Context: an optimization exercise on an open-source flow, tuned for small area, a short achievable clock period and few clock cycles. The choices shown serve that exercise and are no tape-out recipe.
Only simulation tests tie the RTL to the original design; equivalence was not proved.
Not every run is shown, and edits may drop behaviour that the tests do not exercise.

$ cat design/flow/config.mk
export PLATFORM = sky130hd
export DESIGN_NAME = IOTDF
export DESIGN_NICKNAME = IOTDF
export VERILOG_FILES = /design/flow/design.v
export SDC_FILE = /design/flow/constraint.sdc
export NUM_CORES = 4
export LEC_CHECK = 0
export ABC_AREA = 1
export CAP_MARGIN = 20
export CORE_MARGIN = 2
export CORE_UTILIZATION = 60
export CTS_CLUSTER_DIAMETER = 100
export CTS_CLUSTER_SIZE = 25
export SETUP_SLACK_MARGIN = 4.4
export SLEW_MARGIN = 20
$ cat design/flow/constraint.sdc
create_clock -name core_clock -period 7.0 [get_ports {clk}]
set_input_delay 1.4000 -clock core_clock [delete_from_list [all_inputs] [get_ports {clk}]]
set_output_delay 1.4000 -clock core_clock [all_outputs]
set_load 0.01 [all_outputs]
$ cat design/flow/design.v
module S_BOX1 (
    input [5:0] in_6,
    output reg [3:0] out_4
);
    wire [3:0] x = in_6[4:1];   
    wire [1:0] y = {in_6[5], in_6[0]}; 
    always @(*) begin
        case (y)
            2'b00: begin  
                case (x)
                    4'b0000: out_4 = 4'd14;  
                    4'b0001: out_4 = 4'd4;   
                    4'b0010: out_4 = 4'd13;  
                    4'b0011: out_4 = 4'd1;   
                    4'b0100: out_4 = 4'd2;   
                    4'b0101: out_4 = 4'd15;  
                    4'b0110: out_4 = 4'd11;  
                    4'b0111: out_4 = 4'd8;   
                    4'b1000: out_4 = 4'd3;   
                    4'b1001: out_4 = 4'd10;  
                    4'b1010: out_4 = 4'd6;   
                    4'b1011: out_4 = 4'd12;  
                    4'b1100: out_4 = 4'd5;   
                    4'b1101: out_4 = 4'd9;   
                    4'b1110: out_4 = 4'd0;   
                    4'b1111: out_4 = 4'd7;   
                endcase
            end
            2'b01: begin  
                case (x)
                    4'b0000: out_4 = 4'd0;   
                    4'b0001: out_4 = 4'd15;  
                    4'b0010: out_4 = 4'd7;   
                    4'b0011: out_4 = 4'd4;   
                    4'b0100: out_4 = 4'd14;  
                    4'b0101: out_4 = 4'd2;   
                    4'b0110: out_4 = 4'd13;  
                    4'b0111: out_4 = 4'd1;   
                    4'b1000: out_4 = 4'd10;  
                    4'b1001: out_4 = 4'd6;   
                    4'b1010: out_4 = 4'd12;  
                    4'b1011: out_4 = 4'd11;  
                    4'b1100: out_4 = 4'd9;   
                    4'b1101: out_4 = 4'd5;   
                    4'b1110: out_4 = 4'd3;   
                    4'b1111: out_4 = 4'd8;   
                endcase
            end
            2'b10: begin  
                case (x)
                    4'b0000: out_4 = 4'd4;   
                    4'b0001: out_4 = 4'd1;   
                    4'b0010: out_4 = 4'd14;  
                    4'b0011: out_4 = 4'd8;   
                    4'b0100: out_4 = 4'd13;  
                    4'b0101: out_4 = 4'd6;   
                    4'b0110: out_4 = 4'd2;   
                    4'b0111: out_4 = 4'd11;  
                    4'b1000: out_4 = 4'd15;  
                    4'b1001: out_4 = 4'd12;  
                    4'b1010: out_4 = 4'd9;   
                    4'b1011: out_4 = 4'd7;   
                    4'b1100: out_4 = 4'd3;   
                    4'b1101: out_4 = 4'd10;  
                    4'b1110: out_4 = 4'd5;   
                    4'b1111: out_4 = 4'd0;   
                endcase
            end
            2'b11: begin  
                case (x)
                    4'b0000: out_4 = 4'd15;  
                    4'b0001: out_4 = 4'd12;  
                    4'b0010: out_4 = 4'd8;   
                    4'b0011: out_4 = 4'd2;   
                    4'b0100: out_4 = 4'd4;   
                    4'b0101: out_4 = 4'd9;   
                    4'b0110: out_4 = 4'd1;   
                    4'b0111: out_4 = 4'd7;   
                    4'b1000: out_4 = 4'd5;   
                    4'b1001: out_4 = 4'd11;  
                    4'b1010: out_4 = 4'd3;   
                    4'b1011: out_4 = 4'd14;  
                    4'b1100: out_4 = 4'd10;  
                    4'b1101: out_4 = 4'd0;   
                    4'b1110: out_4 = 4'd6;   
                    4'b1111: out_4 = 4'd13;  
                endcase
            end
        endcase
    end
endmodule
module S_BOX2 (
    input [5:0] in_6,
    output reg [3:0] out_4
);
    wire [3:0] x = in_6[4:1];      
    wire [1:0] y = {in_6[5], in_6[0]};
    always @(*) begin
        case (y)
            2'b00: begin  
                case (x)
                    4'b0000: out_4 = 4'd15;  
                    4'b0001: out_4 = 4'd1;   
                    4'b0010: out_4 = 4'd8;   
                    4'b0011: out_4 = 4'd14;  
                    4'b0100: out_4 = 4'd6;   
                    4'b0101: out_4 = 4'd11;  
                    4'b0110: out_4 = 4'd3;   
                    4'b0111: out_4 = 4'd4;   
                    4'b1000: out_4 = 4'd9;   
                    4'b1001: out_4 = 4'd7;   
                    4'b1010: out_4 = 4'd2;   
                    4'b1011: out_4 = 4'd13;  
                    4'b1100: out_4 = 4'd12;  
                    4'b1101: out_4 = 4'd0;   
                    4'b1110: out_4 = 4'd5;   
                    4'b1111: out_4 = 4'd10;  
                endcase
            end
            2'b01: begin  
                case (x)
                    4'b0000: out_4 = 4'd3;   
                    4'b0001: out_4 = 4'd13;  
                    4'b0010: out_4 = 4'd4;   
                    4'b0011: out_4 = 4'd7;   
                    4'b0100: out_4 = 4'd15;  
                    4'b0101: out_4 = 4'd2;   
                    4'b0110: out_4 = 4'd8;   
                    4'b0111: out_4 = 4'd14;  
                    4'b1000: out_4 = 4'd12;  
                    4'b1001: out_4 = 4'd0;   
                    4'b1010: out_4 = 4'd1;   
                    4'b1011: out_4 = 4'd10;  
                    4'b1100: out_4 = 4'd6;   
                    4'b1101: out_4 = 4'd9;   
                    4'b1110: out_4 = 4'd11;  
                    4'b1111: out_4 = 4'd5;   
                endcase
            end
            2'b10: begin  
                case (x)
                    4'b0000: out_4 = 4'd0;   
                    4'b0001: out_4 = 4'd14;  
                    4'b0010: out_4 = 4'd7;   
                    4'b0011: out_4 = 4'd11;  
                    4'b0100: out_4 = 4'd10;  
                    4'b0101: out_4 = 4'd4;   
                    4'b0110: out_4 = 4'd13;  
                    4'b0111: out_4 = 4'd1;   
                    4'b1000: out_4 = 4'd5;   
                    4'b1001: out_4 = 4'd8;   
                    4'b1010: out_4 = 4'd12;  
                    4'b1011: out_4 = 4'd6;   
                    4'b1100: out_4 = 4'd9;   
                    4'b1101: out_4 = 4'd3;   
                    4'b1110: out_4 = 4'd2;   
                    4'b1111: out_4 = 4'd15;  
                endcase
            end
            2'b11: begin  
                case (x)
                    4'b0000: out_4 = 4'd13;  
                    4'b0001: out_4 = 4'd8;   
                    4'b0010: out_4 = 4'd10;  
                    4'b0011: out_4 = 4'd1;   
                    4'b0100: out_4 = 4'd3;   
                    4'b0101: out_4 = 4'd15;  
                    4'b0110: out_4 = 4'd4;   
                    4'b0111: out_4 = 4'd2;   
                    4'b1000: out_4 = 4'd11;  
                    4'b1001: out_4 = 4'd6;   
                    4'b1010: out_4 = 4'd7;   
                    4'b1011: out_4 = 4'd12;  
                    4'b1100: out_4 = 4'd0;   
                    4'b1101: out_4 = 4'd5;   
                    4'b1110: out_4 = 4'd14;  
                    4'b1111: out_4 = 4'd9;   
                endcase
            end
        endcase
    end
endmodule
module S_BOX3 (
    input [5:0] in_6,    
    output reg [3:0] out_4   
);
    wire [3:0] x = in_6[4:1];   
    wire [1:0] y = {in_6[5], in_6[0]};  
    always @(*) begin
        case (y)   
            2'b00: begin  
                case (x)   
                    4'b0000: out_4 = 4'd10;  
                    4'b0001: out_4 = 4'd0;   
                    4'b0010: out_4 = 4'd9;   
                    4'b0011: out_4 = 4'd14;  
                    4'b0100: out_4 = 4'd6;   
                    4'b0101: out_4 = 4'd3;   
                    4'b0110: out_4 = 4'd15;  
                    4'b0111: out_4 = 4'd5;   
                    4'b1000: out_4 = 4'd1;   
                    4'b1001: out_4 = 4'd13;  
                    4'b1010: out_4 = 4'd12;  
                    4'b1011: out_4 = 4'd7;   
                    4'b1100: out_4 = 4'd11;  
                    4'b1101: out_4 = 4'd4;   
                    4'b1110: out_4 = 4'd2;   
                    4'b1111: out_4 = 4'd8;   
                endcase
            end
            2'b01: begin  
                case (x)
                    4'b0000: out_4 = 4'd13;  
                    4'b0001: out_4 = 4'd7;   
                    4'b0010: out_4 = 4'd0;   
                    4'b0011: out_4 = 4'd9;   
                    4'b0100: out_4 = 4'd3;   
                    4'b0101: out_4 = 4'd4;   
                    4'b0110: out_4 = 4'd6;   
                    4'b0111: out_4 = 4'd10;  
                    4'b1000: out_4 = 4'd2;   
                    4'b1001: out_4 = 4'd8;   
                    4'b1010: out_4 = 4'd5;   
                    4'b1011: out_4 = 4'd14;  
                    4'b1100: out_4 = 4'd12;  
                    4'b1101: out_4 = 4'd11;  
                    4'b1110: out_4 = 4'd15;  
                    4'b1111: out_4 = 4'd1;   
                endcase
            end
            2'b10: begin  
                case (x)
                    4'b0000: out_4 = 4'd13;  
                    4'b0001: out_4 = 4'd6;   
                    4'b0010: out_4 = 4'd4;   
                    4'b0011: out_4 = 4'd9;   
                    4'b0100: out_4 = 4'd8;   
                    4'b0101: out_4 = 4'd15;  
                    4'b0110: out_4 = 4'd3;   
                    4'b0111: out_4 = 4'd0;   
                    4'b1000: out_4 = 4'd11;  
                    4'b1001: out_4 = 4'd1;   
                    4'b1010: out_4 = 4'd2;   
                    4'b1011: out_4 = 4'd12;  
                    4'b1100: out_4 = 4'd5;   
                    4'b1101: out_4 = 4'd10;  
                    4'b1110: out_4 = 4'd14;  
                    4'b1111: out_4 = 4'd7;   
                endcase
            end
            2'b11: begin  
                case (x)
                    4'b0000: out_4 = 4'd1;   
                    4'b0001: out_4 = 4'd10;  
                    4'b0010: out_4 = 4'd13;  
                    4'b0011: out_4 = 4'd0;   
                    4'b0100: out_4 = 4'd6;   
                    4'b0101: out_4 = 4'd9;   
                    4'b0110: out_4 = 4'd8;   
                    4'b0111: out_4 = 4'd7;   
                    4'b1000: out_4 = 4'd4;   
                    4'b1001: out_4 = 4'd15;  
                    4'b1010: out_4 = 4'd14;  
                    4'b1011: out_4 = 4'd3;   
                    4'b1100: out_4 = 4'd11;  
                    4'b1101: out_4 = 4'd5;   
                    4'b1110: out_4 = 4'd2;   
                    4'b1111: out_4 = 4'd12;  
                endcase
            end
        endcase
    end
endmodule
module S_BOX4 (
    input [5:0] in_6,    
    output reg [3:0] out_4   
);
    wire [3:0] x = in_6[4:1]; 
    wire [1:0] y = {in_6[5], in_6[0]}; 
    always @(*) begin
        case (y)   
            2'b00: begin  
                case (x)   
                    4'b0000: out_4 = 4'd7;  
                    4'b0001: out_4 = 4'd13; 
                    4'b0010: out_4 = 4'd14;
                    4'b0011: out_4 = 4'd3;  
                    4'b0100: out_4 = 4'd0; 
                    4'b0101: out_4 = 4'd6; 
                    4'b0110: out_4 = 4'd9; 
                    4'b0111: out_4 = 4'd10; 
                    4'b1000: out_4 = 4'd1; 
                    4'b1001: out_4 = 4'd2;  
                    4'b1010: out_4 = 4'd8; 
                    4'b1011: out_4 = 4'd5;  
                    4'b1100: out_4 = 4'd11; 
                    4'b1101: out_4 = 4'd12;
                    4'b1110: out_4 = 4'd4;  
                    4'b1111: out_4 = 4'd15; 
                endcase
            end
            2'b01: begin  
                case (x)
                    4'b0000: out_4 = 4'd13;
                    4'b0001: out_4 = 4'd8;
                    4'b0010: out_4 = 4'd11;
                    4'b0011: out_4 = 4'd5;
                    4'b0100: out_4 = 4'd6;
                    4'b0101: out_4 = 4'd15;
                    4'b0110: out_4 = 4'd0;
                    4'b0111: out_4 = 4'd3;
                    4'b1000: out_4 = 4'd4;
                    4'b1001: out_4 = 4'd7;
                    4'b1010: out_4 = 4'd2;
                    4'b1011: out_4 = 4'd12;
                    4'b1100: out_4 = 4'd1;
                    4'b1101: out_4 = 4'd10;
                    4'b1110: out_4 = 4'd14;
                    4'b1111: out_4 = 4'd9;
                endcase
            end
            2'b10: begin  
                case (x)
                    4'b0000: out_4 = 4'd10;
                    4'b0001: out_4 = 4'd6;
                    4'b0010: out_4 = 4'd9;
                    4'b0011: out_4 = 4'd0;
                    4'b0100: out_4 = 4'd12;
                    4'b0101: out_4 = 4'd11;
                    4'b0110: out_4 = 4'd7;
                    4'b0111: out_4 = 4'd13;
                    4'b1000: out_4 = 4'd15;
                    4'b1001: out_4 = 4'd1;
                    4'b1010: out_4 = 4'd3;
                    4'b1011: out_4 = 4'd14;
                    4'b1100: out_4 = 4'd5;
                    4'b1101: out_4 = 4'd2;
                    4'b1110: out_4 = 4'd8;
                    4'b1111: out_4 = 4'd4;
                endcase
            end
            2'b11: begin  
                case (x)
                    4'b0000: out_4 = 4'd3;
                    4'b0001: out_4 = 4'd15;
                    4'b0010: out_4 = 4'd0;
                    4'b0011: out_4 = 4'd6;
                    4'b0100: out_4 = 4'd10;
                    4'b0101: out_4 = 4'd1;
                    4'b0110: out_4 = 4'd13;
                    4'b0111: out_4 = 4'd8;
                    4'b1000: out_4 = 4'd9;
                    4'b1001: out_4 = 4'd4;
                    4'b1010: out_4 = 4'd5;
                    4'b1011: out_4 = 4'd11;
                    4'b1100: out_4 = 4'd12;
                    4'b1101: out_4 = 4'd7;
                    4'b1110: out_4 = 4'd2;
                    4'b1111: out_4 = 4'd14;
                endcase
            end
        endcase
    end
endmodule
module S_BOX5 (
    input [5:0] in_6,    
    output reg [3:0] out_4   
);
    wire [3:0] x = in_6[4:1]; 
    wire [1:0] y = {in_6[5], in_6[0]}; 
    always @(*) begin
        case (y)   
            2'b00: begin  
                case (x)   
                    4'b0000: out_4 = 4'd2;    
                    4'b0001: out_4 = 4'd12;   
                    4'b0010: out_4 = 4'd4;    
                    4'b0011: out_4 = 4'd1;    
                    4'b0100: out_4 = 4'd7;    
                    4'b0101: out_4 = 4'd10;   
                    4'b0110: out_4 = 4'd11;   
                    4'b0111: out_4 = 4'd6;    
                    4'b1000: out_4 = 4'd8;    
                    4'b1001: out_4 = 4'd5;    
                    4'b1010: out_4 = 4'd3;    
                    4'b1011: out_4 = 4'd15;   
                    4'b1100: out_4 = 4'd13;   
                    4'b1101: out_4 = 4'd0;    
                    4'b1110: out_4 = 4'd14;   
                    4'b1111: out_4 = 4'd9;    
                endcase
            end
            2'b01: begin  
                case (x)
                    4'b0000: out_4 = 4'd14;
                    4'b0001: out_4 = 4'd11;
                    4'b0010: out_4 = 4'd2;
                    4'b0011: out_4 = 4'd12;
                    4'b0100: out_4 = 4'd4;
                    4'b0101: out_4 = 4'd7;
                    4'b0110: out_4 = 4'd13;
                    4'b0111: out_4 = 4'd1;
                    4'b1000: out_4 = 4'd5;
                    4'b1001: out_4 = 4'd0;
                    4'b1010: out_4 = 4'd15;
                    4'b1011: out_4 = 4'd10;
                    4'b1100: out_4 = 4'd3;
                    4'b1101: out_4 = 4'd9;
                    4'b1110: out_4 = 4'd8;
                    4'b1111: out_4 = 4'd6;
                endcase
            end
            2'b10: begin  
                case (x)
                    4'b0000: out_4 = 4'd4;
                    4'b0001: out_4 = 4'd2;
                    4'b0010: out_4 = 4'd1;
                    4'b0011: out_4 = 4'd11;
                    4'b0100: out_4 = 4'd10;
                    4'b0101: out_4 = 4'd13;
                    4'b0110: out_4 = 4'd7;
                    4'b0111: out_4 = 4'd8;
                    4'b1000: out_4 = 4'd15;
                    4'b1001: out_4 = 4'd9;
                    4'b1010: out_4 = 4'd12;
                    4'b1011: out_4 = 4'd5;
                    4'b1100: out_4 = 4'd6;
                    4'b1101: out_4 = 4'd3;
                    4'b1110: out_4 = 4'd0;
                    4'b1111: out_4 = 4'd14;
                endcase
            end
            2'b11: begin  
                case (x)
                    4'b0000: out_4 = 4'd11;
                    4'b0001: out_4 = 4'd8;
                    4'b0010: out_4 = 4'd12;
                    4'b0011: out_4 = 4'd7;
                    4'b0100: out_4 = 4'd1;
                    4'b0101: out_4 = 4'd14;
                    4'b0110: out_4 = 4'd2;
                    4'b0111: out_4 = 4'd13;
                    4'b1000: out_4 = 4'd6;
                    4'b1001: out_4 = 4'd15;
                    4'b1010: out_4 = 4'd0;
                    4'b1011: out_4 = 4'd9;
                    4'b1100: out_4 = 4'd10;
                    4'b1101: out_4 = 4'd4;
                    4'b1110: out_4 = 4'd5;
                    4'b1111: out_4 = 4'd3;
                endcase
            end
        endcase
    end
endmodule
module S_BOX6 (
    input [5:0] in_6,    
    output reg [3:0] out_4   
);
    wire [3:0] x = in_6[4:1]; 
    wire [1:0] y = {in_6[5], in_6[0]}; 
    always @(*) begin
        case (y)   
            2'b00: begin  
                case (x)   
                    4'b0000: out_4 = 4'd12;   
                    4'b0001: out_4 = 4'd1;    
                    4'b0010: out_4 = 4'd10;   
                    4'b0011: out_4 = 4'd15;   
                    4'b0100: out_4 = 4'd9;    
                    4'b0101: out_4 = 4'd2;    
                    4'b0110: out_4 = 4'd6;    
                    4'b0111: out_4 = 4'd8;    
                    4'b1000: out_4 = 4'd0;    
                    4'b1001: out_4 = 4'd13;   
                    4'b1010: out_4 = 4'd3;    
                    4'b1011: out_4 = 4'd4;    
                    4'b1100: out_4 = 4'd14;   
                    4'b1101: out_4 = 4'd7;    
                    4'b1110: out_4 = 4'd5;    
                    4'b1111: out_4 = 4'd11;   
                endcase
            end
            2'b01: begin  
                case (x)
                    4'b0000: out_4 = 4'd10;
                    4'b0001: out_4 = 4'd15;
                    4'b0010: out_4 = 4'd4;
                    4'b0011: out_4 = 4'd2;
                    4'b0100: out_4 = 4'd7;
                    4'b0101: out_4 = 4'd12;
                    4'b0110: out_4 = 4'd9;
                    4'b0111: out_4 = 4'd5;
                    4'b1000: out_4 = 4'd6;
                    4'b1001: out_4 = 4'd1;
                    4'b1010: out_4 = 4'd13;
                    4'b1011: out_4 = 4'd14;
                    4'b1100: out_4 = 4'd0;
                    4'b1101: out_4 = 4'd11;
                    4'b1110: out_4 = 4'd3;
                    4'b1111: out_4 = 4'd8;
                endcase
            end
            2'b10: begin  
                case (x)
                    4'b0000: out_4 = 4'd9;
                    4'b0001: out_4 = 4'd14;
                    4'b0010: out_4 = 4'd15;
                    4'b0011: out_4 = 4'd5;
                    4'b0100: out_4 = 4'd2;
                    4'b0101: out_4 = 4'd8;
                    4'b0110: out_4 = 4'd12;
                    4'b0111: out_4 = 4'd3;
                    4'b1000: out_4 = 4'd7;
                    4'b1001: out_4 = 4'd0;
                    4'b1010: out_4 = 4'd4;
                    4'b1011: out_4 = 4'd10;
                    4'b1100: out_4 = 4'd1;
                    4'b1101: out_4 = 4'd13;
                    4'b1110: out_4 = 4'd11;
                    4'b1111: out_4 = 4'd6;
                endcase
            end
            2'b11: begin  
                case (x)
                    4'b0000: out_4 = 4'd4;
                    4'b0001: out_4 = 4'd3;
                    4'b0010: out_4 = 4'd2;
                    4'b0011: out_4 = 4'd12;
                    4'b0100: out_4 = 4'd9;
                    4'b0101: out_4 = 4'd5;
                    4'b0110: out_4 = 4'd15;
                    4'b0111: out_4 = 4'd10;
                    4'b1000: out_4 = 4'd11;
                    4'b1001: out_4 = 4'd14;
                    4'b1010: out_4 = 4'd1;
                    4'b1011: out_4 = 4'd7;
                    4'b1100: out_4 = 4'd6;
                    4'b1101: out_4 = 4'd0;
                    4'b1110: out_4 = 4'd8;
                    4'b1111: out_4 = 4'd13;
                endcase
            end
        endcase
    end
endmodule
module S_BOX7 (
    input [5:0] in_6,    
    output reg [3:0] out_4   
);
    wire [3:0] x = in_6[4:1]; 
    wire [1:0] y = {in_6[5], in_6[0]}; 
    always @(*) begin
        case (y)   
            2'b00: begin  
                case (x)   
                    4'b0000: out_4 = 4'd4;    
                    4'b0001: out_4 = 4'd11;   
                    4'b0010: out_4 = 4'd2;    
                    4'b0011: out_4 = 4'd14;   
                    4'b0100: out_4 = 4'd15;   
                    4'b0101: out_4 = 4'd0;    
                    4'b0110: out_4 = 4'd8;    
                    4'b0111: out_4 = 4'd13;   
                    4'b1000: out_4 = 4'd3;    
                    4'b1001: out_4 = 4'd12;   
                    4'b1010: out_4 = 4'd9;    
                    4'b1011: out_4 = 4'd7;    
                    4'b1100: out_4 = 4'd5;    
                    4'b1101: out_4 = 4'd10;   
                    4'b1110: out_4 = 4'd6;    
                    4'b1111: out_4 = 4'd1;    
                endcase
            end
            2'b01: begin  
                case (x)
                    4'b0000: out_4 = 4'd13;
                    4'b0001: out_4 = 4'd0;
                    4'b0010: out_4 = 4'd11;
                    4'b0011: out_4 = 4'd7;
                    4'b0100: out_4 = 4'd4;
                    4'b0101: out_4 = 4'd9;
                    4'b0110: out_4 = 4'd1;
                    4'b0111: out_4 = 4'd10;
                    4'b1000: out_4 = 4'd14;
                    4'b1001: out_4 = 4'd3;
                    4'b1010: out_4 = 4'd5;
                    4'b1011: out_4 = 4'd12;
                    4'b1100: out_4 = 4'd2;
                    4'b1101: out_4 = 4'd15;
                    4'b1110: out_4 = 4'd8;
                    4'b1111: out_4 = 4'd6;
                endcase
            end
            2'b10: begin  
                case (x)
                    4'b0000: out_4 = 4'd1;
                    4'b0001: out_4 = 4'd4;
                    4'b0010: out_4 = 4'd11;
                    4'b0011: out_4 = 4'd13;
                    4'b0100: out_4 = 4'd12;
                    4'b0101: out_4 = 4'd3;
                    4'b0110: out_4 = 4'd7;
                    4'b0111: out_4 = 4'd14;
                    4'b1000: out_4 = 4'd10;
                    4'b1001: out_4 = 4'd15;
                    4'b1010: out_4 = 4'd6;
                    4'b1011: out_4 = 4'd8;
                    4'b1100: out_4 = 4'd0;
                    4'b1101: out_4 = 4'd5;
                    4'b1110: out_4 = 4'd9;
                    4'b1111: out_4 = 4'd2;
                endcase
            end
            2'b11: begin  
                case (x)
                    4'b0000: out_4 = 4'd6;
                    4'b0001: out_4 = 4'd11;
                    4'b0010: out_4 = 4'd13;
                    4'b0011: out_4 = 4'd8;
                    4'b0100: out_4 = 4'd1;
                    4'b0101: out_4 = 4'd4;
                    4'b0110: out_4 = 4'd10;
                    4'b0111: out_4 = 4'd7;
                    4'b1000: out_4 = 4'd9;
                    4'b1001: out_4 = 4'd5;
                    4'b1010: out_4 = 4'd0;
                    4'b1011: out_4 = 4'd15;
                    4'b1100: out_4 = 4'd14;
                    4'b1101: out_4 = 4'd2;
                    4'b1110: out_4 = 4'd3;
                    4'b1111: out_4 = 4'd12;
                endcase
            end
        endcase
    end
endmodule
module S_BOX8 (
    input [5:0] in_6,    
    output reg [3:0] out_4   
);
    wire [3:0] x = in_6[4:1]; 
    wire [1:0] y = {in_6[5], in_6[0]}; 
    always @(*) begin
        case (y)   
            2'b00: begin  
                case (x)   
                    4'b0000: out_4 = 4'd13;   
                    4'b0001: out_4 = 4'd2;    
                    4'b0010: out_4 = 4'd8;    
                    4'b0011: out_4 = 4'd4;    
                    4'b0100: out_4 = 4'd6;    
                    4'b0101: out_4 = 4'd15;   
                    4'b0110: out_4 = 4'd11;   
                    4'b0111: out_4 = 4'd1;    
                    4'b1000: out_4 = 4'd10;   
                    4'b1001: out_4 = 4'd9;    
                    4'b1010: out_4 = 4'd3;    
                    4'b1011: out_4 = 4'd14;   
                    4'b1100: out_4 = 4'd5;    
                    4'b1101: out_4 = 4'd0;    
                    4'b1110: out_4 = 4'd12;   
                    4'b1111: out_4 = 4'd7;    
                endcase
            end
            2'b01: begin  
                case (x)
                    4'b0000: out_4 = 4'd1;
                    4'b0001: out_4 = 4'd15;
                    4'b0010: out_4 = 4'd13;
                    4'b0011: out_4 = 4'd8;
                    4'b0100: out_4 = 4'd10;
                    4'b0101: out_4 = 4'd3;
                    4'b0110: out_4 = 4'd7;
                    4'b0111: out_4 = 4'd4;
                    4'b1000: out_4 = 4'd12;
                    4'b1001: out_4 = 4'd5;
                    4'b1010: out_4 = 4'd6;
                    4'b1011: out_4 = 4'd11;
                    4'b1100: out_4 = 4'd0;
                    4'b1101: out_4 = 4'd14;
                    4'b1110: out_4 = 4'd9;
                    4'b1111: out_4 = 4'd2;
                endcase
            end
            2'b10: begin  
                case (x)
                    4'b0000: out_4 = 4'd7;
                    4'b0001: out_4 = 4'd11;
                    4'b0010: out_4 = 4'd4;
                    4'b0011: out_4 = 4'd1;
                    4'b0100: out_4 = 4'd9;
                    4'b0101: out_4 = 4'd12;
                    4'b0110: out_4 = 4'd14;
                    4'b0111: out_4 = 4'd2;
                    4'b1000: out_4 = 4'd0;
                    4'b1001: out_4 = 4'd6;
                    4'b1010: out_4 = 4'd10;
                    4'b1011: out_4 = 4'd13;
                    4'b1100: out_4 = 4'd15;
                    4'b1101: out_4 = 4'd3;
                    4'b1110: out_4 = 4'd5;
                    4'b1111: out_4 = 4'd8;
                endcase
            end
            2'b11: begin  
                case (x)
                    4'b0000: out_4 = 4'd2;
                    4'b0001: out_4 = 4'd1;
                    4'b0010: out_4 = 4'd14;
                    4'b0011: out_4 = 4'd7;
                    4'b0100: out_4 = 4'd4;
                    4'b0101: out_4 = 4'd10;
                    4'b0110: out_4 = 4'd8;
                    4'b0111: out_4 = 4'd13;
                    4'b1000: out_4 = 4'd15;
                    4'b1001: out_4 = 4'd12;
                    4'b1010: out_4 = 4'd9;
                    4'b1011: out_4 = 4'd0;
                    4'b1100: out_4 = 4'd3;
                    4'b1101: out_4 = 4'd5;
                    4'b1110: out_4 = 4'd6;
                    4'b1111: out_4 = 4'd11;
                endcase
            end
        endcase
    end
endmodule
module F (
    input [31:0] R,
    input [47:0] K,
    output reg[31:0] F_out
);
reg [47:0] R_48, R_48_xor;
reg [3:0] S_result [1:8];
S_BOX1 s1 (
    .in_6(R_48_xor[47:42]),
    .out_4(S_result[1])
);
S_BOX2 s2 (
    .in_6(R_48_xor[41:36]),
    .out_4(S_result[2])
);
S_BOX3 s3 (
    .in_6(R_48_xor[35:30]),
    .out_4(S_result[3])
);
S_BOX4 s4 (
    .in_6(R_48_xor[29:24]),
    .out_4(S_result[4])
);
S_BOX5 s5 (
    .in_6(R_48_xor[23:18]),
    .out_4(S_result[5])
);
S_BOX6 s6 (
    .in_6(R_48_xor[17:12]),
    .out_4(S_result[6])
);
S_BOX7 s7 (
    .in_6(R_48_xor[11:6]),
    .out_4(S_result[7])
);
S_BOX8 s8 (
    .in_6(R_48_xor[5:0]),
    .out_4(S_result[8])
);
always @(*) begin
    R_48 = expansion(R);
    R_48_xor = R_48 ^ K;
    F_out = P({S_result[1], S_result[2], S_result[3], S_result[4], S_result[5], S_result[6], S_result[7], S_result[8]});
end
function [31:0] P;
    input [31:0] in_32; 
    begin
        P[31] = in_32[16];
        P[30] = in_32[25];
        P[29] = in_32[12];
        P[28] = in_32[11];
        P[27] = in_32[3];
        P[26] = in_32[20];
        P[25] = in_32[4];
        P[24] = in_32[15];
        P[23] = in_32[31];
        P[22] = in_32[17];
        P[21] = in_32[9];
        P[20] = in_32[6];
        P[19] = in_32[27];
        P[18] = in_32[14];
        P[17] = in_32[1];
        P[16] = in_32[22];
        P[15] = in_32[30];
        P[14] = in_32[24];
        P[13] = in_32[8];
        P[12] = in_32[18];
        P[11] = in_32[0];
        P[10] = in_32[5];
        P[9]  = in_32[29];
        P[8]  = in_32[23];  
        P[7]  = in_32[13];
        P[6]  = in_32[19];
        P[5]  = in_32[2];
        P[4]  = in_32[26];
        P[3]  = in_32[10];
        P[2]  = in_32[21];
        P[1]  = in_32[28];
        P[0]  = in_32[7];
    end
endfunction
function [47:0] expansion;
    input [31:0] in_32; 
    begin
        expansion[47] = in_32[0];
        expansion[46] = in_32[31];
        expansion[45] = in_32[30];
        expansion[44] = in_32[29];
        expansion[43] = in_32[28];
        expansion[42] = in_32[27];
        expansion[41] = in_32[28];
        expansion[40] = in_32[27]; 
        expansion[39] = in_32[26];
        expansion[38] = in_32[25];
        expansion[37] = in_32[24];
        expansion[36] = in_32[23];
        expansion[35] = in_32[24];
        expansion[34] = in_32[23];
        expansion[33] = in_32[22];
        expansion[32] = in_32[21];
        expansion[31] = in_32[20];
        expansion[30] = in_32[19];
        expansion[29] = in_32[20];
        expansion[28] = in_32[19];
        expansion[27] = in_32[18];
        expansion[26] = in_32[17];
        expansion[25] = in_32[16];
        expansion[24] = in_32[15];
        expansion[23] = in_32[16];
        expansion[22] = in_32[15];
        expansion[21] = in_32[14];
        expansion[20] = in_32[13];
        expansion[19] = in_32[12];
        expansion[18] = in_32[11];
        expansion[17] = in_32[12];
        expansion[16] = in_32[11];
        expansion[15] = in_32[10];
        expansion[14] = in_32[9];
        expansion[13] = in_32[8];
        expansion[12] = in_32[7];
        expansion[11] = in_32[8];
        expansion[10] = in_32[7];
        expansion[9]  = in_32[6];
        expansion[8]  = in_32[5];
        expansion[7]  = in_32[4];
        expansion[6]  = in_32[3];
        expansion[5]  = in_32[4];
        expansion[4]  = in_32[3];
        expansion[3]  = in_32[2];
        expansion[2]  = in_32[1];
        expansion[1]  = in_32[0];
        expansion[0]  = in_32[31];
    end
endfunction
endmodule
module KEY (
    input [63:0] main_key,
    output reg [47:0] K1,
    output reg [47:0] K2,
    output reg [47:0] K3,
    output reg [47:0] K4,
    output reg [47:0] K5,
    output reg [47:0] K6,
    output reg [47:0] K7,
    output reg [47:0] K8,
    output reg [47:0] K9,
    output reg [47:0] K10,
    output reg [47:0] K11,
    output reg [47:0] K12,
    output reg [47:0] K13,
    output reg [47:0] K14,
    output reg [47:0] K15,
    output reg [47:0] K16
);
reg [55:0] cipher_key;
always @(*) begin
    cipher_key = PC1(main_key);
    K1 = PC2({cipher_key[54:28], cipher_key[55], cipher_key[26:0], cipher_key[27]});
    K2 = PC2({cipher_key[53:28], cipher_key[55:54], cipher_key[25:0], cipher_key[27:26]});
    K3 = PC2({cipher_key[51:28], cipher_key[55:52], cipher_key[23:0], cipher_key[27:24]});
    K4 = PC2({cipher_key[49:28], cipher_key[55:50], cipher_key[21:0], cipher_key[27:22]});
    K5 = PC2({cipher_key[47:28], cipher_key[55:48], cipher_key[19:0], cipher_key[27:20]});
    K6 = PC2({cipher_key[45:28], cipher_key[55:46], cipher_key[17:0], cipher_key[27:18]});
    K7 = PC2({cipher_key[43:28], cipher_key[55:44], cipher_key[15:0], cipher_key[27:16]});
    K8 = PC2({cipher_key[41:28], cipher_key[55:42], cipher_key[13:0], cipher_key[27:14]});
    K9 = PC2({cipher_key[40:28], cipher_key[55:41], cipher_key[12:0], cipher_key[27:13]});
    K10 = PC2({cipher_key[38:28], cipher_key[55:39], cipher_key[10:0], cipher_key[27:11]});
    K11 = PC2({cipher_key[36:28], cipher_key[55:37], cipher_key[8:0], cipher_key[27:9]});
    K12 = PC2({cipher_key[34:28], cipher_key[55:35], cipher_key[6:0], cipher_key[27:7]});
    K13 = PC2({cipher_key[32:28], cipher_key[55:33], cipher_key[4:0], cipher_key[27:5]});
    K14 = PC2({cipher_key[30:28], cipher_key[55:31], cipher_key[2:0], cipher_key[27:3]});
    K15 = PC2({cipher_key[28], cipher_key[55:29], cipher_key[0], cipher_key[27:1]});
    K16 = PC2(cipher_key);
end
function [55:0] PC1; 
    input [63:0] in_64;
    begin
        PC1[55] = in_64[7];
        PC1[54] = in_64[15];
        PC1[53] = in_64[23];
        PC1[52] = in_64[31];
        PC1[51] = in_64[39];
        PC1[50] = in_64[47];
        PC1[49] = in_64[55];
        PC1[48] = in_64[63];
        PC1[47] = in_64[6];
        PC1[46] = in_64[14];
        PC1[45] = in_64[22];
        PC1[44] = in_64[30];
        PC1[43] = in_64[38];
        PC1[42] = in_64[46];
        PC1[41] = in_64[54];
        PC1[40] = in_64[62];
        PC1[39] = in_64[5];
        PC1[38] = in_64[13];
        PC1[37] = in_64[21];
        PC1[36] = in_64[29];
        PC1[35] = in_64[37];
        PC1[34] = in_64[45];
        PC1[33] = in_64[53];
        PC1[32] = in_64[61];
        PC1[31] = in_64[4];
        PC1[30] = in_64[12];
        PC1[29] = in_64[20];
        PC1[28] = in_64[28];
        PC1[27] = in_64[1];
        PC1[26] = in_64[9];
        PC1[25] = in_64[17];
        PC1[24] = in_64[25];
        PC1[23] = in_64[33];
        PC1[22] = in_64[41];
        PC1[21] = in_64[49];
        PC1[20] = in_64[57];
        PC1[19] = in_64[2];
        PC1[18] = in_64[10];
        PC1[17] = in_64[18];
        PC1[16] = in_64[26];
        PC1[15] = in_64[34];
        PC1[14] = in_64[42];
        PC1[13] = in_64[50];
        PC1[12] = in_64[58];
        PC1[11] = in_64[3];
        PC1[10] = in_64[11];
        PC1[9]  = in_64[19];
        PC1[8]  = in_64[27];
        PC1[7]  = in_64[35];
        PC1[6]  = in_64[43];
        PC1[5]  = in_64[51];
        PC1[4]  = in_64[59];
        PC1[3]  = in_64[36];
        PC1[2]  = in_64[44];
        PC1[1]  = in_64[52];
        PC1[0]  = in_64[60];
    end
endfunction
function [47:0] PC2;
    input [55:0] in_56;
    begin
        PC2[47] = in_56[42];   
        PC2[46] = in_56[39];   
        PC2[45] = in_56[45];   
        PC2[44] = in_56[32];   
        PC2[43] = in_56[55];   
        PC2[42] = in_56[51];   
        PC2[41] = in_56[53];   
        PC2[40] = in_56[28];   
        PC2[39] = in_56[41];   
        PC2[38] = in_56[50];   
        PC2[37] = in_56[35];   
        PC2[36] = in_56[46];   
        PC2[35] = in_56[33];   
        PC2[34] = in_56[37];   
        PC2[33] = in_56[44];   
        PC2[32] = in_56[52];   
        PC2[31] = in_56[30];   
        PC2[30] = in_56[48];   
        PC2[29] = in_56[40];   
        PC2[28] = in_56[49];   
        PC2[27] = in_56[29];   
        PC2[26] = in_56[36];   
        PC2[25] = in_56[43];   
        PC2[24] = in_56[54];   
        PC2[23] = in_56[15];   
        PC2[22] = in_56[4];    
        PC2[21] = in_56[25];   
        PC2[20] = in_56[19];   
        PC2[19] = in_56[9];    
        PC2[18] = in_56[1];    
        PC2[17] = in_56[26];   
        PC2[16] = in_56[16];   
        PC2[15] = in_56[5];    
        PC2[14] = in_56[11];   
        PC2[13] = in_56[23];   
        PC2[12] = in_56[8];    
        PC2[11] = in_56[12];   
        PC2[10] = in_56[7];    
        PC2[9]  = in_56[17];   
        PC2[8]  = in_56[0];    
        PC2[7]  = in_56[22];   
        PC2[6]  = in_56[3];    
        PC2[5]  = in_56[10];   
        PC2[4]  = in_56[14];   
        PC2[3]  = in_56[6];    
        PC2[2]  = in_56[20];   
        PC2[1]  = in_56[27];   
        PC2[0]  = in_56[24];   
    end
endfunction
endmodule
module IOTDF( clk, rst, in_en, iot_in, fn_sel, busy, valid, iot_out);
input          clk;
input          rst;
input          in_en;
input  [7:0]   iot_in;
input  [2:0]   fn_sel;
output         busy;
output         valid;
output [127:0] iot_out;
reg [127:0] A, B;
reg [135:0] D;    
reg m_des, m_dec, m_crc, m_mm, m_min;
reg run;
reg [4:0] cnt;
reg busy_r, valid_r;
reg [2:0] blk;
reg pg, caseY;
reg oA_a, oA_b, oA_d, oB_a, oB_b, oB_d;
reg gA, lA, gB, lB;
reg des_have;
reg k_lde, k_ldd, k_l1, k_l2, k_r1, k_r2, k_h;
assign iot_out = A;
assign busy = busy_r;
assign valid = valid_r;
always @(posedge clk) begin
    m_des <= (fn_sel == 3'd1) | (fn_sel == 3'd2);
    m_dec <= (fn_sel == 3'd2);
    m_crc <= (fn_sel == 3'd3);
    m_mm  <= (fn_sel == 3'd4) | (fn_sel == 3'd5);
    m_min <= (fn_sel == 3'd5);
end
wire adv = run | in_en;
wire wrap = m_des ? cnt[4] : (cnt[3:0] == 4'd15);
wire [4:0] cnt_n = adv ? (wrap ? 5'd0 : cnt + 5'd1) : cnt;
always @(posedge clk or posedge rst) begin
    if (rst) begin
        run <= 1'b0;
        cnt <= 5'd0;
    end else begin
        run <= adv;
        cnt <= cnt_n;
    end
end
always @(posedge clk)
    D <= {iot_in, D[135:8]};
wire [7:0] at = ({8{oA_a}} & A[7:0]) | ({8{oA_b}} & B[7:0]) | ({8{oA_d}} & D[7:0]);
wire [7:0] bt = ({8{oB_a}} & A[7:0]) | ({8{oB_b}} & B[7:0]) | ({8{oB_d}} & D[7:0]);
wire first = (cnt[3:0] == 4'd0);
wire cfirst = (cnt[3:0] == 4'd1);
reg gta, lta, gtb, ltb, gtd, ltd;
always @(posedge clk) begin
    {gta, lta} <= cmp8(iot_in, A[15:8]);
    {gtb, ltb} <= cmp8(iot_in, B[15:8]);
    {gtd, ltd} <= cmp8(iot_in, D[15:8]);
end
wire gtA = (oA_a & gta) | (oA_b & gtb) | (oA_d & gtd);
wire ltA = (oA_a & lta) | (oA_b & ltb) | (oA_d & ltd);
wire gtB = (oB_a & gta) | (oB_b & gtb) | (oB_d & gtd);
wire ltB = (oB_a & lta) | (oB_b & ltb) | (oB_d & ltd);
wire fgA = gtA | (~ltA & ~cfirst & gA);
wire flA = ltA | (~gtA & ~cfirst & lA);
wire fgB = gtB | (~ltB & ~cfirst & gB);
wire flB = ltB | (~gtB & ~cfirst & lB);
wire betA = m_min ? flA : fgA;
wire betB = m_min ? flB : fgB;
wire dec_t = m_mm & run & first;
always @(posedge clk) begin
    gA <= fgA;
    lA <= flA;
    gB <= fgB;
    lB <= flB;
end
always @(posedge clk or posedge rst) begin
    if (rst) begin
        {oA_a, oA_b, oA_d, oB_a, oB_b, oB_d} <= 6'd0;
        blk <= 3'd0;
        pg <= 1'b0;
        caseY <= 1'b0;
    end else if (dec_t) begin
        blk <= blk + 3'd1;
        if (blk == 3'd7) begin
            pg <= 1'b1;
            caseY <= betA;
        end
        case (blk)
            3'd0: {oA_a, oA_b, oA_d, oB_a, oB_b, oB_d} <= 6'b010_001;
            3'd1: {oA_a, oA_b, oA_d, oB_a, oB_b, oB_d} <= betB ? 6'b001_010 : 6'b010_001;
            3'd7: {oA_a, oA_b, oA_d, oB_a, oB_b, oB_d} <= betA ? 6'b001_100 : (betB ? 6'b001_010 : 6'b010_010);
            default: {oA_a, oA_b, oA_d, oB_a, oB_b, oB_d} <= betA ? 6'b001_100 : (betB ? 6'b100_001 : 6'b100_010);
        endcase
    end
end
always @(posedge clk)
    B <= {bt, B[127:8]};
wire [63:0] RL = IPf(A[63:0]);
wire [31:0] Rr = RL[63:32];
wire [31:0] Lr = RL[31:0];
wire [55:0] ck = PC1f(A[127:64]);
wire [27:0] Cc = ck[55:28];
wire [27:0] Dc = ck[27:0];
wire [47:0] K = PC2f(ck);
wire [31:0] fo;
F f0 (.R(Rr), .K(K), .F_out(fo));
wire [63:0] ipt = IPf(D[71:8]);
wire [63:0] lr_round = FPf({Lr ^ fo, Rr});
wire [63:0] lr_load = FPf({ipt[31:0], ipt[63:32]});
wire [55:0] ckD = PC1f(D[135:72]);
wire [55:0] ck_next =
      ({56{k_ldd}} & ckD)
    | ({56{k_lde}} & {ckD[54:28], ckD[55], ckD[26:0], ckD[27]})
    | ({56{k_l1}}  & {Cc[26:0], Cc[27], Dc[26:0], Dc[27]})
    | ({56{k_l2}}  & {Cc[25:0], Cc[27:26], Dc[25:0], Dc[27:26]})
    | ({56{k_r1}}  & {Cc[0], Cc[27:1], Dc[0], Dc[27:1]})
    | ({56{k_r2}}  & {Cc[1:0], Cc[27:2], Dc[1:0], Dc[27:2]})
    | ({56{k_h}}   & ck);
wire [63:0] par_mask = 64'h0101010101010101;
wire [63:0] par_rot = {A[64], 7'd0, A[120:72]};
wire [63:0] key_next = invPC1(ck_next) | (par_mask & ((k_ldd | k_lde) ? D[135:72] : par_rot));
wire [3:0] c4 = cnt_n[3:0];
wire ks1 = (c4 == 4'd0) | (c4 == 4'd7) | (c4 == 4'd14);
wire ke15 = (c4 == 4'd15);
always @(posedge clk or posedge rst) begin
    if (rst) begin
        des_have <= 1'b0;
        busy_r <= 1'b0;
        valid_r <= 1'b0;
    end else begin
        if (m_des & cnt[4])
            des_have <= 1'b1;
        busy_r <= m_des & (cnt_n == 5'd15);
        valid_r <= m_mm ? dec_t & (((blk == 3'd7) & ~betA) | ((blk == 3'd0) & pg) | ((blk == 3'd1) & pg & caseY))
                 : m_crc ? (cnt[3:0] == 4'd15)
                 : m_des & des_have & (cnt == 5'd15);
    end
end
always @(posedge clk) begin
    k_ldd <= m_des & m_dec & cnt_n[4];
    k_lde <= m_des & ~m_dec & cnt_n[4];
    k_l1 <= ~m_dec & ~cnt_n[4] & ks1;
    k_l2 <= ~m_dec & ~cnt_n[4] & ~ks1 & ~ke15;
    k_h  <= ~m_dec & ~cnt_n[4] & ke15;
    k_r1 <= m_dec & ~cnt_n[4] & (ks1 | ke15);
    k_r2 <= m_dec & ~cnt_n[4] & ~ks1 & ~ke15;
end
wire [1:0] crc_next = (first ? 2'b00 : A[2:1]) ^ crcf(cnt[3:0], iot_in);
reg sel_rnd, sel_ld;
always @(posedge clk) begin
    sel_rnd <= m_des & ~cnt_n[4];
    sel_ld <= m_des & cnt_n[4];
end
wire [127:0] A_ring = m_crc ? {8'd0, A[127:11], crc_next, A[8]} : {at, A[127:8]};
wire [63:0] lr_other = sel_ld ? lr_load : A_ring[63:0];
always @(posedge clk) begin
    A[63:0] <= sel_rnd ? lr_round : lr_other;
    A[127:64] <= m_des ? key_next : A_ring[127:64];
end
function [1:0] cmp8;
    input [7:0] a;
    input [7:0] b;
    reg [7:0] g1, l1;
    reg [3:0] g2, l2;
    reg [1:0] g3, l3;
    integer i;
    begin
        for (i = 0; i < 8; i = i + 1) begin
            g1[i] = a[i] & ~b[i];
            l1[i] = ~a[i] & b[i];
        end
        for (i = 0; i < 4; i = i + 1) begin
            g2[i] = g1[2*i+1] | (~l1[2*i+1] & g1[2*i]);
            l2[i] = l1[2*i+1] | (~g1[2*i+1] & l1[2*i]);
        end
        for (i = 0; i < 2; i = i + 1) begin
            g3[i] = g2[2*i+1] | (~l2[2*i+1] & g2[2*i]);
            l3[i] = l2[2*i+1] | (~g2[2*i+1] & l2[2*i]);
        end
        cmp8[1] = g3[1] | (~l3[1] & g3[0]);
        cmp8[0] = l3[1] | (~g3[1] & l3[0]);
    end
endfunction
function [63:0] IPf;
    input [63:0] x;
    begin
        IPf[0] = x[57];
        IPf[1] = x[49];
        IPf[2] = x[41];
        IPf[3] = x[33];
        IPf[4] = x[25];
        IPf[5] = x[17];
        IPf[6] = x[9];
        IPf[7] = x[1];
        IPf[8] = x[59];
        IPf[9] = x[51];
        IPf[10] = x[43];
        IPf[11] = x[35];
        IPf[12] = x[27];
        IPf[13] = x[19];
        IPf[14] = x[11];
        IPf[15] = x[3];
        IPf[16] = x[61];
        IPf[17] = x[53];
        IPf[18] = x[45];
        IPf[19] = x[37];
        IPf[20] = x[29];
        IPf[21] = x[21];
        IPf[22] = x[13];
        IPf[23] = x[5];
        IPf[24] = x[63];
        IPf[25] = x[55];
        IPf[26] = x[47];
        IPf[27] = x[39];
        IPf[28] = x[31];
        IPf[29] = x[23];
        IPf[30] = x[15];
        IPf[31] = x[7];
        IPf[32] = x[56];
        IPf[33] = x[48];
        IPf[34] = x[40];
        IPf[35] = x[32];
        IPf[36] = x[24];
        IPf[37] = x[16];
        IPf[38] = x[8];
        IPf[39] = x[0];
        IPf[40] = x[58];
        IPf[41] = x[50];
        IPf[42] = x[42];
        IPf[43] = x[34];
        IPf[44] = x[26];
        IPf[45] = x[18];
        IPf[46] = x[10];
        IPf[47] = x[2];
        IPf[48] = x[60];
        IPf[49] = x[52];
        IPf[50] = x[44];
        IPf[51] = x[36];
        IPf[52] = x[28];
        IPf[53] = x[20];
        IPf[54] = x[12];
        IPf[55] = x[4];
        IPf[56] = x[62];
        IPf[57] = x[54];
        IPf[58] = x[46];
        IPf[59] = x[38];
        IPf[60] = x[30];
        IPf[61] = x[22];
        IPf[62] = x[14];
        IPf[63] = x[6];
    end
endfunction
function [63:0] FPf;
    input [63:0] x;
    begin
        FPf[0] = x[39];
        FPf[1] = x[7];
        FPf[2] = x[47];
        FPf[3] = x[15];
        FPf[4] = x[55];
        FPf[5] = x[23];
        FPf[6] = x[63];
        FPf[7] = x[31];
        FPf[8] = x[38];
        FPf[9] = x[6];
        FPf[10] = x[46];
        FPf[11] = x[14];
        FPf[12] = x[54];
        FPf[13] = x[22];
        FPf[14] = x[62];
        FPf[15] = x[30];
        FPf[16] = x[37];
        FPf[17] = x[5];
        FPf[18] = x[45];
        FPf[19] = x[13];
        FPf[20] = x[53];
        FPf[21] = x[21];
        FPf[22] = x[61];
        FPf[23] = x[29];
        FPf[24] = x[36];
        FPf[25] = x[4];
        FPf[26] = x[44];
        FPf[27] = x[12];
        FPf[28] = x[52];
        FPf[29] = x[20];
        FPf[30] = x[60];
        FPf[31] = x[28];
        FPf[32] = x[35];
        FPf[33] = x[3];
        FPf[34] = x[43];
        FPf[35] = x[11];
        FPf[36] = x[51];
        FPf[37] = x[19];
        FPf[38] = x[59];
        FPf[39] = x[27];
        FPf[40] = x[34];
        FPf[41] = x[2];
        FPf[42] = x[42];
        FPf[43] = x[10];
        FPf[44] = x[50];
        FPf[45] = x[18];
        FPf[46] = x[58];
        FPf[47] = x[26];
        FPf[48] = x[33];
        FPf[49] = x[1];
        FPf[50] = x[41];
        FPf[51] = x[9];
        FPf[52] = x[49];
        FPf[53] = x[17];
        FPf[54] = x[57];
        FPf[55] = x[25];
        FPf[56] = x[32];
        FPf[57] = x[0];
        FPf[58] = x[40];
        FPf[59] = x[8];
        FPf[60] = x[48];
        FPf[61] = x[16];
        FPf[62] = x[56];
        FPf[63] = x[24];
    end
endfunction
function [55:0] PC1f;
    input [63:0] x;
    begin
        PC1f[0] = x[60];
        PC1f[1] = x[52];
        PC1f[2] = x[44];
        PC1f[3] = x[36];
        PC1f[4] = x[59];
        PC1f[5] = x[51];
        PC1f[6] = x[43];
        PC1f[7] = x[35];
        PC1f[8] = x[27];
        PC1f[9] = x[19];
        PC1f[10] = x[11];
        PC1f[11] = x[3];
        PC1f[12] = x[58];
        PC1f[13] = x[50];
        PC1f[14] = x[42];
        PC1f[15] = x[34];
        PC1f[16] = x[26];
        PC1f[17] = x[18];
        PC1f[18] = x[10];
        PC1f[19] = x[2];
        PC1f[20] = x[57];
        PC1f[21] = x[49];
        PC1f[22] = x[41];
        PC1f[23] = x[33];
        PC1f[24] = x[25];
        PC1f[25] = x[17];
        PC1f[26] = x[9];
        PC1f[27] = x[1];
        PC1f[28] = x[28];
        PC1f[29] = x[20];
        PC1f[30] = x[12];
        PC1f[31] = x[4];
        PC1f[32] = x[61];
        PC1f[33] = x[53];
        PC1f[34] = x[45];
        PC1f[35] = x[37];
        PC1f[36] = x[29];
        PC1f[37] = x[21];
        PC1f[38] = x[13];
        PC1f[39] = x[5];
        PC1f[40] = x[62];
        PC1f[41] = x[54];
        PC1f[42] = x[46];
        PC1f[43] = x[38];
        PC1f[44] = x[30];
        PC1f[45] = x[22];
        PC1f[46] = x[14];
        PC1f[47] = x[6];
        PC1f[48] = x[63];
        PC1f[49] = x[55];
        PC1f[50] = x[47];
        PC1f[51] = x[39];
        PC1f[52] = x[31];
        PC1f[53] = x[23];
        PC1f[54] = x[15];
        PC1f[55] = x[7];
    end
endfunction
function [47:0] PC2f;
    input [55:0] x;
    begin
        PC2f[0] = x[24];
        PC2f[1] = x[27];
        PC2f[2] = x[20];
        PC2f[3] = x[6];
        PC2f[4] = x[14];
        PC2f[5] = x[10];
        PC2f[6] = x[3];
        PC2f[7] = x[22];
        PC2f[8] = x[0];
        PC2f[9] = x[17];
        PC2f[10] = x[7];
        PC2f[11] = x[12];
        PC2f[12] = x[8];
        PC2f[13] = x[23];
        PC2f[14] = x[11];
        PC2f[15] = x[5];
        PC2f[16] = x[16];
        PC2f[17] = x[26];
        PC2f[18] = x[1];
        PC2f[19] = x[9];
        PC2f[20] = x[19];
        PC2f[21] = x[25];
        PC2f[22] = x[4];
        PC2f[23] = x[15];
        PC2f[24] = x[54];
        PC2f[25] = x[43];
        PC2f[26] = x[36];
        PC2f[27] = x[29];
        PC2f[28] = x[49];
        PC2f[29] = x[40];
        PC2f[30] = x[48];
        PC2f[31] = x[30];
        PC2f[32] = x[52];
        PC2f[33] = x[44];
        PC2f[34] = x[37];
        PC2f[35] = x[33];
        PC2f[36] = x[46];
        PC2f[37] = x[35];
        PC2f[38] = x[50];
        PC2f[39] = x[41];
        PC2f[40] = x[28];
        PC2f[41] = x[53];
        PC2f[42] = x[51];
        PC2f[43] = x[55];
        PC2f[44] = x[32];
        PC2f[45] = x[45];
        PC2f[46] = x[39];
        PC2f[47] = x[42];
    end
endfunction
function [63:0] invPC1;
    input [55:0] x;
    begin
        invPC1[0] = 1'b0;
        invPC1[1] = x[27];
        invPC1[2] = x[19];
        invPC1[3] = x[11];
        invPC1[4] = x[31];
        invPC1[5] = x[39];
        invPC1[6] = x[47];
        invPC1[7] = x[55];
        invPC1[8] = 1'b0;
        invPC1[9] = x[26];
        invPC1[10] = x[18];
        invPC1[11] = x[10];
        invPC1[12] = x[30];
        invPC1[13] = x[38];
        invPC1[14] = x[46];
        invPC1[15] = x[54];
        invPC1[16] = 1'b0;
        invPC1[17] = x[25];
        invPC1[18] = x[17];
        invPC1[19] = x[9];
        invPC1[20] = x[29];
        invPC1[21] = x[37];
        invPC1[22] = x[45];
        invPC1[23] = x[53];
        invPC1[24] = 1'b0;
        invPC1[25] = x[24];
        invPC1[26] = x[16];
        invPC1[27] = x[8];
        invPC1[28] = x[28];
        invPC1[29] = x[36];
        invPC1[30] = x[44];
        invPC1[31] = x[52];
        invPC1[32] = 1'b0;
        invPC1[33] = x[23];
        invPC1[34] = x[15];
        invPC1[35] = x[7];
        invPC1[36] = x[3];
        invPC1[37] = x[35];
        invPC1[38] = x[43];
        invPC1[39] = x[51];
        invPC1[40] = 1'b0;
        invPC1[41] = x[22];
        invPC1[42] = x[14];
        invPC1[43] = x[6];
        invPC1[44] = x[2];
        invPC1[45] = x[34];
        invPC1[46] = x[42];
        invPC1[47] = x[50];
        invPC1[48] = 1'b0;
        invPC1[49] = x[21];
        invPC1[50] = x[13];
        invPC1[51] = x[5];
        invPC1[52] = x[1];
        invPC1[53] = x[33];
        invPC1[54] = x[41];
        invPC1[55] = x[49];
        invPC1[56] = 1'b0;
        invPC1[57] = x[20];
        invPC1[58] = x[12];
        invPC1[59] = x[4];
        invPC1[60] = x[0];
        invPC1[61] = x[32];
        invPC1[62] = x[40];
        invPC1[63] = x[48];
    end
endfunction
function [1:0] crcf;
    input [3:0] p;
    input [7:0] b;
    begin
        case (p)
            4'd0: crcf = {^(b & 8'd109), ^(b & 8'd219)};
            4'd1: crcf = {^(b & 8'd219), ^(b & 8'd182)};
            4'd2: crcf = {^(b & 8'd182), ^(b & 8'd109)};
            4'd3: crcf = {^(b & 8'd109), ^(b & 8'd219)};
            4'd4: crcf = {^(b & 8'd219), ^(b & 8'd182)};
            4'd5: crcf = {^(b & 8'd182), ^(b & 8'd109)};
            4'd6: crcf = {^(b & 8'd109), ^(b & 8'd219)};
            4'd7: crcf = {^(b & 8'd219), ^(b & 8'd182)};
            4'd8: crcf = {^(b & 8'd182), ^(b & 8'd109)};
            4'd9: crcf = {^(b & 8'd109), ^(b & 8'd219)};
            4'd10: crcf = {^(b & 8'd219), ^(b & 8'd182)};
            4'd11: crcf = {^(b & 8'd182), ^(b & 8'd109)};
            4'd12: crcf = {^(b & 8'd109), ^(b & 8'd219)};
            4'd13: crcf = {^(b & 8'd219), ^(b & 8'd182)};
            4'd14: crcf = {^(b & 8'd182), ^(b & 8'd109)};
            4'd15: crcf = {^(b & 8'd109), ^(b & 8'd219)};
        endcase
    end
endfunction
endmodule
$ cat design/flow/flow/run.sh
#!/bin/bash
# The standard layout (standard.sh, standard synthesis unchanged), except that the
# port buffers that buffer_ports inserts are plain sky130 buf_2 cells instead of the
# resizer's default pick (a slow delay cell). Every input and output still gets a buffer.
set -uo pipefail
export BUFFER_PORTS_ARGS="-buffer_cell sky130_fd_sc_hd__buf_2"
bash standard.sh > standard_flow.log 2>&1
$ cat design/flow/standard.sh
#!/bin/bash
# synth_recipe.tcl (not shown) runs the flow's synth.tcl, then flattens the netlist and writes it again
# the make line also repeats each setting of config.mk as NAME=value (left out here)
make -C /OpenROAD-flow-scripts/flow DESIGN_CONFIG=/design/flow/config.mk WORK_HOME=/design/flow/orfs CLKGATE_MAP_FILE= SYNTH_SCRIPT=/design/flow/synth_recipe.tcl "${@:-finish}"
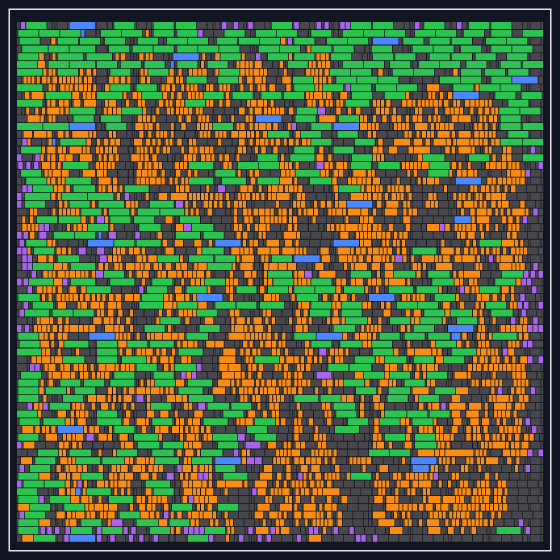
Fig. 1. Placed cells, one color a class (run 1).
Fill, decap, tap and diode cells in gray.
legend:
  blue:
    class: clock drivers and dummy loads
    cells: 31
  orange:
    class: remaining logic cells
    cells: 2,216
  green:
    class: sequential cells
    cells: 436
  purple:
    class: remaining buffers and delay cells
    cells: 167
sequential share of cell area: 0.4061
Row Count: 67
fin area: 0.02236 mm2
final core occ: 0.6651

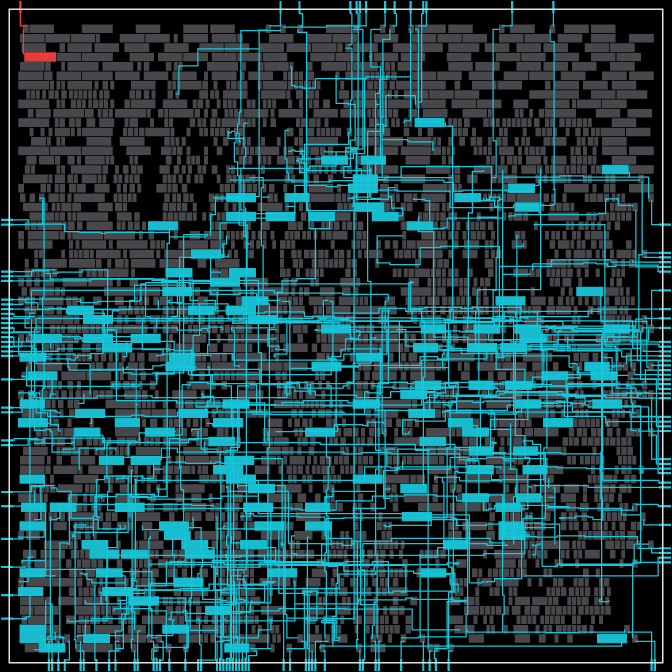
Fig. 2. Wires at chosen ports, followed through buffers (run 1).
legend:
  cyan:
    port: iot_out
    bits: 128
    direction: output
    end_cells: 128
    buffers: 130
    wire: 15,300 um
  red:
    port: valid
    bits: 1
    direction: output
    end_cells: 1
    buffers: 1
    wire: 22.4 um

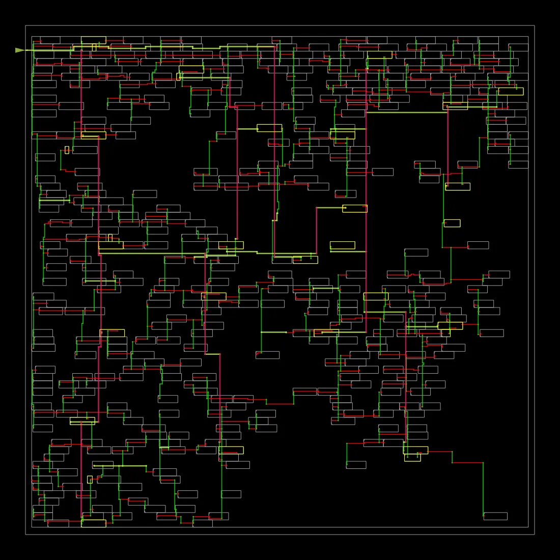
Fig. 3. Clock routing (run 1).
Worst Skew: 38.43 ps

==> flow_metrics.tcl, run 1 <==
set metrics [dict create \
    crit_type "reg2out" \
    synth_mux_area_frac 0.003836 \
    yosys-top-cells-area "dfxtp_1 41%, nand2_1 15%, nand3_1 6.3%" \
    wire_per_inst_um 19.98 \
    pin_count 144 \
    synth.avg_cell_area_um2 7.400 \
    dp_cells 3254 \
    postRouteAntennaNets 0 \
    post-synth-top-count-cell "nand2_1" \
    finalHoldViolations 0 \
    io_buffers 143 \
    fmax_mhz 383.7 \
    n_antenna_cell 0 \
    status "no timing/DRC/antenna violations" \
    worstMarginPinSlew_ps 1052 \
    core_mm2 0.03362 \
    grt_pass1_wl_um 100500 \
    clkLatencyLatePin_ps 570 \
    antenna_found_initial 1 \
    num_vias 19890 \
    synthAdderAreaFrac 0.04323 \
    min_path_cells 0 \
    hold_end "B[51]$_DFF_P_" \
    cp.buffers_inverters 1 \
    reg2reg_to "A[2]$_DFF_P_" \
    critPathRequiredTime_ps 5600 \
    syn_to_final_growth_pct 8.798 \
    arrival_ps 1210 \
    end_kind "output port" \
    r2r-start "A[125]$_DFF_P_" \
    synth_xor_area_frac 0.03392 \
    grt_pass1_vias 17920 \
    synth-compound-area-share 0.1503 \
    fin_crit_sh 0.3723 \
    rsz0062_at_grt "yes" \
    drt-total-wl_um 65890 \
    syn_nets 2862 \
    clkTransAtPathRegs_ps 110 \
    fp.dieH_um 189.1 \
    cpMaxStageDelayCell "dfxtp_2" \
]
Testbench counts for the RTL of run 1, summed over its fixed seeds: cycles 16,368.
run 1: registers in the layout, summed over array words and instances, names as in the netlist, 3 cells and up:
name and count:
B 128, cnt 5, D 136, blk 3
A 128
run 1: through the flow:
| step | worst slack (ps) |
|---|---|
| after floorplan | 4537 |
| after global placement | 4320 |
| after detailed placement | 4224 |
| after CTS | 4327 |
| after global routing | 4377 |
| final | 4394 |
run 1: per-layer routing:
metal,GRT usage,routed length [um],part of all wire
met5,0,13,0.00020
met3,0.06061,7669,0.12
met1,0.5069,27130,0.41
met2,0.5365,27770,0.42
met4,0.1587,3316,0.050
run 1: kinds of logic (layout without fill, tap and decap cells):
logic type                 Yosys count  in the layout
AOI/OAI and AO/OA                  511            511
xor gates and xnor gates            68             68
adders and majority gates           71             71
buffers and inverters              390            462
DFF                                436            436
muxes                                7              7
and+or+nand+nor                   1294           1295
run 1: worst max path at each step:
stage / startpoint / endpoint / cells after the start
floorplan: in_en / k_r1$_DFF_P_ / 10
global placement: in_en / k_r1$_DFF_P_ / 11
detailed placement: in_en / k_r1$_DFF_P_ / 11
CTS: A[65]$_DFF_P_ / iot_out[65] / 1
global route: cnt[0]$_DFF_PP0_ / caseY$_DFFE_PP0P_ / 11
finish: A[115]$_DFF_P_ / iot_out[115] / 1
run 1: layout by cell type, fill, tap and decap left out, types with 8 or more instances in the layout:
master,n
nor2_1,111
ha_1,71
o21ai_0,199
dfxtp_2,53
inv_1,254
nand2_1,848
dfxtp_1,314
xor2_1,22
o22ai_1,26
clkbuf_16,23
buf_2,142
xnor2_2,10
a221oi_1,30
nor3_1,37
o21ai_1,10
buf_4,22
dfxtp_4,49
a22oi_1,28
a21oi_1,110
nand4_1,19
nand3_1,257
dfrtp_1,20
o211ai_1,51
inv_2,8
xnor2_1,28
a22o_1,30
run 1: final cells by class:
| class | instances | area (um2) |
|---|---|---|
| Clock buffer | 27 | 590.6 |
| Clock inverter | 4 | 46.29 |
| Fill cell | 2873 | 11260 |
| Inverter | 264 | 997.2 |
| Multi-Input combinational cell | 1952 | 10170 |
| Sequential cell | 436 | 9079 |
| Tap cell | 448 | 560.5 |
| Timing Repair Buffer | 167 | 917.1 |
run 1: what timing repair did:
| action | 4_1_cts | 5_1_grt |
|---|---|---|
| setup endpoints to repair | 92 | 43 |
| hold buffers | 0 | 0 |
| gates cloned | 1 | 0 |
| pin swaps | 1 | 0 |
| gates resized for setup | 134 | 27 |
| buffers inserted | 6 | 6 |
Fig. 4: run 1, selected gate families
Bar = 50 um.
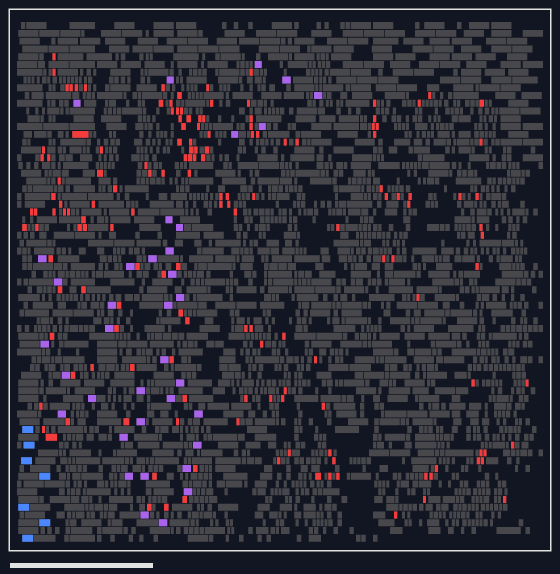

## Run 2: large edit since run 1, in outline
design/flow/design.v: 1543 -> 2813 lines; modules unchanged: 2
  S_BOX1: edited, 91 -> 202 lines
  S_BOX2: edited, 91 -> 678 lines
  S_BOX3: edited, 91 -> 164 lines
  S_BOX4: edited, 91 -> 154 lines
  S_BOX5: edited, 91 -> 204 lines
  S_BOX6: edited, 91 -> 200 lines
  S_BOX7: edited, 91 -> 158 lines
  S_BOX8: edited, 91 -> 182 lines
  IOTDF: edited, 526 -> 582 lines
==> module S_BOX7 as of run 2 <==
module S_BOX7(in_6, out_4);
  input [5:0] in_6;
  wire [5:0] in_6;
  output [3:0] out_4;
  wire [3:0] out_4;
  wire _000_;
  wire _001_;
  wire _002_;
  wire _003_;
  wire _004_;
  wire _005_;
  wire _006_;
  wire _007_;
  wire _008_;
  wire _009_;
  wire _010_;
  wire _011_;
  wire _012_;
  wire _013_;
  wire _014_;
  wire _015_;
  wire _016_;
  wire _017_;
  wire _018_;
  wire _019_;
  wire _020_;
  wire _021_;
  wire _022_;
  wire _023_;
  wire _024_;
  wire _025_;
  wire _026_;
  wire _027_;
  wire _028_;
  wire _029_;
  wire _030_;
  wire _031_;
  wire _032_;
  wire _033_;
  wire _034_;
  wire _035_;
  wire _036_;
  wire _037_;
  wire _038_;
  wire _039_;
  wire _040_;
  wire _041_;
  wire _042_;
  wire _043_;
  wire _044_;
  wire _045_;
  wire _046_;
  wire _047_;
  wire _048_;
  wire _049_;
  wire _050_;
  wire _051_;
  wire _052_;
  wire _053_;
  wire _054_;
  wire _055_;
  wire _056_;
  wire _057_;
  wire _058_;
  wire _059_;
  wire _060_;
  wire _061_;
  wire _062_;
  wire _063_;
  wire _064_;
  wire _065_;
  wire _066_;
  wire _067_;
  wire _068_;
  wire _069_;
  wire _070_;
  wire _071_;
  wire _072_;
  wire _073_;
  assign _000_ = in_6[0] | ~(in_6[5]);
  assign _001_ = in_6[1] & in_6[2];
  assign _002_ = in_6[1] ^ in_6[3];
  assign _003_ = ~(_001_ | _002_);
  assign _004_ = _003_ | in_6[4];
  assign _005_ = in_6[2] & ~(in_6[1]);
  assign _006_ = ~in_6[3];
  assign _007_ = _005_ ^ _006_;
  assign _008_ = ~in_6[1];
  assign _009_ = in_6[1] & ~(in_6[2]);
  assign _010_ = ~(_009_ | _005_);
  assign _011_ = ~in_6[4];
  assign _012_ = _010_ | _011_;
  assign _013_ = ~((_007_ & _008_) | _012_);
  assign _014_ = _004_ & ~(_013_);
  assign _015_ = _010_ | in_6[4];
  assign _016_ = ~(in_6[0] | in_6[5]);
  assign _017_ = ~_016_;
  assign _018_ = _015_ & ~(_017_);
  assign _019_ = _002_ | _011_;
  assign _020_ = _005_ | _011_;
  assign _021_ = _011_ & ~(_002_);
  assign _022_ = ~_021_;
  assign _023_ = ~((_020_ | _003_) & _022_);
  assign _024_ = in_6[0] & in_6[5];
  assign _025_ = ~((_018_ & _019_) | (_023_ & _024_));
  assign _026_ = ~((_000_ | _014_) & _025_);
  assign _027_ = in_6[0] & ~(in_6[5]);
  assign _028_ = ~(in_6[4] | in_6[2]);
  assign _029_ = ~((_028_ | _001_) & (_008_ | _006_));
  assign _030_ = ~(_029_ | _009_);
  assign _031_ = _019_ & ~(_030_);
  assign _032_ = _027_ & ~(_031_);
  assign out_4[2] = _026_ | _032_;
  assign _033_ = _022_ & ~(_030_);
  assign _034_ = in_6[1] & in_6[3];
  assign _035_ = in_6[2] & ~(_034_);
  assign _036_ = ~((_033_ | _035_) & _012_);
  assign _037_ = ~_024_;
  assign _038_ = _036_ | _037_;
  assign _039_ = ~(_035_ | _003_);
  assign _040_ = _005_ & ~(in_6[3]);
  assign _041_ = _039_ | _040_;
  assign _042_ = _011_ ? _002_ : _041_;
  assign _043_ = ~_027_;
  assign _044_ = _007_ & ~(_011_);
  assign _045_ = ~in_6[2];
  assign _046_ = in_6[1] ? _045_ : _007_;
  assign _047_ = _011_ & ~(_046_);
  assign _048_ = ~(_044_ | _047_);
  assign _049_ = ~((_042_ | _043_) & (_048_ | _000_));
  assign _050_ = _038_ & ~(_049_);
  assign out_4[3] = ~((_017_ | _014_) & _050_);
  assign _051_ = ~in_6[0];
  assign _052_ = _013_ | _051_;
  assign _053_ = _011_ & ~(_039_);
  assign _054_ = ~((_036_ & _046_) | _053_);
  assign _055_ = _051_ & ~(_054_);
  assign _056_ = ~in_6[5];
  assign _057_ = ~((_052_ | _053_) & (_055_ | _056_));
  assign _058_ = _041_ & ~(in_6[4]);
  assign _059_ = ~((_058_ | _044_) & _024_);
  assign out_4[0] = ~((_057_ & _059_) | (_055_ & _056_));
  assign _060_ = _011_ ? _045_ : _001_;
  assign _061_ = _060_ ^ _006_;
  assign _062_ = in_6[2] & ~(in_6[4]);
  assign _063_ = _029_ & ~(_000_);
  assign _064_ = ~((_061_ | _062_) & _063_);
  assign _065_ = ~((_061_ | _037_) & _017_);
  assign _066_ = _064_ & ~(_065_);
  assign _067_ = _058_ | _047_;
  assign _068_ = ~_035_;
  assign _069_ = _027_ & ~(_028_);
  assign _070_ = ~((_067_ | _068_) & _069_);
  assign _071_ = _041_ | _011_;
  assign _072_ = _071_ & ~(_017_);
  assign _073_ = _034_ | ~(_067_);
  assign out_4[1] = ~((_066_ & _070_) | (_072_ & _073_));
endmodule
==> module S_BOX5 as of run 2 <==
module S_BOX5(in_6, out_4);
  input [5:0] in_6;
  wire [5:0] in_6;
  output [3:0] out_4;
  wire [3:0] out_4;
  wire _000_;
  wire _001_;
  wire _002_;
  wire _003_;
  wire _004_;
  wire _005_;
  wire _006_;
  wire _007_;
  wire _008_;
  wire _009_;
  wire _010_;
  wire _011_;
  wire _012_;
  wire _013_;
  wire _014_;
  wire _015_;
  wire _016_;
  wire _017_;
  wire _018_;
  wire _019_;
  wire _020_;
  wire _021_;
  wire _022_;
  wire _023_;
  wire _024_;
  wire _025_;
  wire _026_;
  wire _027_;
  wire _028_;
  wire _029_;
  wire _030_;
  wire _031_;
  wire _032_;
  wire _033_;
  wire _034_;
  wire _035_;
  wire _036_;
  wire _037_;
  wire _038_;
  wire _039_;
  wire _040_;
  wire _041_;
  wire _042_;
  wire _043_;
  wire _044_;
  wire _045_;
  wire _046_;
  wire _047_;
  wire _048_;
  wire _049_;
  wire _050_;
  wire _051_;
  wire _052_;
  wire _053_;
  wire _054_;
  wire _055_;
  wire _056_;
  wire _057_;
  wire _058_;
  wire _059_;
  wire _060_;
  wire _061_;
  wire _062_;
  wire _063_;
  wire _064_;
  wire _065_;
  wire _066_;
  wire _067_;
  wire _068_;
  wire _069_;
  wire _070_;
  wire _071_;
  wire _072_;
  wire _073_;
  wire _074_;
  wire _075_;
  wire _076_;
  wire _077_;
  wire _078_;
  wire _079_;
  wire _080_;
  wire _081_;
  wire _082_;
  wire _083_;
  wire _084_;
  wire _085_;
  wire _086_;
  wire _087_;
  wire _088_;
  wire _089_;
  wire _090_;
  wire _091_;
  wire _092_;
  wire _093_;
  wire _094_;
  wire _095_;
  wire _096_;
  assign _010_ = ~(in_6[2] & in_6[1]);
  assign _012_ = in_6[2] | in_6[1];
  assign _013_ = _010_ & _012_;
  assign _014_ = ~in_6[3];
  assign _015_ = _013_ & ~(_014_);
  assign _016_ = in_6[2] & ~(in_6[3]);
  assign _017_ = ~(_015_ | _016_);
  assign _018_ = ~in_6[4];
  assign _019_ = ~(_017_ & _018_);
  assign _020_ = in_6[5] & ~(in_6[0]);
  assign _021_ = ~(in_6[1] ^ in_6[3]);
  assign _022_ = _021_ & ~(in_6[2]);
  assign _023_ = in_6[1] & ~(in_6[3]);
  assign _024_ = in_6[4] & ~(_023_);
  assign _025_ = _022_ | ~(_024_);
  assign _026_ = ~(_020_ & _025_);
  assign _027_ = _019_ & ~(_026_);
  assign _028_ = ~(in_6[2] & in_6[3]);
  assign _029_ = ~(_028_ & _024_);
  assign _030_ = in_6[2] ? in_6[3] : in_6[1];
  assign _031_ = ~(_030_ & _018_);
  assign _032_ = ~(_031_ & in_6[0]);
  assign _033_ = _029_ & ~(_032_);
  assign _034_ = ~(_033_ | in_6[5]);
  assign _035_ = _027_ | _034_;
  assign _036_ = ~(in_6[4] | in_6[3]);
  assign _037_ = _036_ & _013_;
  assign _038_ = ~(in_6[0] & in_6[5]);
  assign _039_ = ~(_037_ | _038_);
  assign _040_ = _010_ & ~(_033_);
  assign _041_ = _039_ & ~(_040_);
  assign _042_ = _035_ | _041_;
  assign _043_ = ~(_022_ | _015_);
  assign _044_ = ~(_043_ & in_6[4]);
  assign _045_ = ~_021_;
  assign _046_ = ~(in_6[2] | in_6[3]);
  assign _047_ = _046_ | in_6[4];
  assign _048_ = _045_ & ~(_047_);
  assign _049_ = ~(in_6[0] | in_6[5]);
  assign _050_ = ~_049_;
  assign _051_ = _048_ | _050_;
  assign _052_ = _044_ & ~(_051_);
  assign out_4[0] = _042_ & ~(_052_);
  assign _053_ = _030_ & _010_;
  assign _054_ = _018_ ? _043_ : _053_;
  assign _055_ = _020_ & ~(_054_);
  assign _056_ = in_6[2] & ~(in_6[4]);
  assign _057_ = _056_ ^ _021_;
  assign _058_ = _049_ & ~(_057_);
  assign _059_ = _055_ | _058_;
  assign _060_ = _046_ | _044_;
  assign _061_ = in_6[3] ? in_6[1] : in_6[2];
  assign _062_ = _018_ & ~(_061_);
  assign _063_ = _062_ | _038_;
  assign _064_ = _060_ & ~(_063_);
  assign _065_ = _059_ | _064_;
  assign _066_ = in_6[0] & ~(in_6[5]);
  assign _067_ = _045_ ? _047_ : _054_;
  assign _068_ = _066_ & ~(_067_);
  assign out_4[2] = _065_ | _068_;
  assign _069_ = ~(_048_ | _038_);
  assign _070_ = in_6[3] & ~(_012_);
  assign _071_ = _024_ & ~(_070_);
  assign _072_ = _069_ & ~(_071_);
  assign _073_ = _072_ | _049_;
  assign _074_ = _056_ ? _045_ : _036_;
  assign _075_ = in_6[4] & ~(_017_);
  assign _076_ = ~(_074_ | _075_);
  assign _077_ = _066_ & ~(_076_);
  assign _078_ = _073_ | _077_;
  assign _079_ = ~(_053_ & in_6[4]);
  assign _080_ = _079_ & ~(_071_);
  assign _081_ = _080_ | _015_;
  assign _082_ = in_6[2] & ~(in_6[1]);
  assign _083_ = ~(_082_ | _047_);
  assign _084_ = _081_ & ~(_083_);
  assign _085_ = _020_ & ~(_084_);
  assign _086_ = _078_ | _085_;
  assign _087_ = ~(in_6[1] & in_6[4]);
  assign _088_ = ~(_087_ & _053_);
  assign _089_ = in_6[4] & ~(_013_);
  assign _090_ = _089_ | _050_;
  assign _091_ = _088_ & ~(_090_);
  assign out_4[3] = _086_ & ~(_091_);
  assign _092_ = _019_ | _014_;
  assign _093_ = _075_ | ~(_039_);
  assign _094_ = _092_ & ~(_093_);
  assign _095_ = _021_ | in_6[4];
  assign _096_ = _024_ & ~(_082_);
  assign _000_ = _095_ & ~(_096_);
  assign _001_ = _020_ & ~(_000_);
  assign _002_ = _094_ | _001_;
  assign _003_ = ~(_054_ & _014_);
  assign _004_ = _096_ | _050_;
  assign _005_ = _003_ & ~(_004_);
  assign _006_ = _002_ | _005_;
  assign _007_ = in_6[1] ? in_6[2] : in_6[3];
  assign _008_ = _018_ & ~(_007_);
  assign _009_ = _060_ & ~(_008_);
  assign _011_ = _066_ & ~(_009_);
  assign out_4[1] = _006_ | _011_;
endmodule
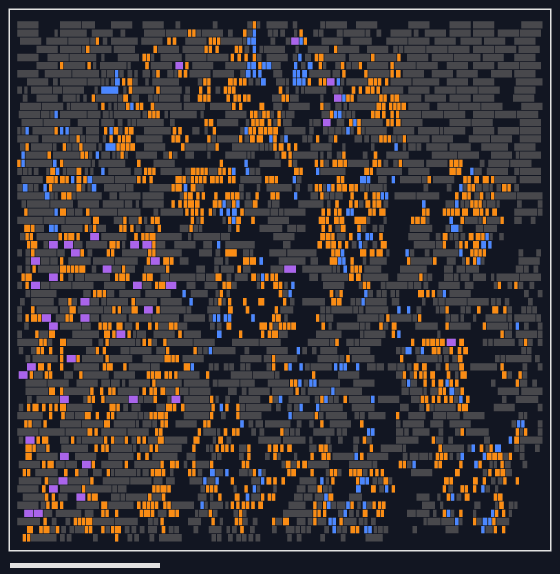
Fig. 5. Selected gate families (run 2).
Bar = 50 um.
legend:
  purple:
    family: non-inverting ao/oa cells
    cells: 40
    most_used: a22o_1
  orange:
    family: nand cells
    cells: 942
    most_used: nand2_1
    where: spread over the die
  blue:
    family: nor cells
    cells: 189
    most_used: nor2_1
    where: spread over the die

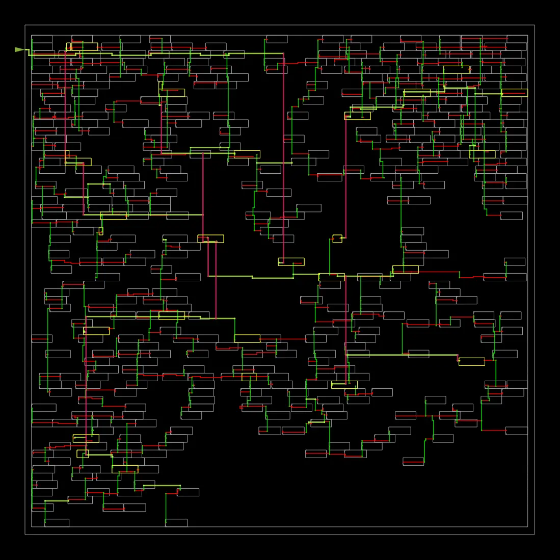
Fig. 6. Clock routing (run 2).
Seq cells: 438
Skew-Pair Late Insertion Delay: 550 ps

==> run 2 against run 1 <==
  * Final cell count shrank 12%
  * Setup slack lost 26 ps
  * Utilization increased by 0.65 points
  * Critical path type unchanged
  * Hold slack gained 13 ps
  * Sequential cell count rose by 2
  * Highest routed layer is now met4
==> flow_metrics.tcl, run 2 <==
set metrics [dict create \
    status "no timing/DRC/antenna violations" \
    h-tree-depth 1 \
    most-common-layout-cells "722 x nand2_1, 320 x dfxtp_1, 202 x inv_1" \
    postRouteAntennaNets 0 \
    path_depth 1 \
    worstSetupEndpoint "iot_out[95]" \
    crit_family "flip-flops" \
    worstMarginPinSlew_ps 1134 \
    cts_hold_buf 0 \
    maxCapViolations 0 \
    fillCellCount 2613 \
    worstRegToRegCells 5 \
    post-synth-top-count-cell "nand2_1" \
    fin_setup_tns_ps 0 \
    end_kind "output port" \
    slowest_delay_ps 490 \
    synth.avg_cell_area_um2 7.714 \
    post_dp_cell_area_mm2 0.01956 \
    drive_gt1_frac 0.1352 \
    cpMaxStageDelayCell "dfxtp_2" \
    syn_to_final_growth_pct 9.996 \
    finClkSkew_ps 28.50 \
    first_pass_iters 6 \
    initial_core_util 0.6105 \
    finalHoldViolations 0 \
    yosys-top-cells-area "dfxtp_1 45%, nand2_1 15%, inv_1 4.1%" \
    critPathLaunchType "register" \
    fp.dieH_um 180.4 \
    num_vias 17400 \
    dp_cells 2873 \
    top_register "D" \
    final_common_cell "nand2_1" \
    cp.buffers_inverters 1 \
    arrival_ps 1230 \
    cts.sinks 438 \
    grt_pass1_wl_um 89560 \
    min_path_cells 0 \
    largest_register_ffs 136 \
    fin_crit_sh 0.3760 \
    r2r-start "sel_ld$_DFF_P_" \
    fmax_mhz 379.9 \
    syn_nets 2475 \
    path_max_fanout 7 \
    cts_buffer_depth 3 \
    rsz0062_at_grt "yes" \
    critPathRequiredTime_ps 5600 \
    crit_type "reg2out" \
    drt-total-wl_um 58670 \
    synth-main-ff-cell "dfxtp_1" \
    largest_registers "D (136), A (128), B (128)" \
    clkTransAtPathRegs_ps 90 \
    yosys.cell_types.count 53 \
    wire_per_inst_um 20.15 \
    critPathLaunch "A[95]$_DFF_P_" \
    antenna_found_initial 1 \
    grt_pass1_vias 15940 \
    grt_usage 0.3472 \
    reg2reg_to "A[62]$_DFF_P_" \
]
Testbench counts for the RTL of run 2, summed over its fixed seeds: cycles 16,368.
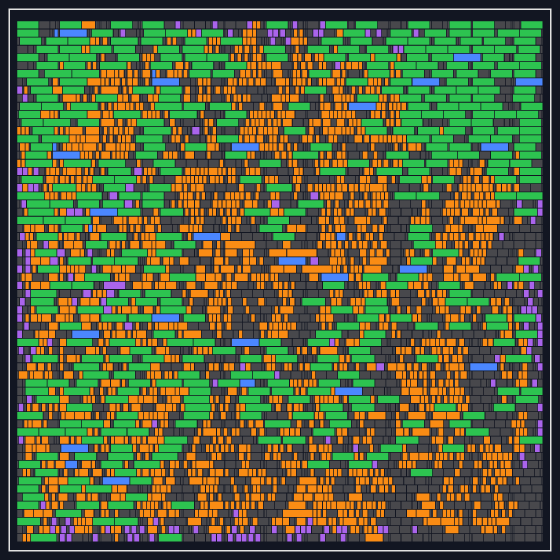
Fig. 7. Placed cells, one color a class (run 2).
Fill, decap, tap and diode cells in gray.
Row Count: 64
Core Area: 0.03059 mm2
fin area: 0.02054 mm2
final core occ: 0.6715

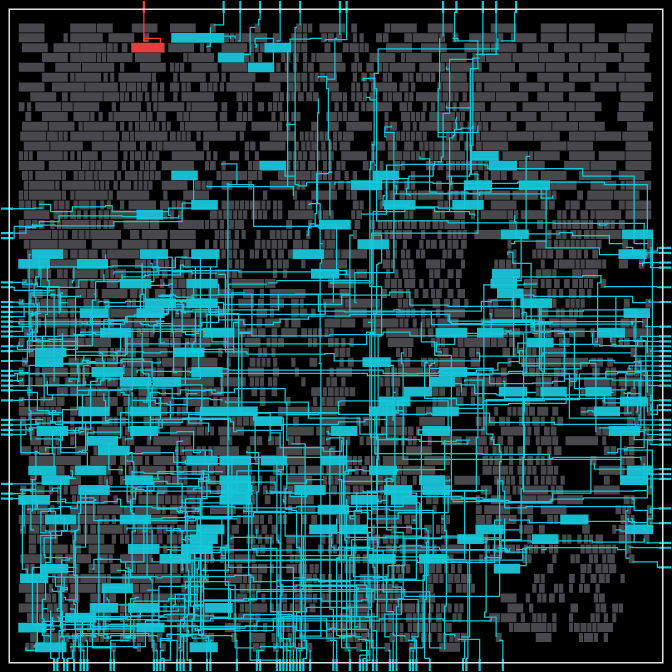
Fig. 8. Wires at chosen ports, followed through buffers (run 2).
IO buf count: 143
Ports: 144

[run 2: timing repair]
action	CTS	global route
resized for setup	112	46
setup buffers	0	8
pin swaps	0	2
endpoints found under the setup margin	88	57
[run 2: through the flow]
stage | worst slack [ps] | util | hold WS [ps]
floorplan | 4526 | - | 309.6
global placement | 4231 | 0.6394 | 309.8
detailed placement | 4222 | 0.6394 | 312.1
CTS | 4302 | 0.6641 | 333.7
global route | 4337 | 0.6715 | 339.0
finish | 4368 | 0.6715 | 330.4
[run 2: cell families (layout without fill, tap and decap cells)]
| kind of cell | Yosys count | after routing | synth area share |
|---|---|---|---|
| AO/OA/AOI/OAI | 424 | 424 | 0.1420 |
| AND/OR/NAND/NOR | 1138 | 1138 | 0.2528 |
| flip-flops | 438 | 438 | 0.4749 |
| other | 0 | 1 | 0 |
| adder cells (fa/ha/maj) | 40 | 40 | 0.02680 |
| XOR/XNOR | 70 | 70 | 0.03846 |
| buffers and inverters | 311 | 404 | 0.06499 |
[run 2: how the worst min path moves through the flow]
stage,startpoint,end,slack (ps)
2_1_floorplan,B[108]$_DFF_P_,B[100]$_DFF_P_,310
3_3_place_gp,B[125]$_DFF_P_,B[117]$_DFF_P_,310
3_5_place_dp,B[94]$_DFF_P_,B[86]$_DFF_P_,310
4_1_cts,B[50]$_DFF_P_,B[42]$_DFF_P_,330
5_1_grt,B[47]$_DFF_P_,B[39]$_DFF_P_,340
6_report,B[119]$_DFF_P_,B[111]$_DFF_P_,330
[run 2: final cells by class]
| class | instances | area [um2] | share of cell area |
|---|---|---|---|
| clock buffer | 26 | 554.3 | 0.02698 |
| multi-input combinational | 1672 | 8672 | 0.4222 |
| clock inverter | 2 | 20.02 | 0.0009745 |
| timing repair buffer | 161 | 863.3 | 0.04203 |
| tap | 396 | 495.5 | 0.02412 |
| inverter | 215 | 813.3 | 0.03959 |
| antenna | 1 | 2.502 | 0.0001218 |
| sequential | 438 | 9121 | 0.4440 |
[run 2: per-layer routing]
layer / part of all wire / GRT usage / vias up
met4: 0.038 / 0.1239 / 0
met1: 0.41 / 0.4861 / 8067
met5: 0 / 0 / -
met2: 0.44 / 0.5371 / 1020
li1: - / - / 8170
met3: 0.11 / 0.06710 / 143
Fig. 9: run 2, M3 wires
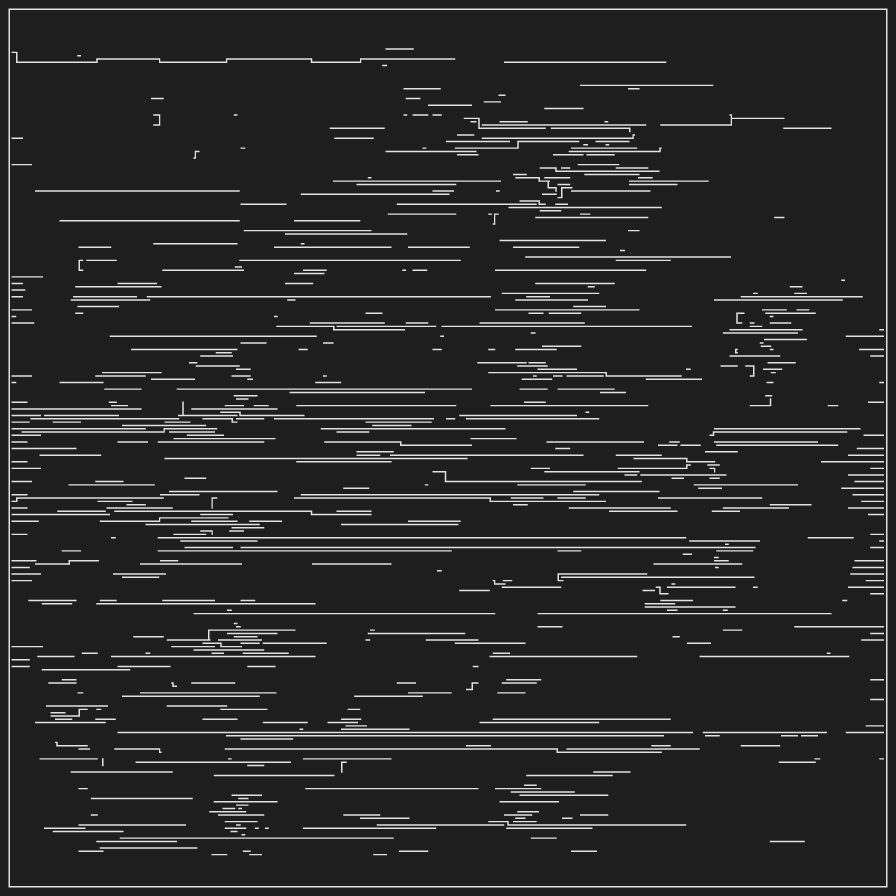

==> run 2 -> run 3 <==
--- a/design/flow/design.v
+++ b/design/flow/design.v
@@ -2250,5 +2250,4 @@
 reg gA, lA, gB, lB;
 reg des_have;
-reg k_lde, k_ldd, k_l1, k_l1x, k_ring, k_l2, k_r1, k_r2, k_h, k_pld;
 assign iot_out = A;
 assign busy = busy_r;
@@ -2401,5 +2400,5 @@
 assign kn[62] = (k_ldd & D[134]) | (k_lde & D[77]) | (k_l2 & A[77]) | (k_r1 & A[118]) | (k_r2 & A[110]) | (k_h & A[126]) | (k_l1 & A[69]) | (k_ring & at[6]);
 assign kn[63] = (k_ldd & D[135]) | (k_lde & D[78]) | (k_l2 & A[78]) | (k_r1 & A[119]) | (k_r2 & A[111]) | (k_h & A[127]) | (k_l1 & A[70]) | (k_ring & at[7]);
-wire [3:0] c4 = cnt_n[3:0];
+wire [3:0] c4 = cnt[3:0];
 wire ks1 = (c4 == 4'd0) | (c4 == 4'd7) | (c4 == 4'd14);
 wire ke15 = (c4 == 4'd15);
@@ -2418,22 +2417,17 @@
     end
 end
-always @(posedge clk) begin
-    k_ldd <= m_des & m_dec & cnt_n[4];
-    k_lde <= m_des & ~m_dec & cnt_n[4];
-    k_l1 <= m_des & ~m_dec & ~cnt_n[4] & ks1;
-    k_l1x <= ~m_des | (~m_dec & ~cnt_n[4] & ks1);
-    k_ring <= ~m_des;
-    k_l2 <= m_des & ~m_dec & ~cnt_n[4] & ~ks1 & ~ke15;
-    k_h  <= m_des & ~m_dec & ~cnt_n[4] & ke15;
-    k_r1 <= m_des & m_dec & ~cnt_n[4] & (ks1 | ke15);
-    k_r2 <= m_des & m_dec & ~cnt_n[4] & ~ks1 & ~ke15;
-    k_pld <= m_des & cnt_n[4];
-end
+wire k_ldd = m_des & m_dec & cnt[4];
+wire k_lde = m_des & ~m_dec & cnt[4];
+wire k_l1 = m_des & ~m_dec & ~cnt[4] & ks1;
+wire k_l1x = ~m_des | (~m_dec & ~cnt[4] & ks1);
+wire k_ring = ~m_des;
+wire k_l2 = m_des & ~m_dec & ~cnt[4] & ~ks1 & ~ke15;
+wire k_h  = m_des & ~m_dec & ~cnt[4] & ke15;
+wire k_r1 = m_des & m_dec & ~cnt[4] & (ks1 | ke15);
+wire k_r2 = m_des & m_dec & ~cnt[4] & ~ks1 & ~ke15;
+wire k_pld = m_des & cnt[4];
 wire [1:0] crc_next = (first ? 2'b00 : A[2:1]) ^ crcf(cnt[3:0], iot_in);
-reg sel_rnd, sel_ld;
-always @(posedge clk) begin
-    sel_rnd <= m_des & ~cnt_n[4];
-    sel_ld <= m_des & cnt_n[4];
-end
+wire sel_rnd = m_des & ~cnt[4];
+wire sel_ld = m_des & cnt[4];
 wire [63:0] A_ring = m_crc ? {A[71:11], crc_next, A[8]} : A[71:8];
 wire [63:0] lr_other = sel_ld ? lr_load : A_ring;
==> design/flow/flow/run.sh (replaced) <==
#!/bin/bash
# The standard layout (standard.sh, standard synthesis unchanged), except that the
# port buffers that buffer_ports inserts are plain sky130 buf_1 cells instead of the
# resizer's default pick (a slow delay cell). Every input and output still gets a buffer.
set -uo pipefail
export BUFFER_PORTS_ARGS="-buffer_cell sky130_fd_sc_hd__buf_1"
bash standard.sh > standard_flow.log 2>&1
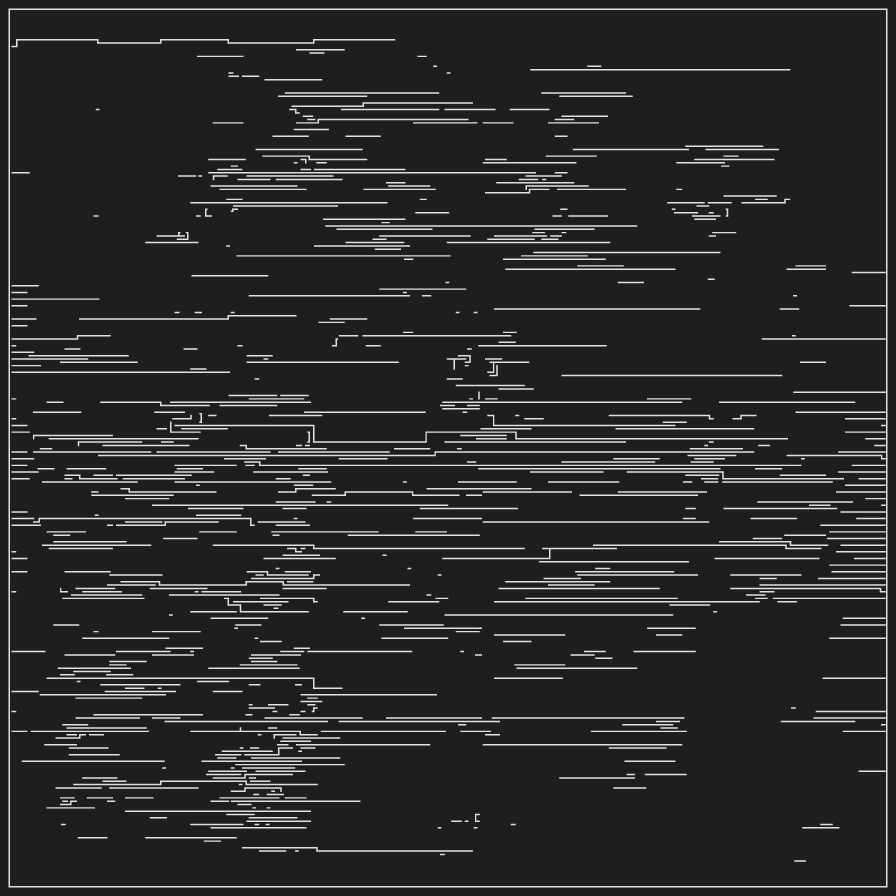
Fig. 10. M3 wires (run 3).
main direction: horizontal
wire length on this layer: 7,120 um
longest straight run: 111 um
share of all routed wire: 12%
met3 GRT Util: 0.06446
Vias: 17,540
Routed WL: 59,530 um

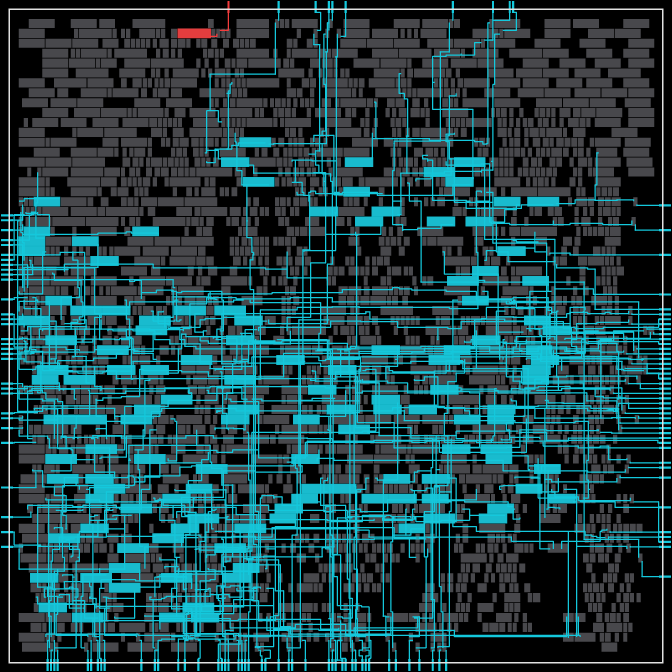
Fig. 11. Wires at chosen ports, followed through buffers (run 3).
legend:
  red:
    port: valid
    bits: 1
    direction: output
    end_cells: 1
    buffers: 1
    wire: 10.2 um
  cyan:
    port: iot_out
    bits: 128
    direction: output
    end_cells: 128
    buffers: 129
    wire: 13,700 um

==> run 3 against run 2 <==
  * Final cell count fell by 0.79%
  * Synthesized cell count fell by 2.0%
  * Via count rose by 0.82%
  * Largest cell class unchanged
  * Utilization fell by 0.55 points
  * Die area fell by 1.4%
  * Routed wire length rose by 1.5%
  * Sequential cell count fell by 11
  * Setup slack improved by 14 ps
  * Critical path depth did not move
==> flow_metrics.tcl, run 3 <==
set metrics [dict create \
    status "no timing/DRC/antenna violations" \
    fp.dieH_um 179.1 \
    syn_nets 2427 \
    cts_buffer_depth 3 \
    critPathLaunch "A[20]$_DFF_P_" \
    rows 64 \
    grt_usage 0.3586 \
    slowest_delay_ps 500 \
    fillCellCount 2550 \
    fin_crit_sh 0.3740 \
    final_common_cell "nand2_1" \
    fin_setup_tns_ps 0 \
    worstMarginPinSlew_ps 985.3 \
    regArea_mm2 0.008882 \
    critPathRequiredTime_ps 5600 \
    yosys-top-cells-area "dfxtp_1 44%, nand2_1 15%, inv_1 5.0%" \
    post-route-util 0.6660 \
    critPathLaunchType "register" \
    dp_cells 2841 \
    drive_gt1_frac 0.09069 \
    synth.avg_cell_area_um2 7.756 \
    cts_hold_buf 0 \
    io_buffers 143 \
    post-synth-top-count-cell "nand2_1" \
    crit_type "reg2out" \
    cp.buffers_inverters 1 \
    largest_registers "D (136), A (128), B (128)" \
    multi_input_area_mm2 0.008459 \
    path_max_fanout 3 \
    largest_register_ffs 136 \
    synth-main-ff-cell "dfxtp_1" \
    postRouteAntennaNets 0 \
    cts.sinks 427 \
    clkLatencyLatePin_ps 550 \
    grt_pass1_wl_um 88310 \
    crit_family "flip-flops" \
    grt_pass1_vias 15580 \
    finClkSkew_ps 30.79 \
    wire_per_inst_um 20.61 \
]
Testbench counts for the RTL of run 3, summed over its fixed seeds: cycles 16,368.
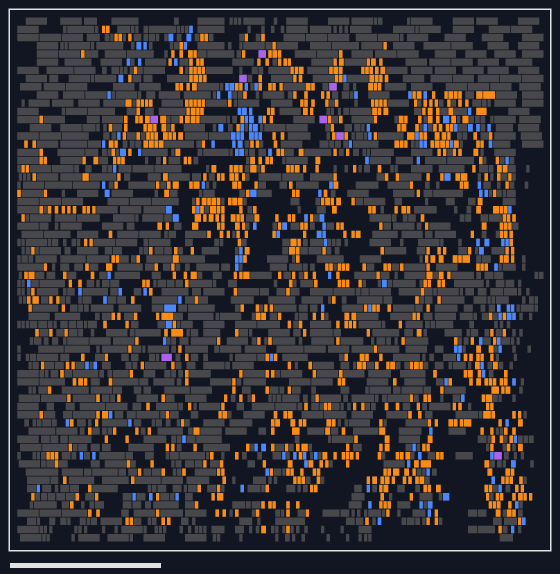
Fig. 12. Selected gate families (run 3).
Bar = 50 um.
legend:
  blue:
    family: nor cells
    cells: 173
    most_used: nor2_1
    where: spread over the die
  orange:
    family: nand cells
    cells: 881
    most_used: nand2_1
    where: spread over the die
  purple:
    family: non-inverting ao/oa cells
    cells: 8
    most_used: o21a_1

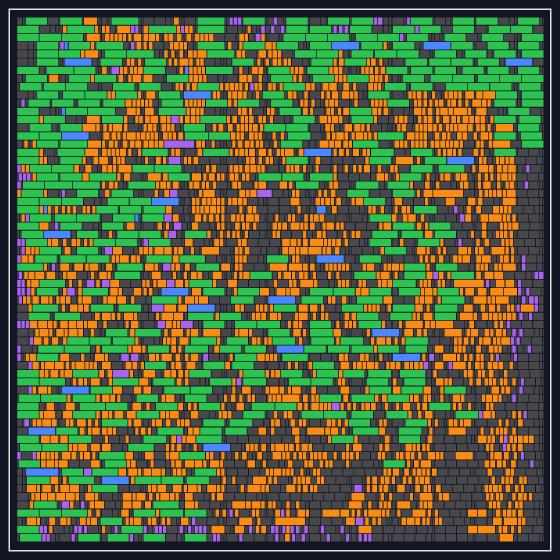
Fig. 13. Placed cells, one color a class (run 3).
Fill, decap, tap and diode cells in gray.
legend:
  green:
    class: sequential cells
    cells: 427
  orange:
    class: remaining logic cells
    cells: 1,868
  blue:
    class: clock drivers and dummy loads
    cells: 28
  purple:
    class: remaining buffers and delay cells
    cells: 169

-- run 3: final timing paths --
kind,end,slack (ps),cells after the start
hold / removal,D[82]$_DFF_P_,320,0
max in group asynchronous,blk[0]$_DFFE_PP0P_,5500,2
setup / recovery,iot_out[20],4380,1
min in group asynchronous,valid_r$_DFF_PP0_,980,2
setup reg to reg,A[78]$_DFF_P_,4540,9
hold reg to reg,D[82]$_DFF_P_,320,0
-- run 3: metrics by stage --
stage | worst slack [ps] | cell area, um2 | hold slack (ps)
after global routing | 4342 | 20270 | 327.8
final | 4382 | 20270 | 324.4
after CTS | 4390 | 20020 | 325.5
after global placement | 2880 | 19120 | 310.3
after floorplan | 4411 | 18410 | 309.6
after detailed placement | 2794 | 19120 | 312.1
-- run 3: timing repair --
action	4_1_cts	5_1_grt
buffers inserted	6	12
gates cloned	0	1
setup endpoints to repair	197	102
gates resized for setup	132	61
endpoints found under the hold margin	0	0
pin swaps	0	3
-- run 3: final cells by class --
cell class,count,area share
well taps,396,0.02445
repair buffers,169,0.03914
clock inverters,2,0.001914
multi-input cells,1603,0.4174
flip-flops and latches,427,0.4383
repair inverters,1,0.0003704
inverters,264,0.05161
clock buffers,26,0.02686
-- run 3: cells by family (layout without fill, tap and decap cells) --
group                    after synthesis  in the layout  share of synthesized area
AND/OR/NAND/NOR                     1064           1064                     0.2364
XOR/XNOR                              65             65                    0.03685
flip-flops                           427            427                     0.4699
adder cells (fa/ha/maj)               40             40                    0.02719
buffers and inverters                343            462                    0.07451
AO/OA/AOI/OAI                        434            434                     0.1551
-- run 3: layer usage --
layer / up-vias / routed length (um) / share of wire / track usage
met5: - / 0 / 0 / 0
met4: 0 / 2703 / 0.045 / 0.1425
met3: 204 / 7124 / 0.12 / 0.06446
met2: 1127 / 25620 / 0.43 / 0.5438
met1: 8143 / 24080 / 0.40 / 0.5067
li1: 8068 / - / - / -

## afterwards: timing with drivers on the ports
In the flow no input, the clock included, has a driving cell. The finished layouts below were timed again as built, in two steps.
Step 1, drivers: a clkbuf_16 drives clk and a buf_2 each remaining input, both assumed.
Step 2, shift: input delay + t, output delay - t, t = (earliest + latest rising clock arrival at the registers) / 2. This alone moves slack from input paths to output paths.
Three values: no drivers, after step 1, after step 2; two values: the first two.
| run | shift t [ns] | setup slack, ns | latest minus earliest clock arrival (ns) | slew at the worst register clock pin (ns) |
|---|---|---|---|---|
| run 1 | 0.607 | 4.394 / 4.339 / 4.185 | 0.043 / 0.043 | 0.11 / 0.11 |
| run 2 | 0.590 | 4.368 / 4.315 / 4.220 | 0.030 / 0.030 | 0.11 / 0.11 |
| run 3 | 0.589 | 4.382 / 4.328 / 3.914 | 0.033 / 0.032 | 0.10 / 0.10 |
After both steps every run listed still meets setup and hold. The setup slack of run 3, which loses most, moves by -0.054 ns with the drivers and by -0.468 ns with both steps.
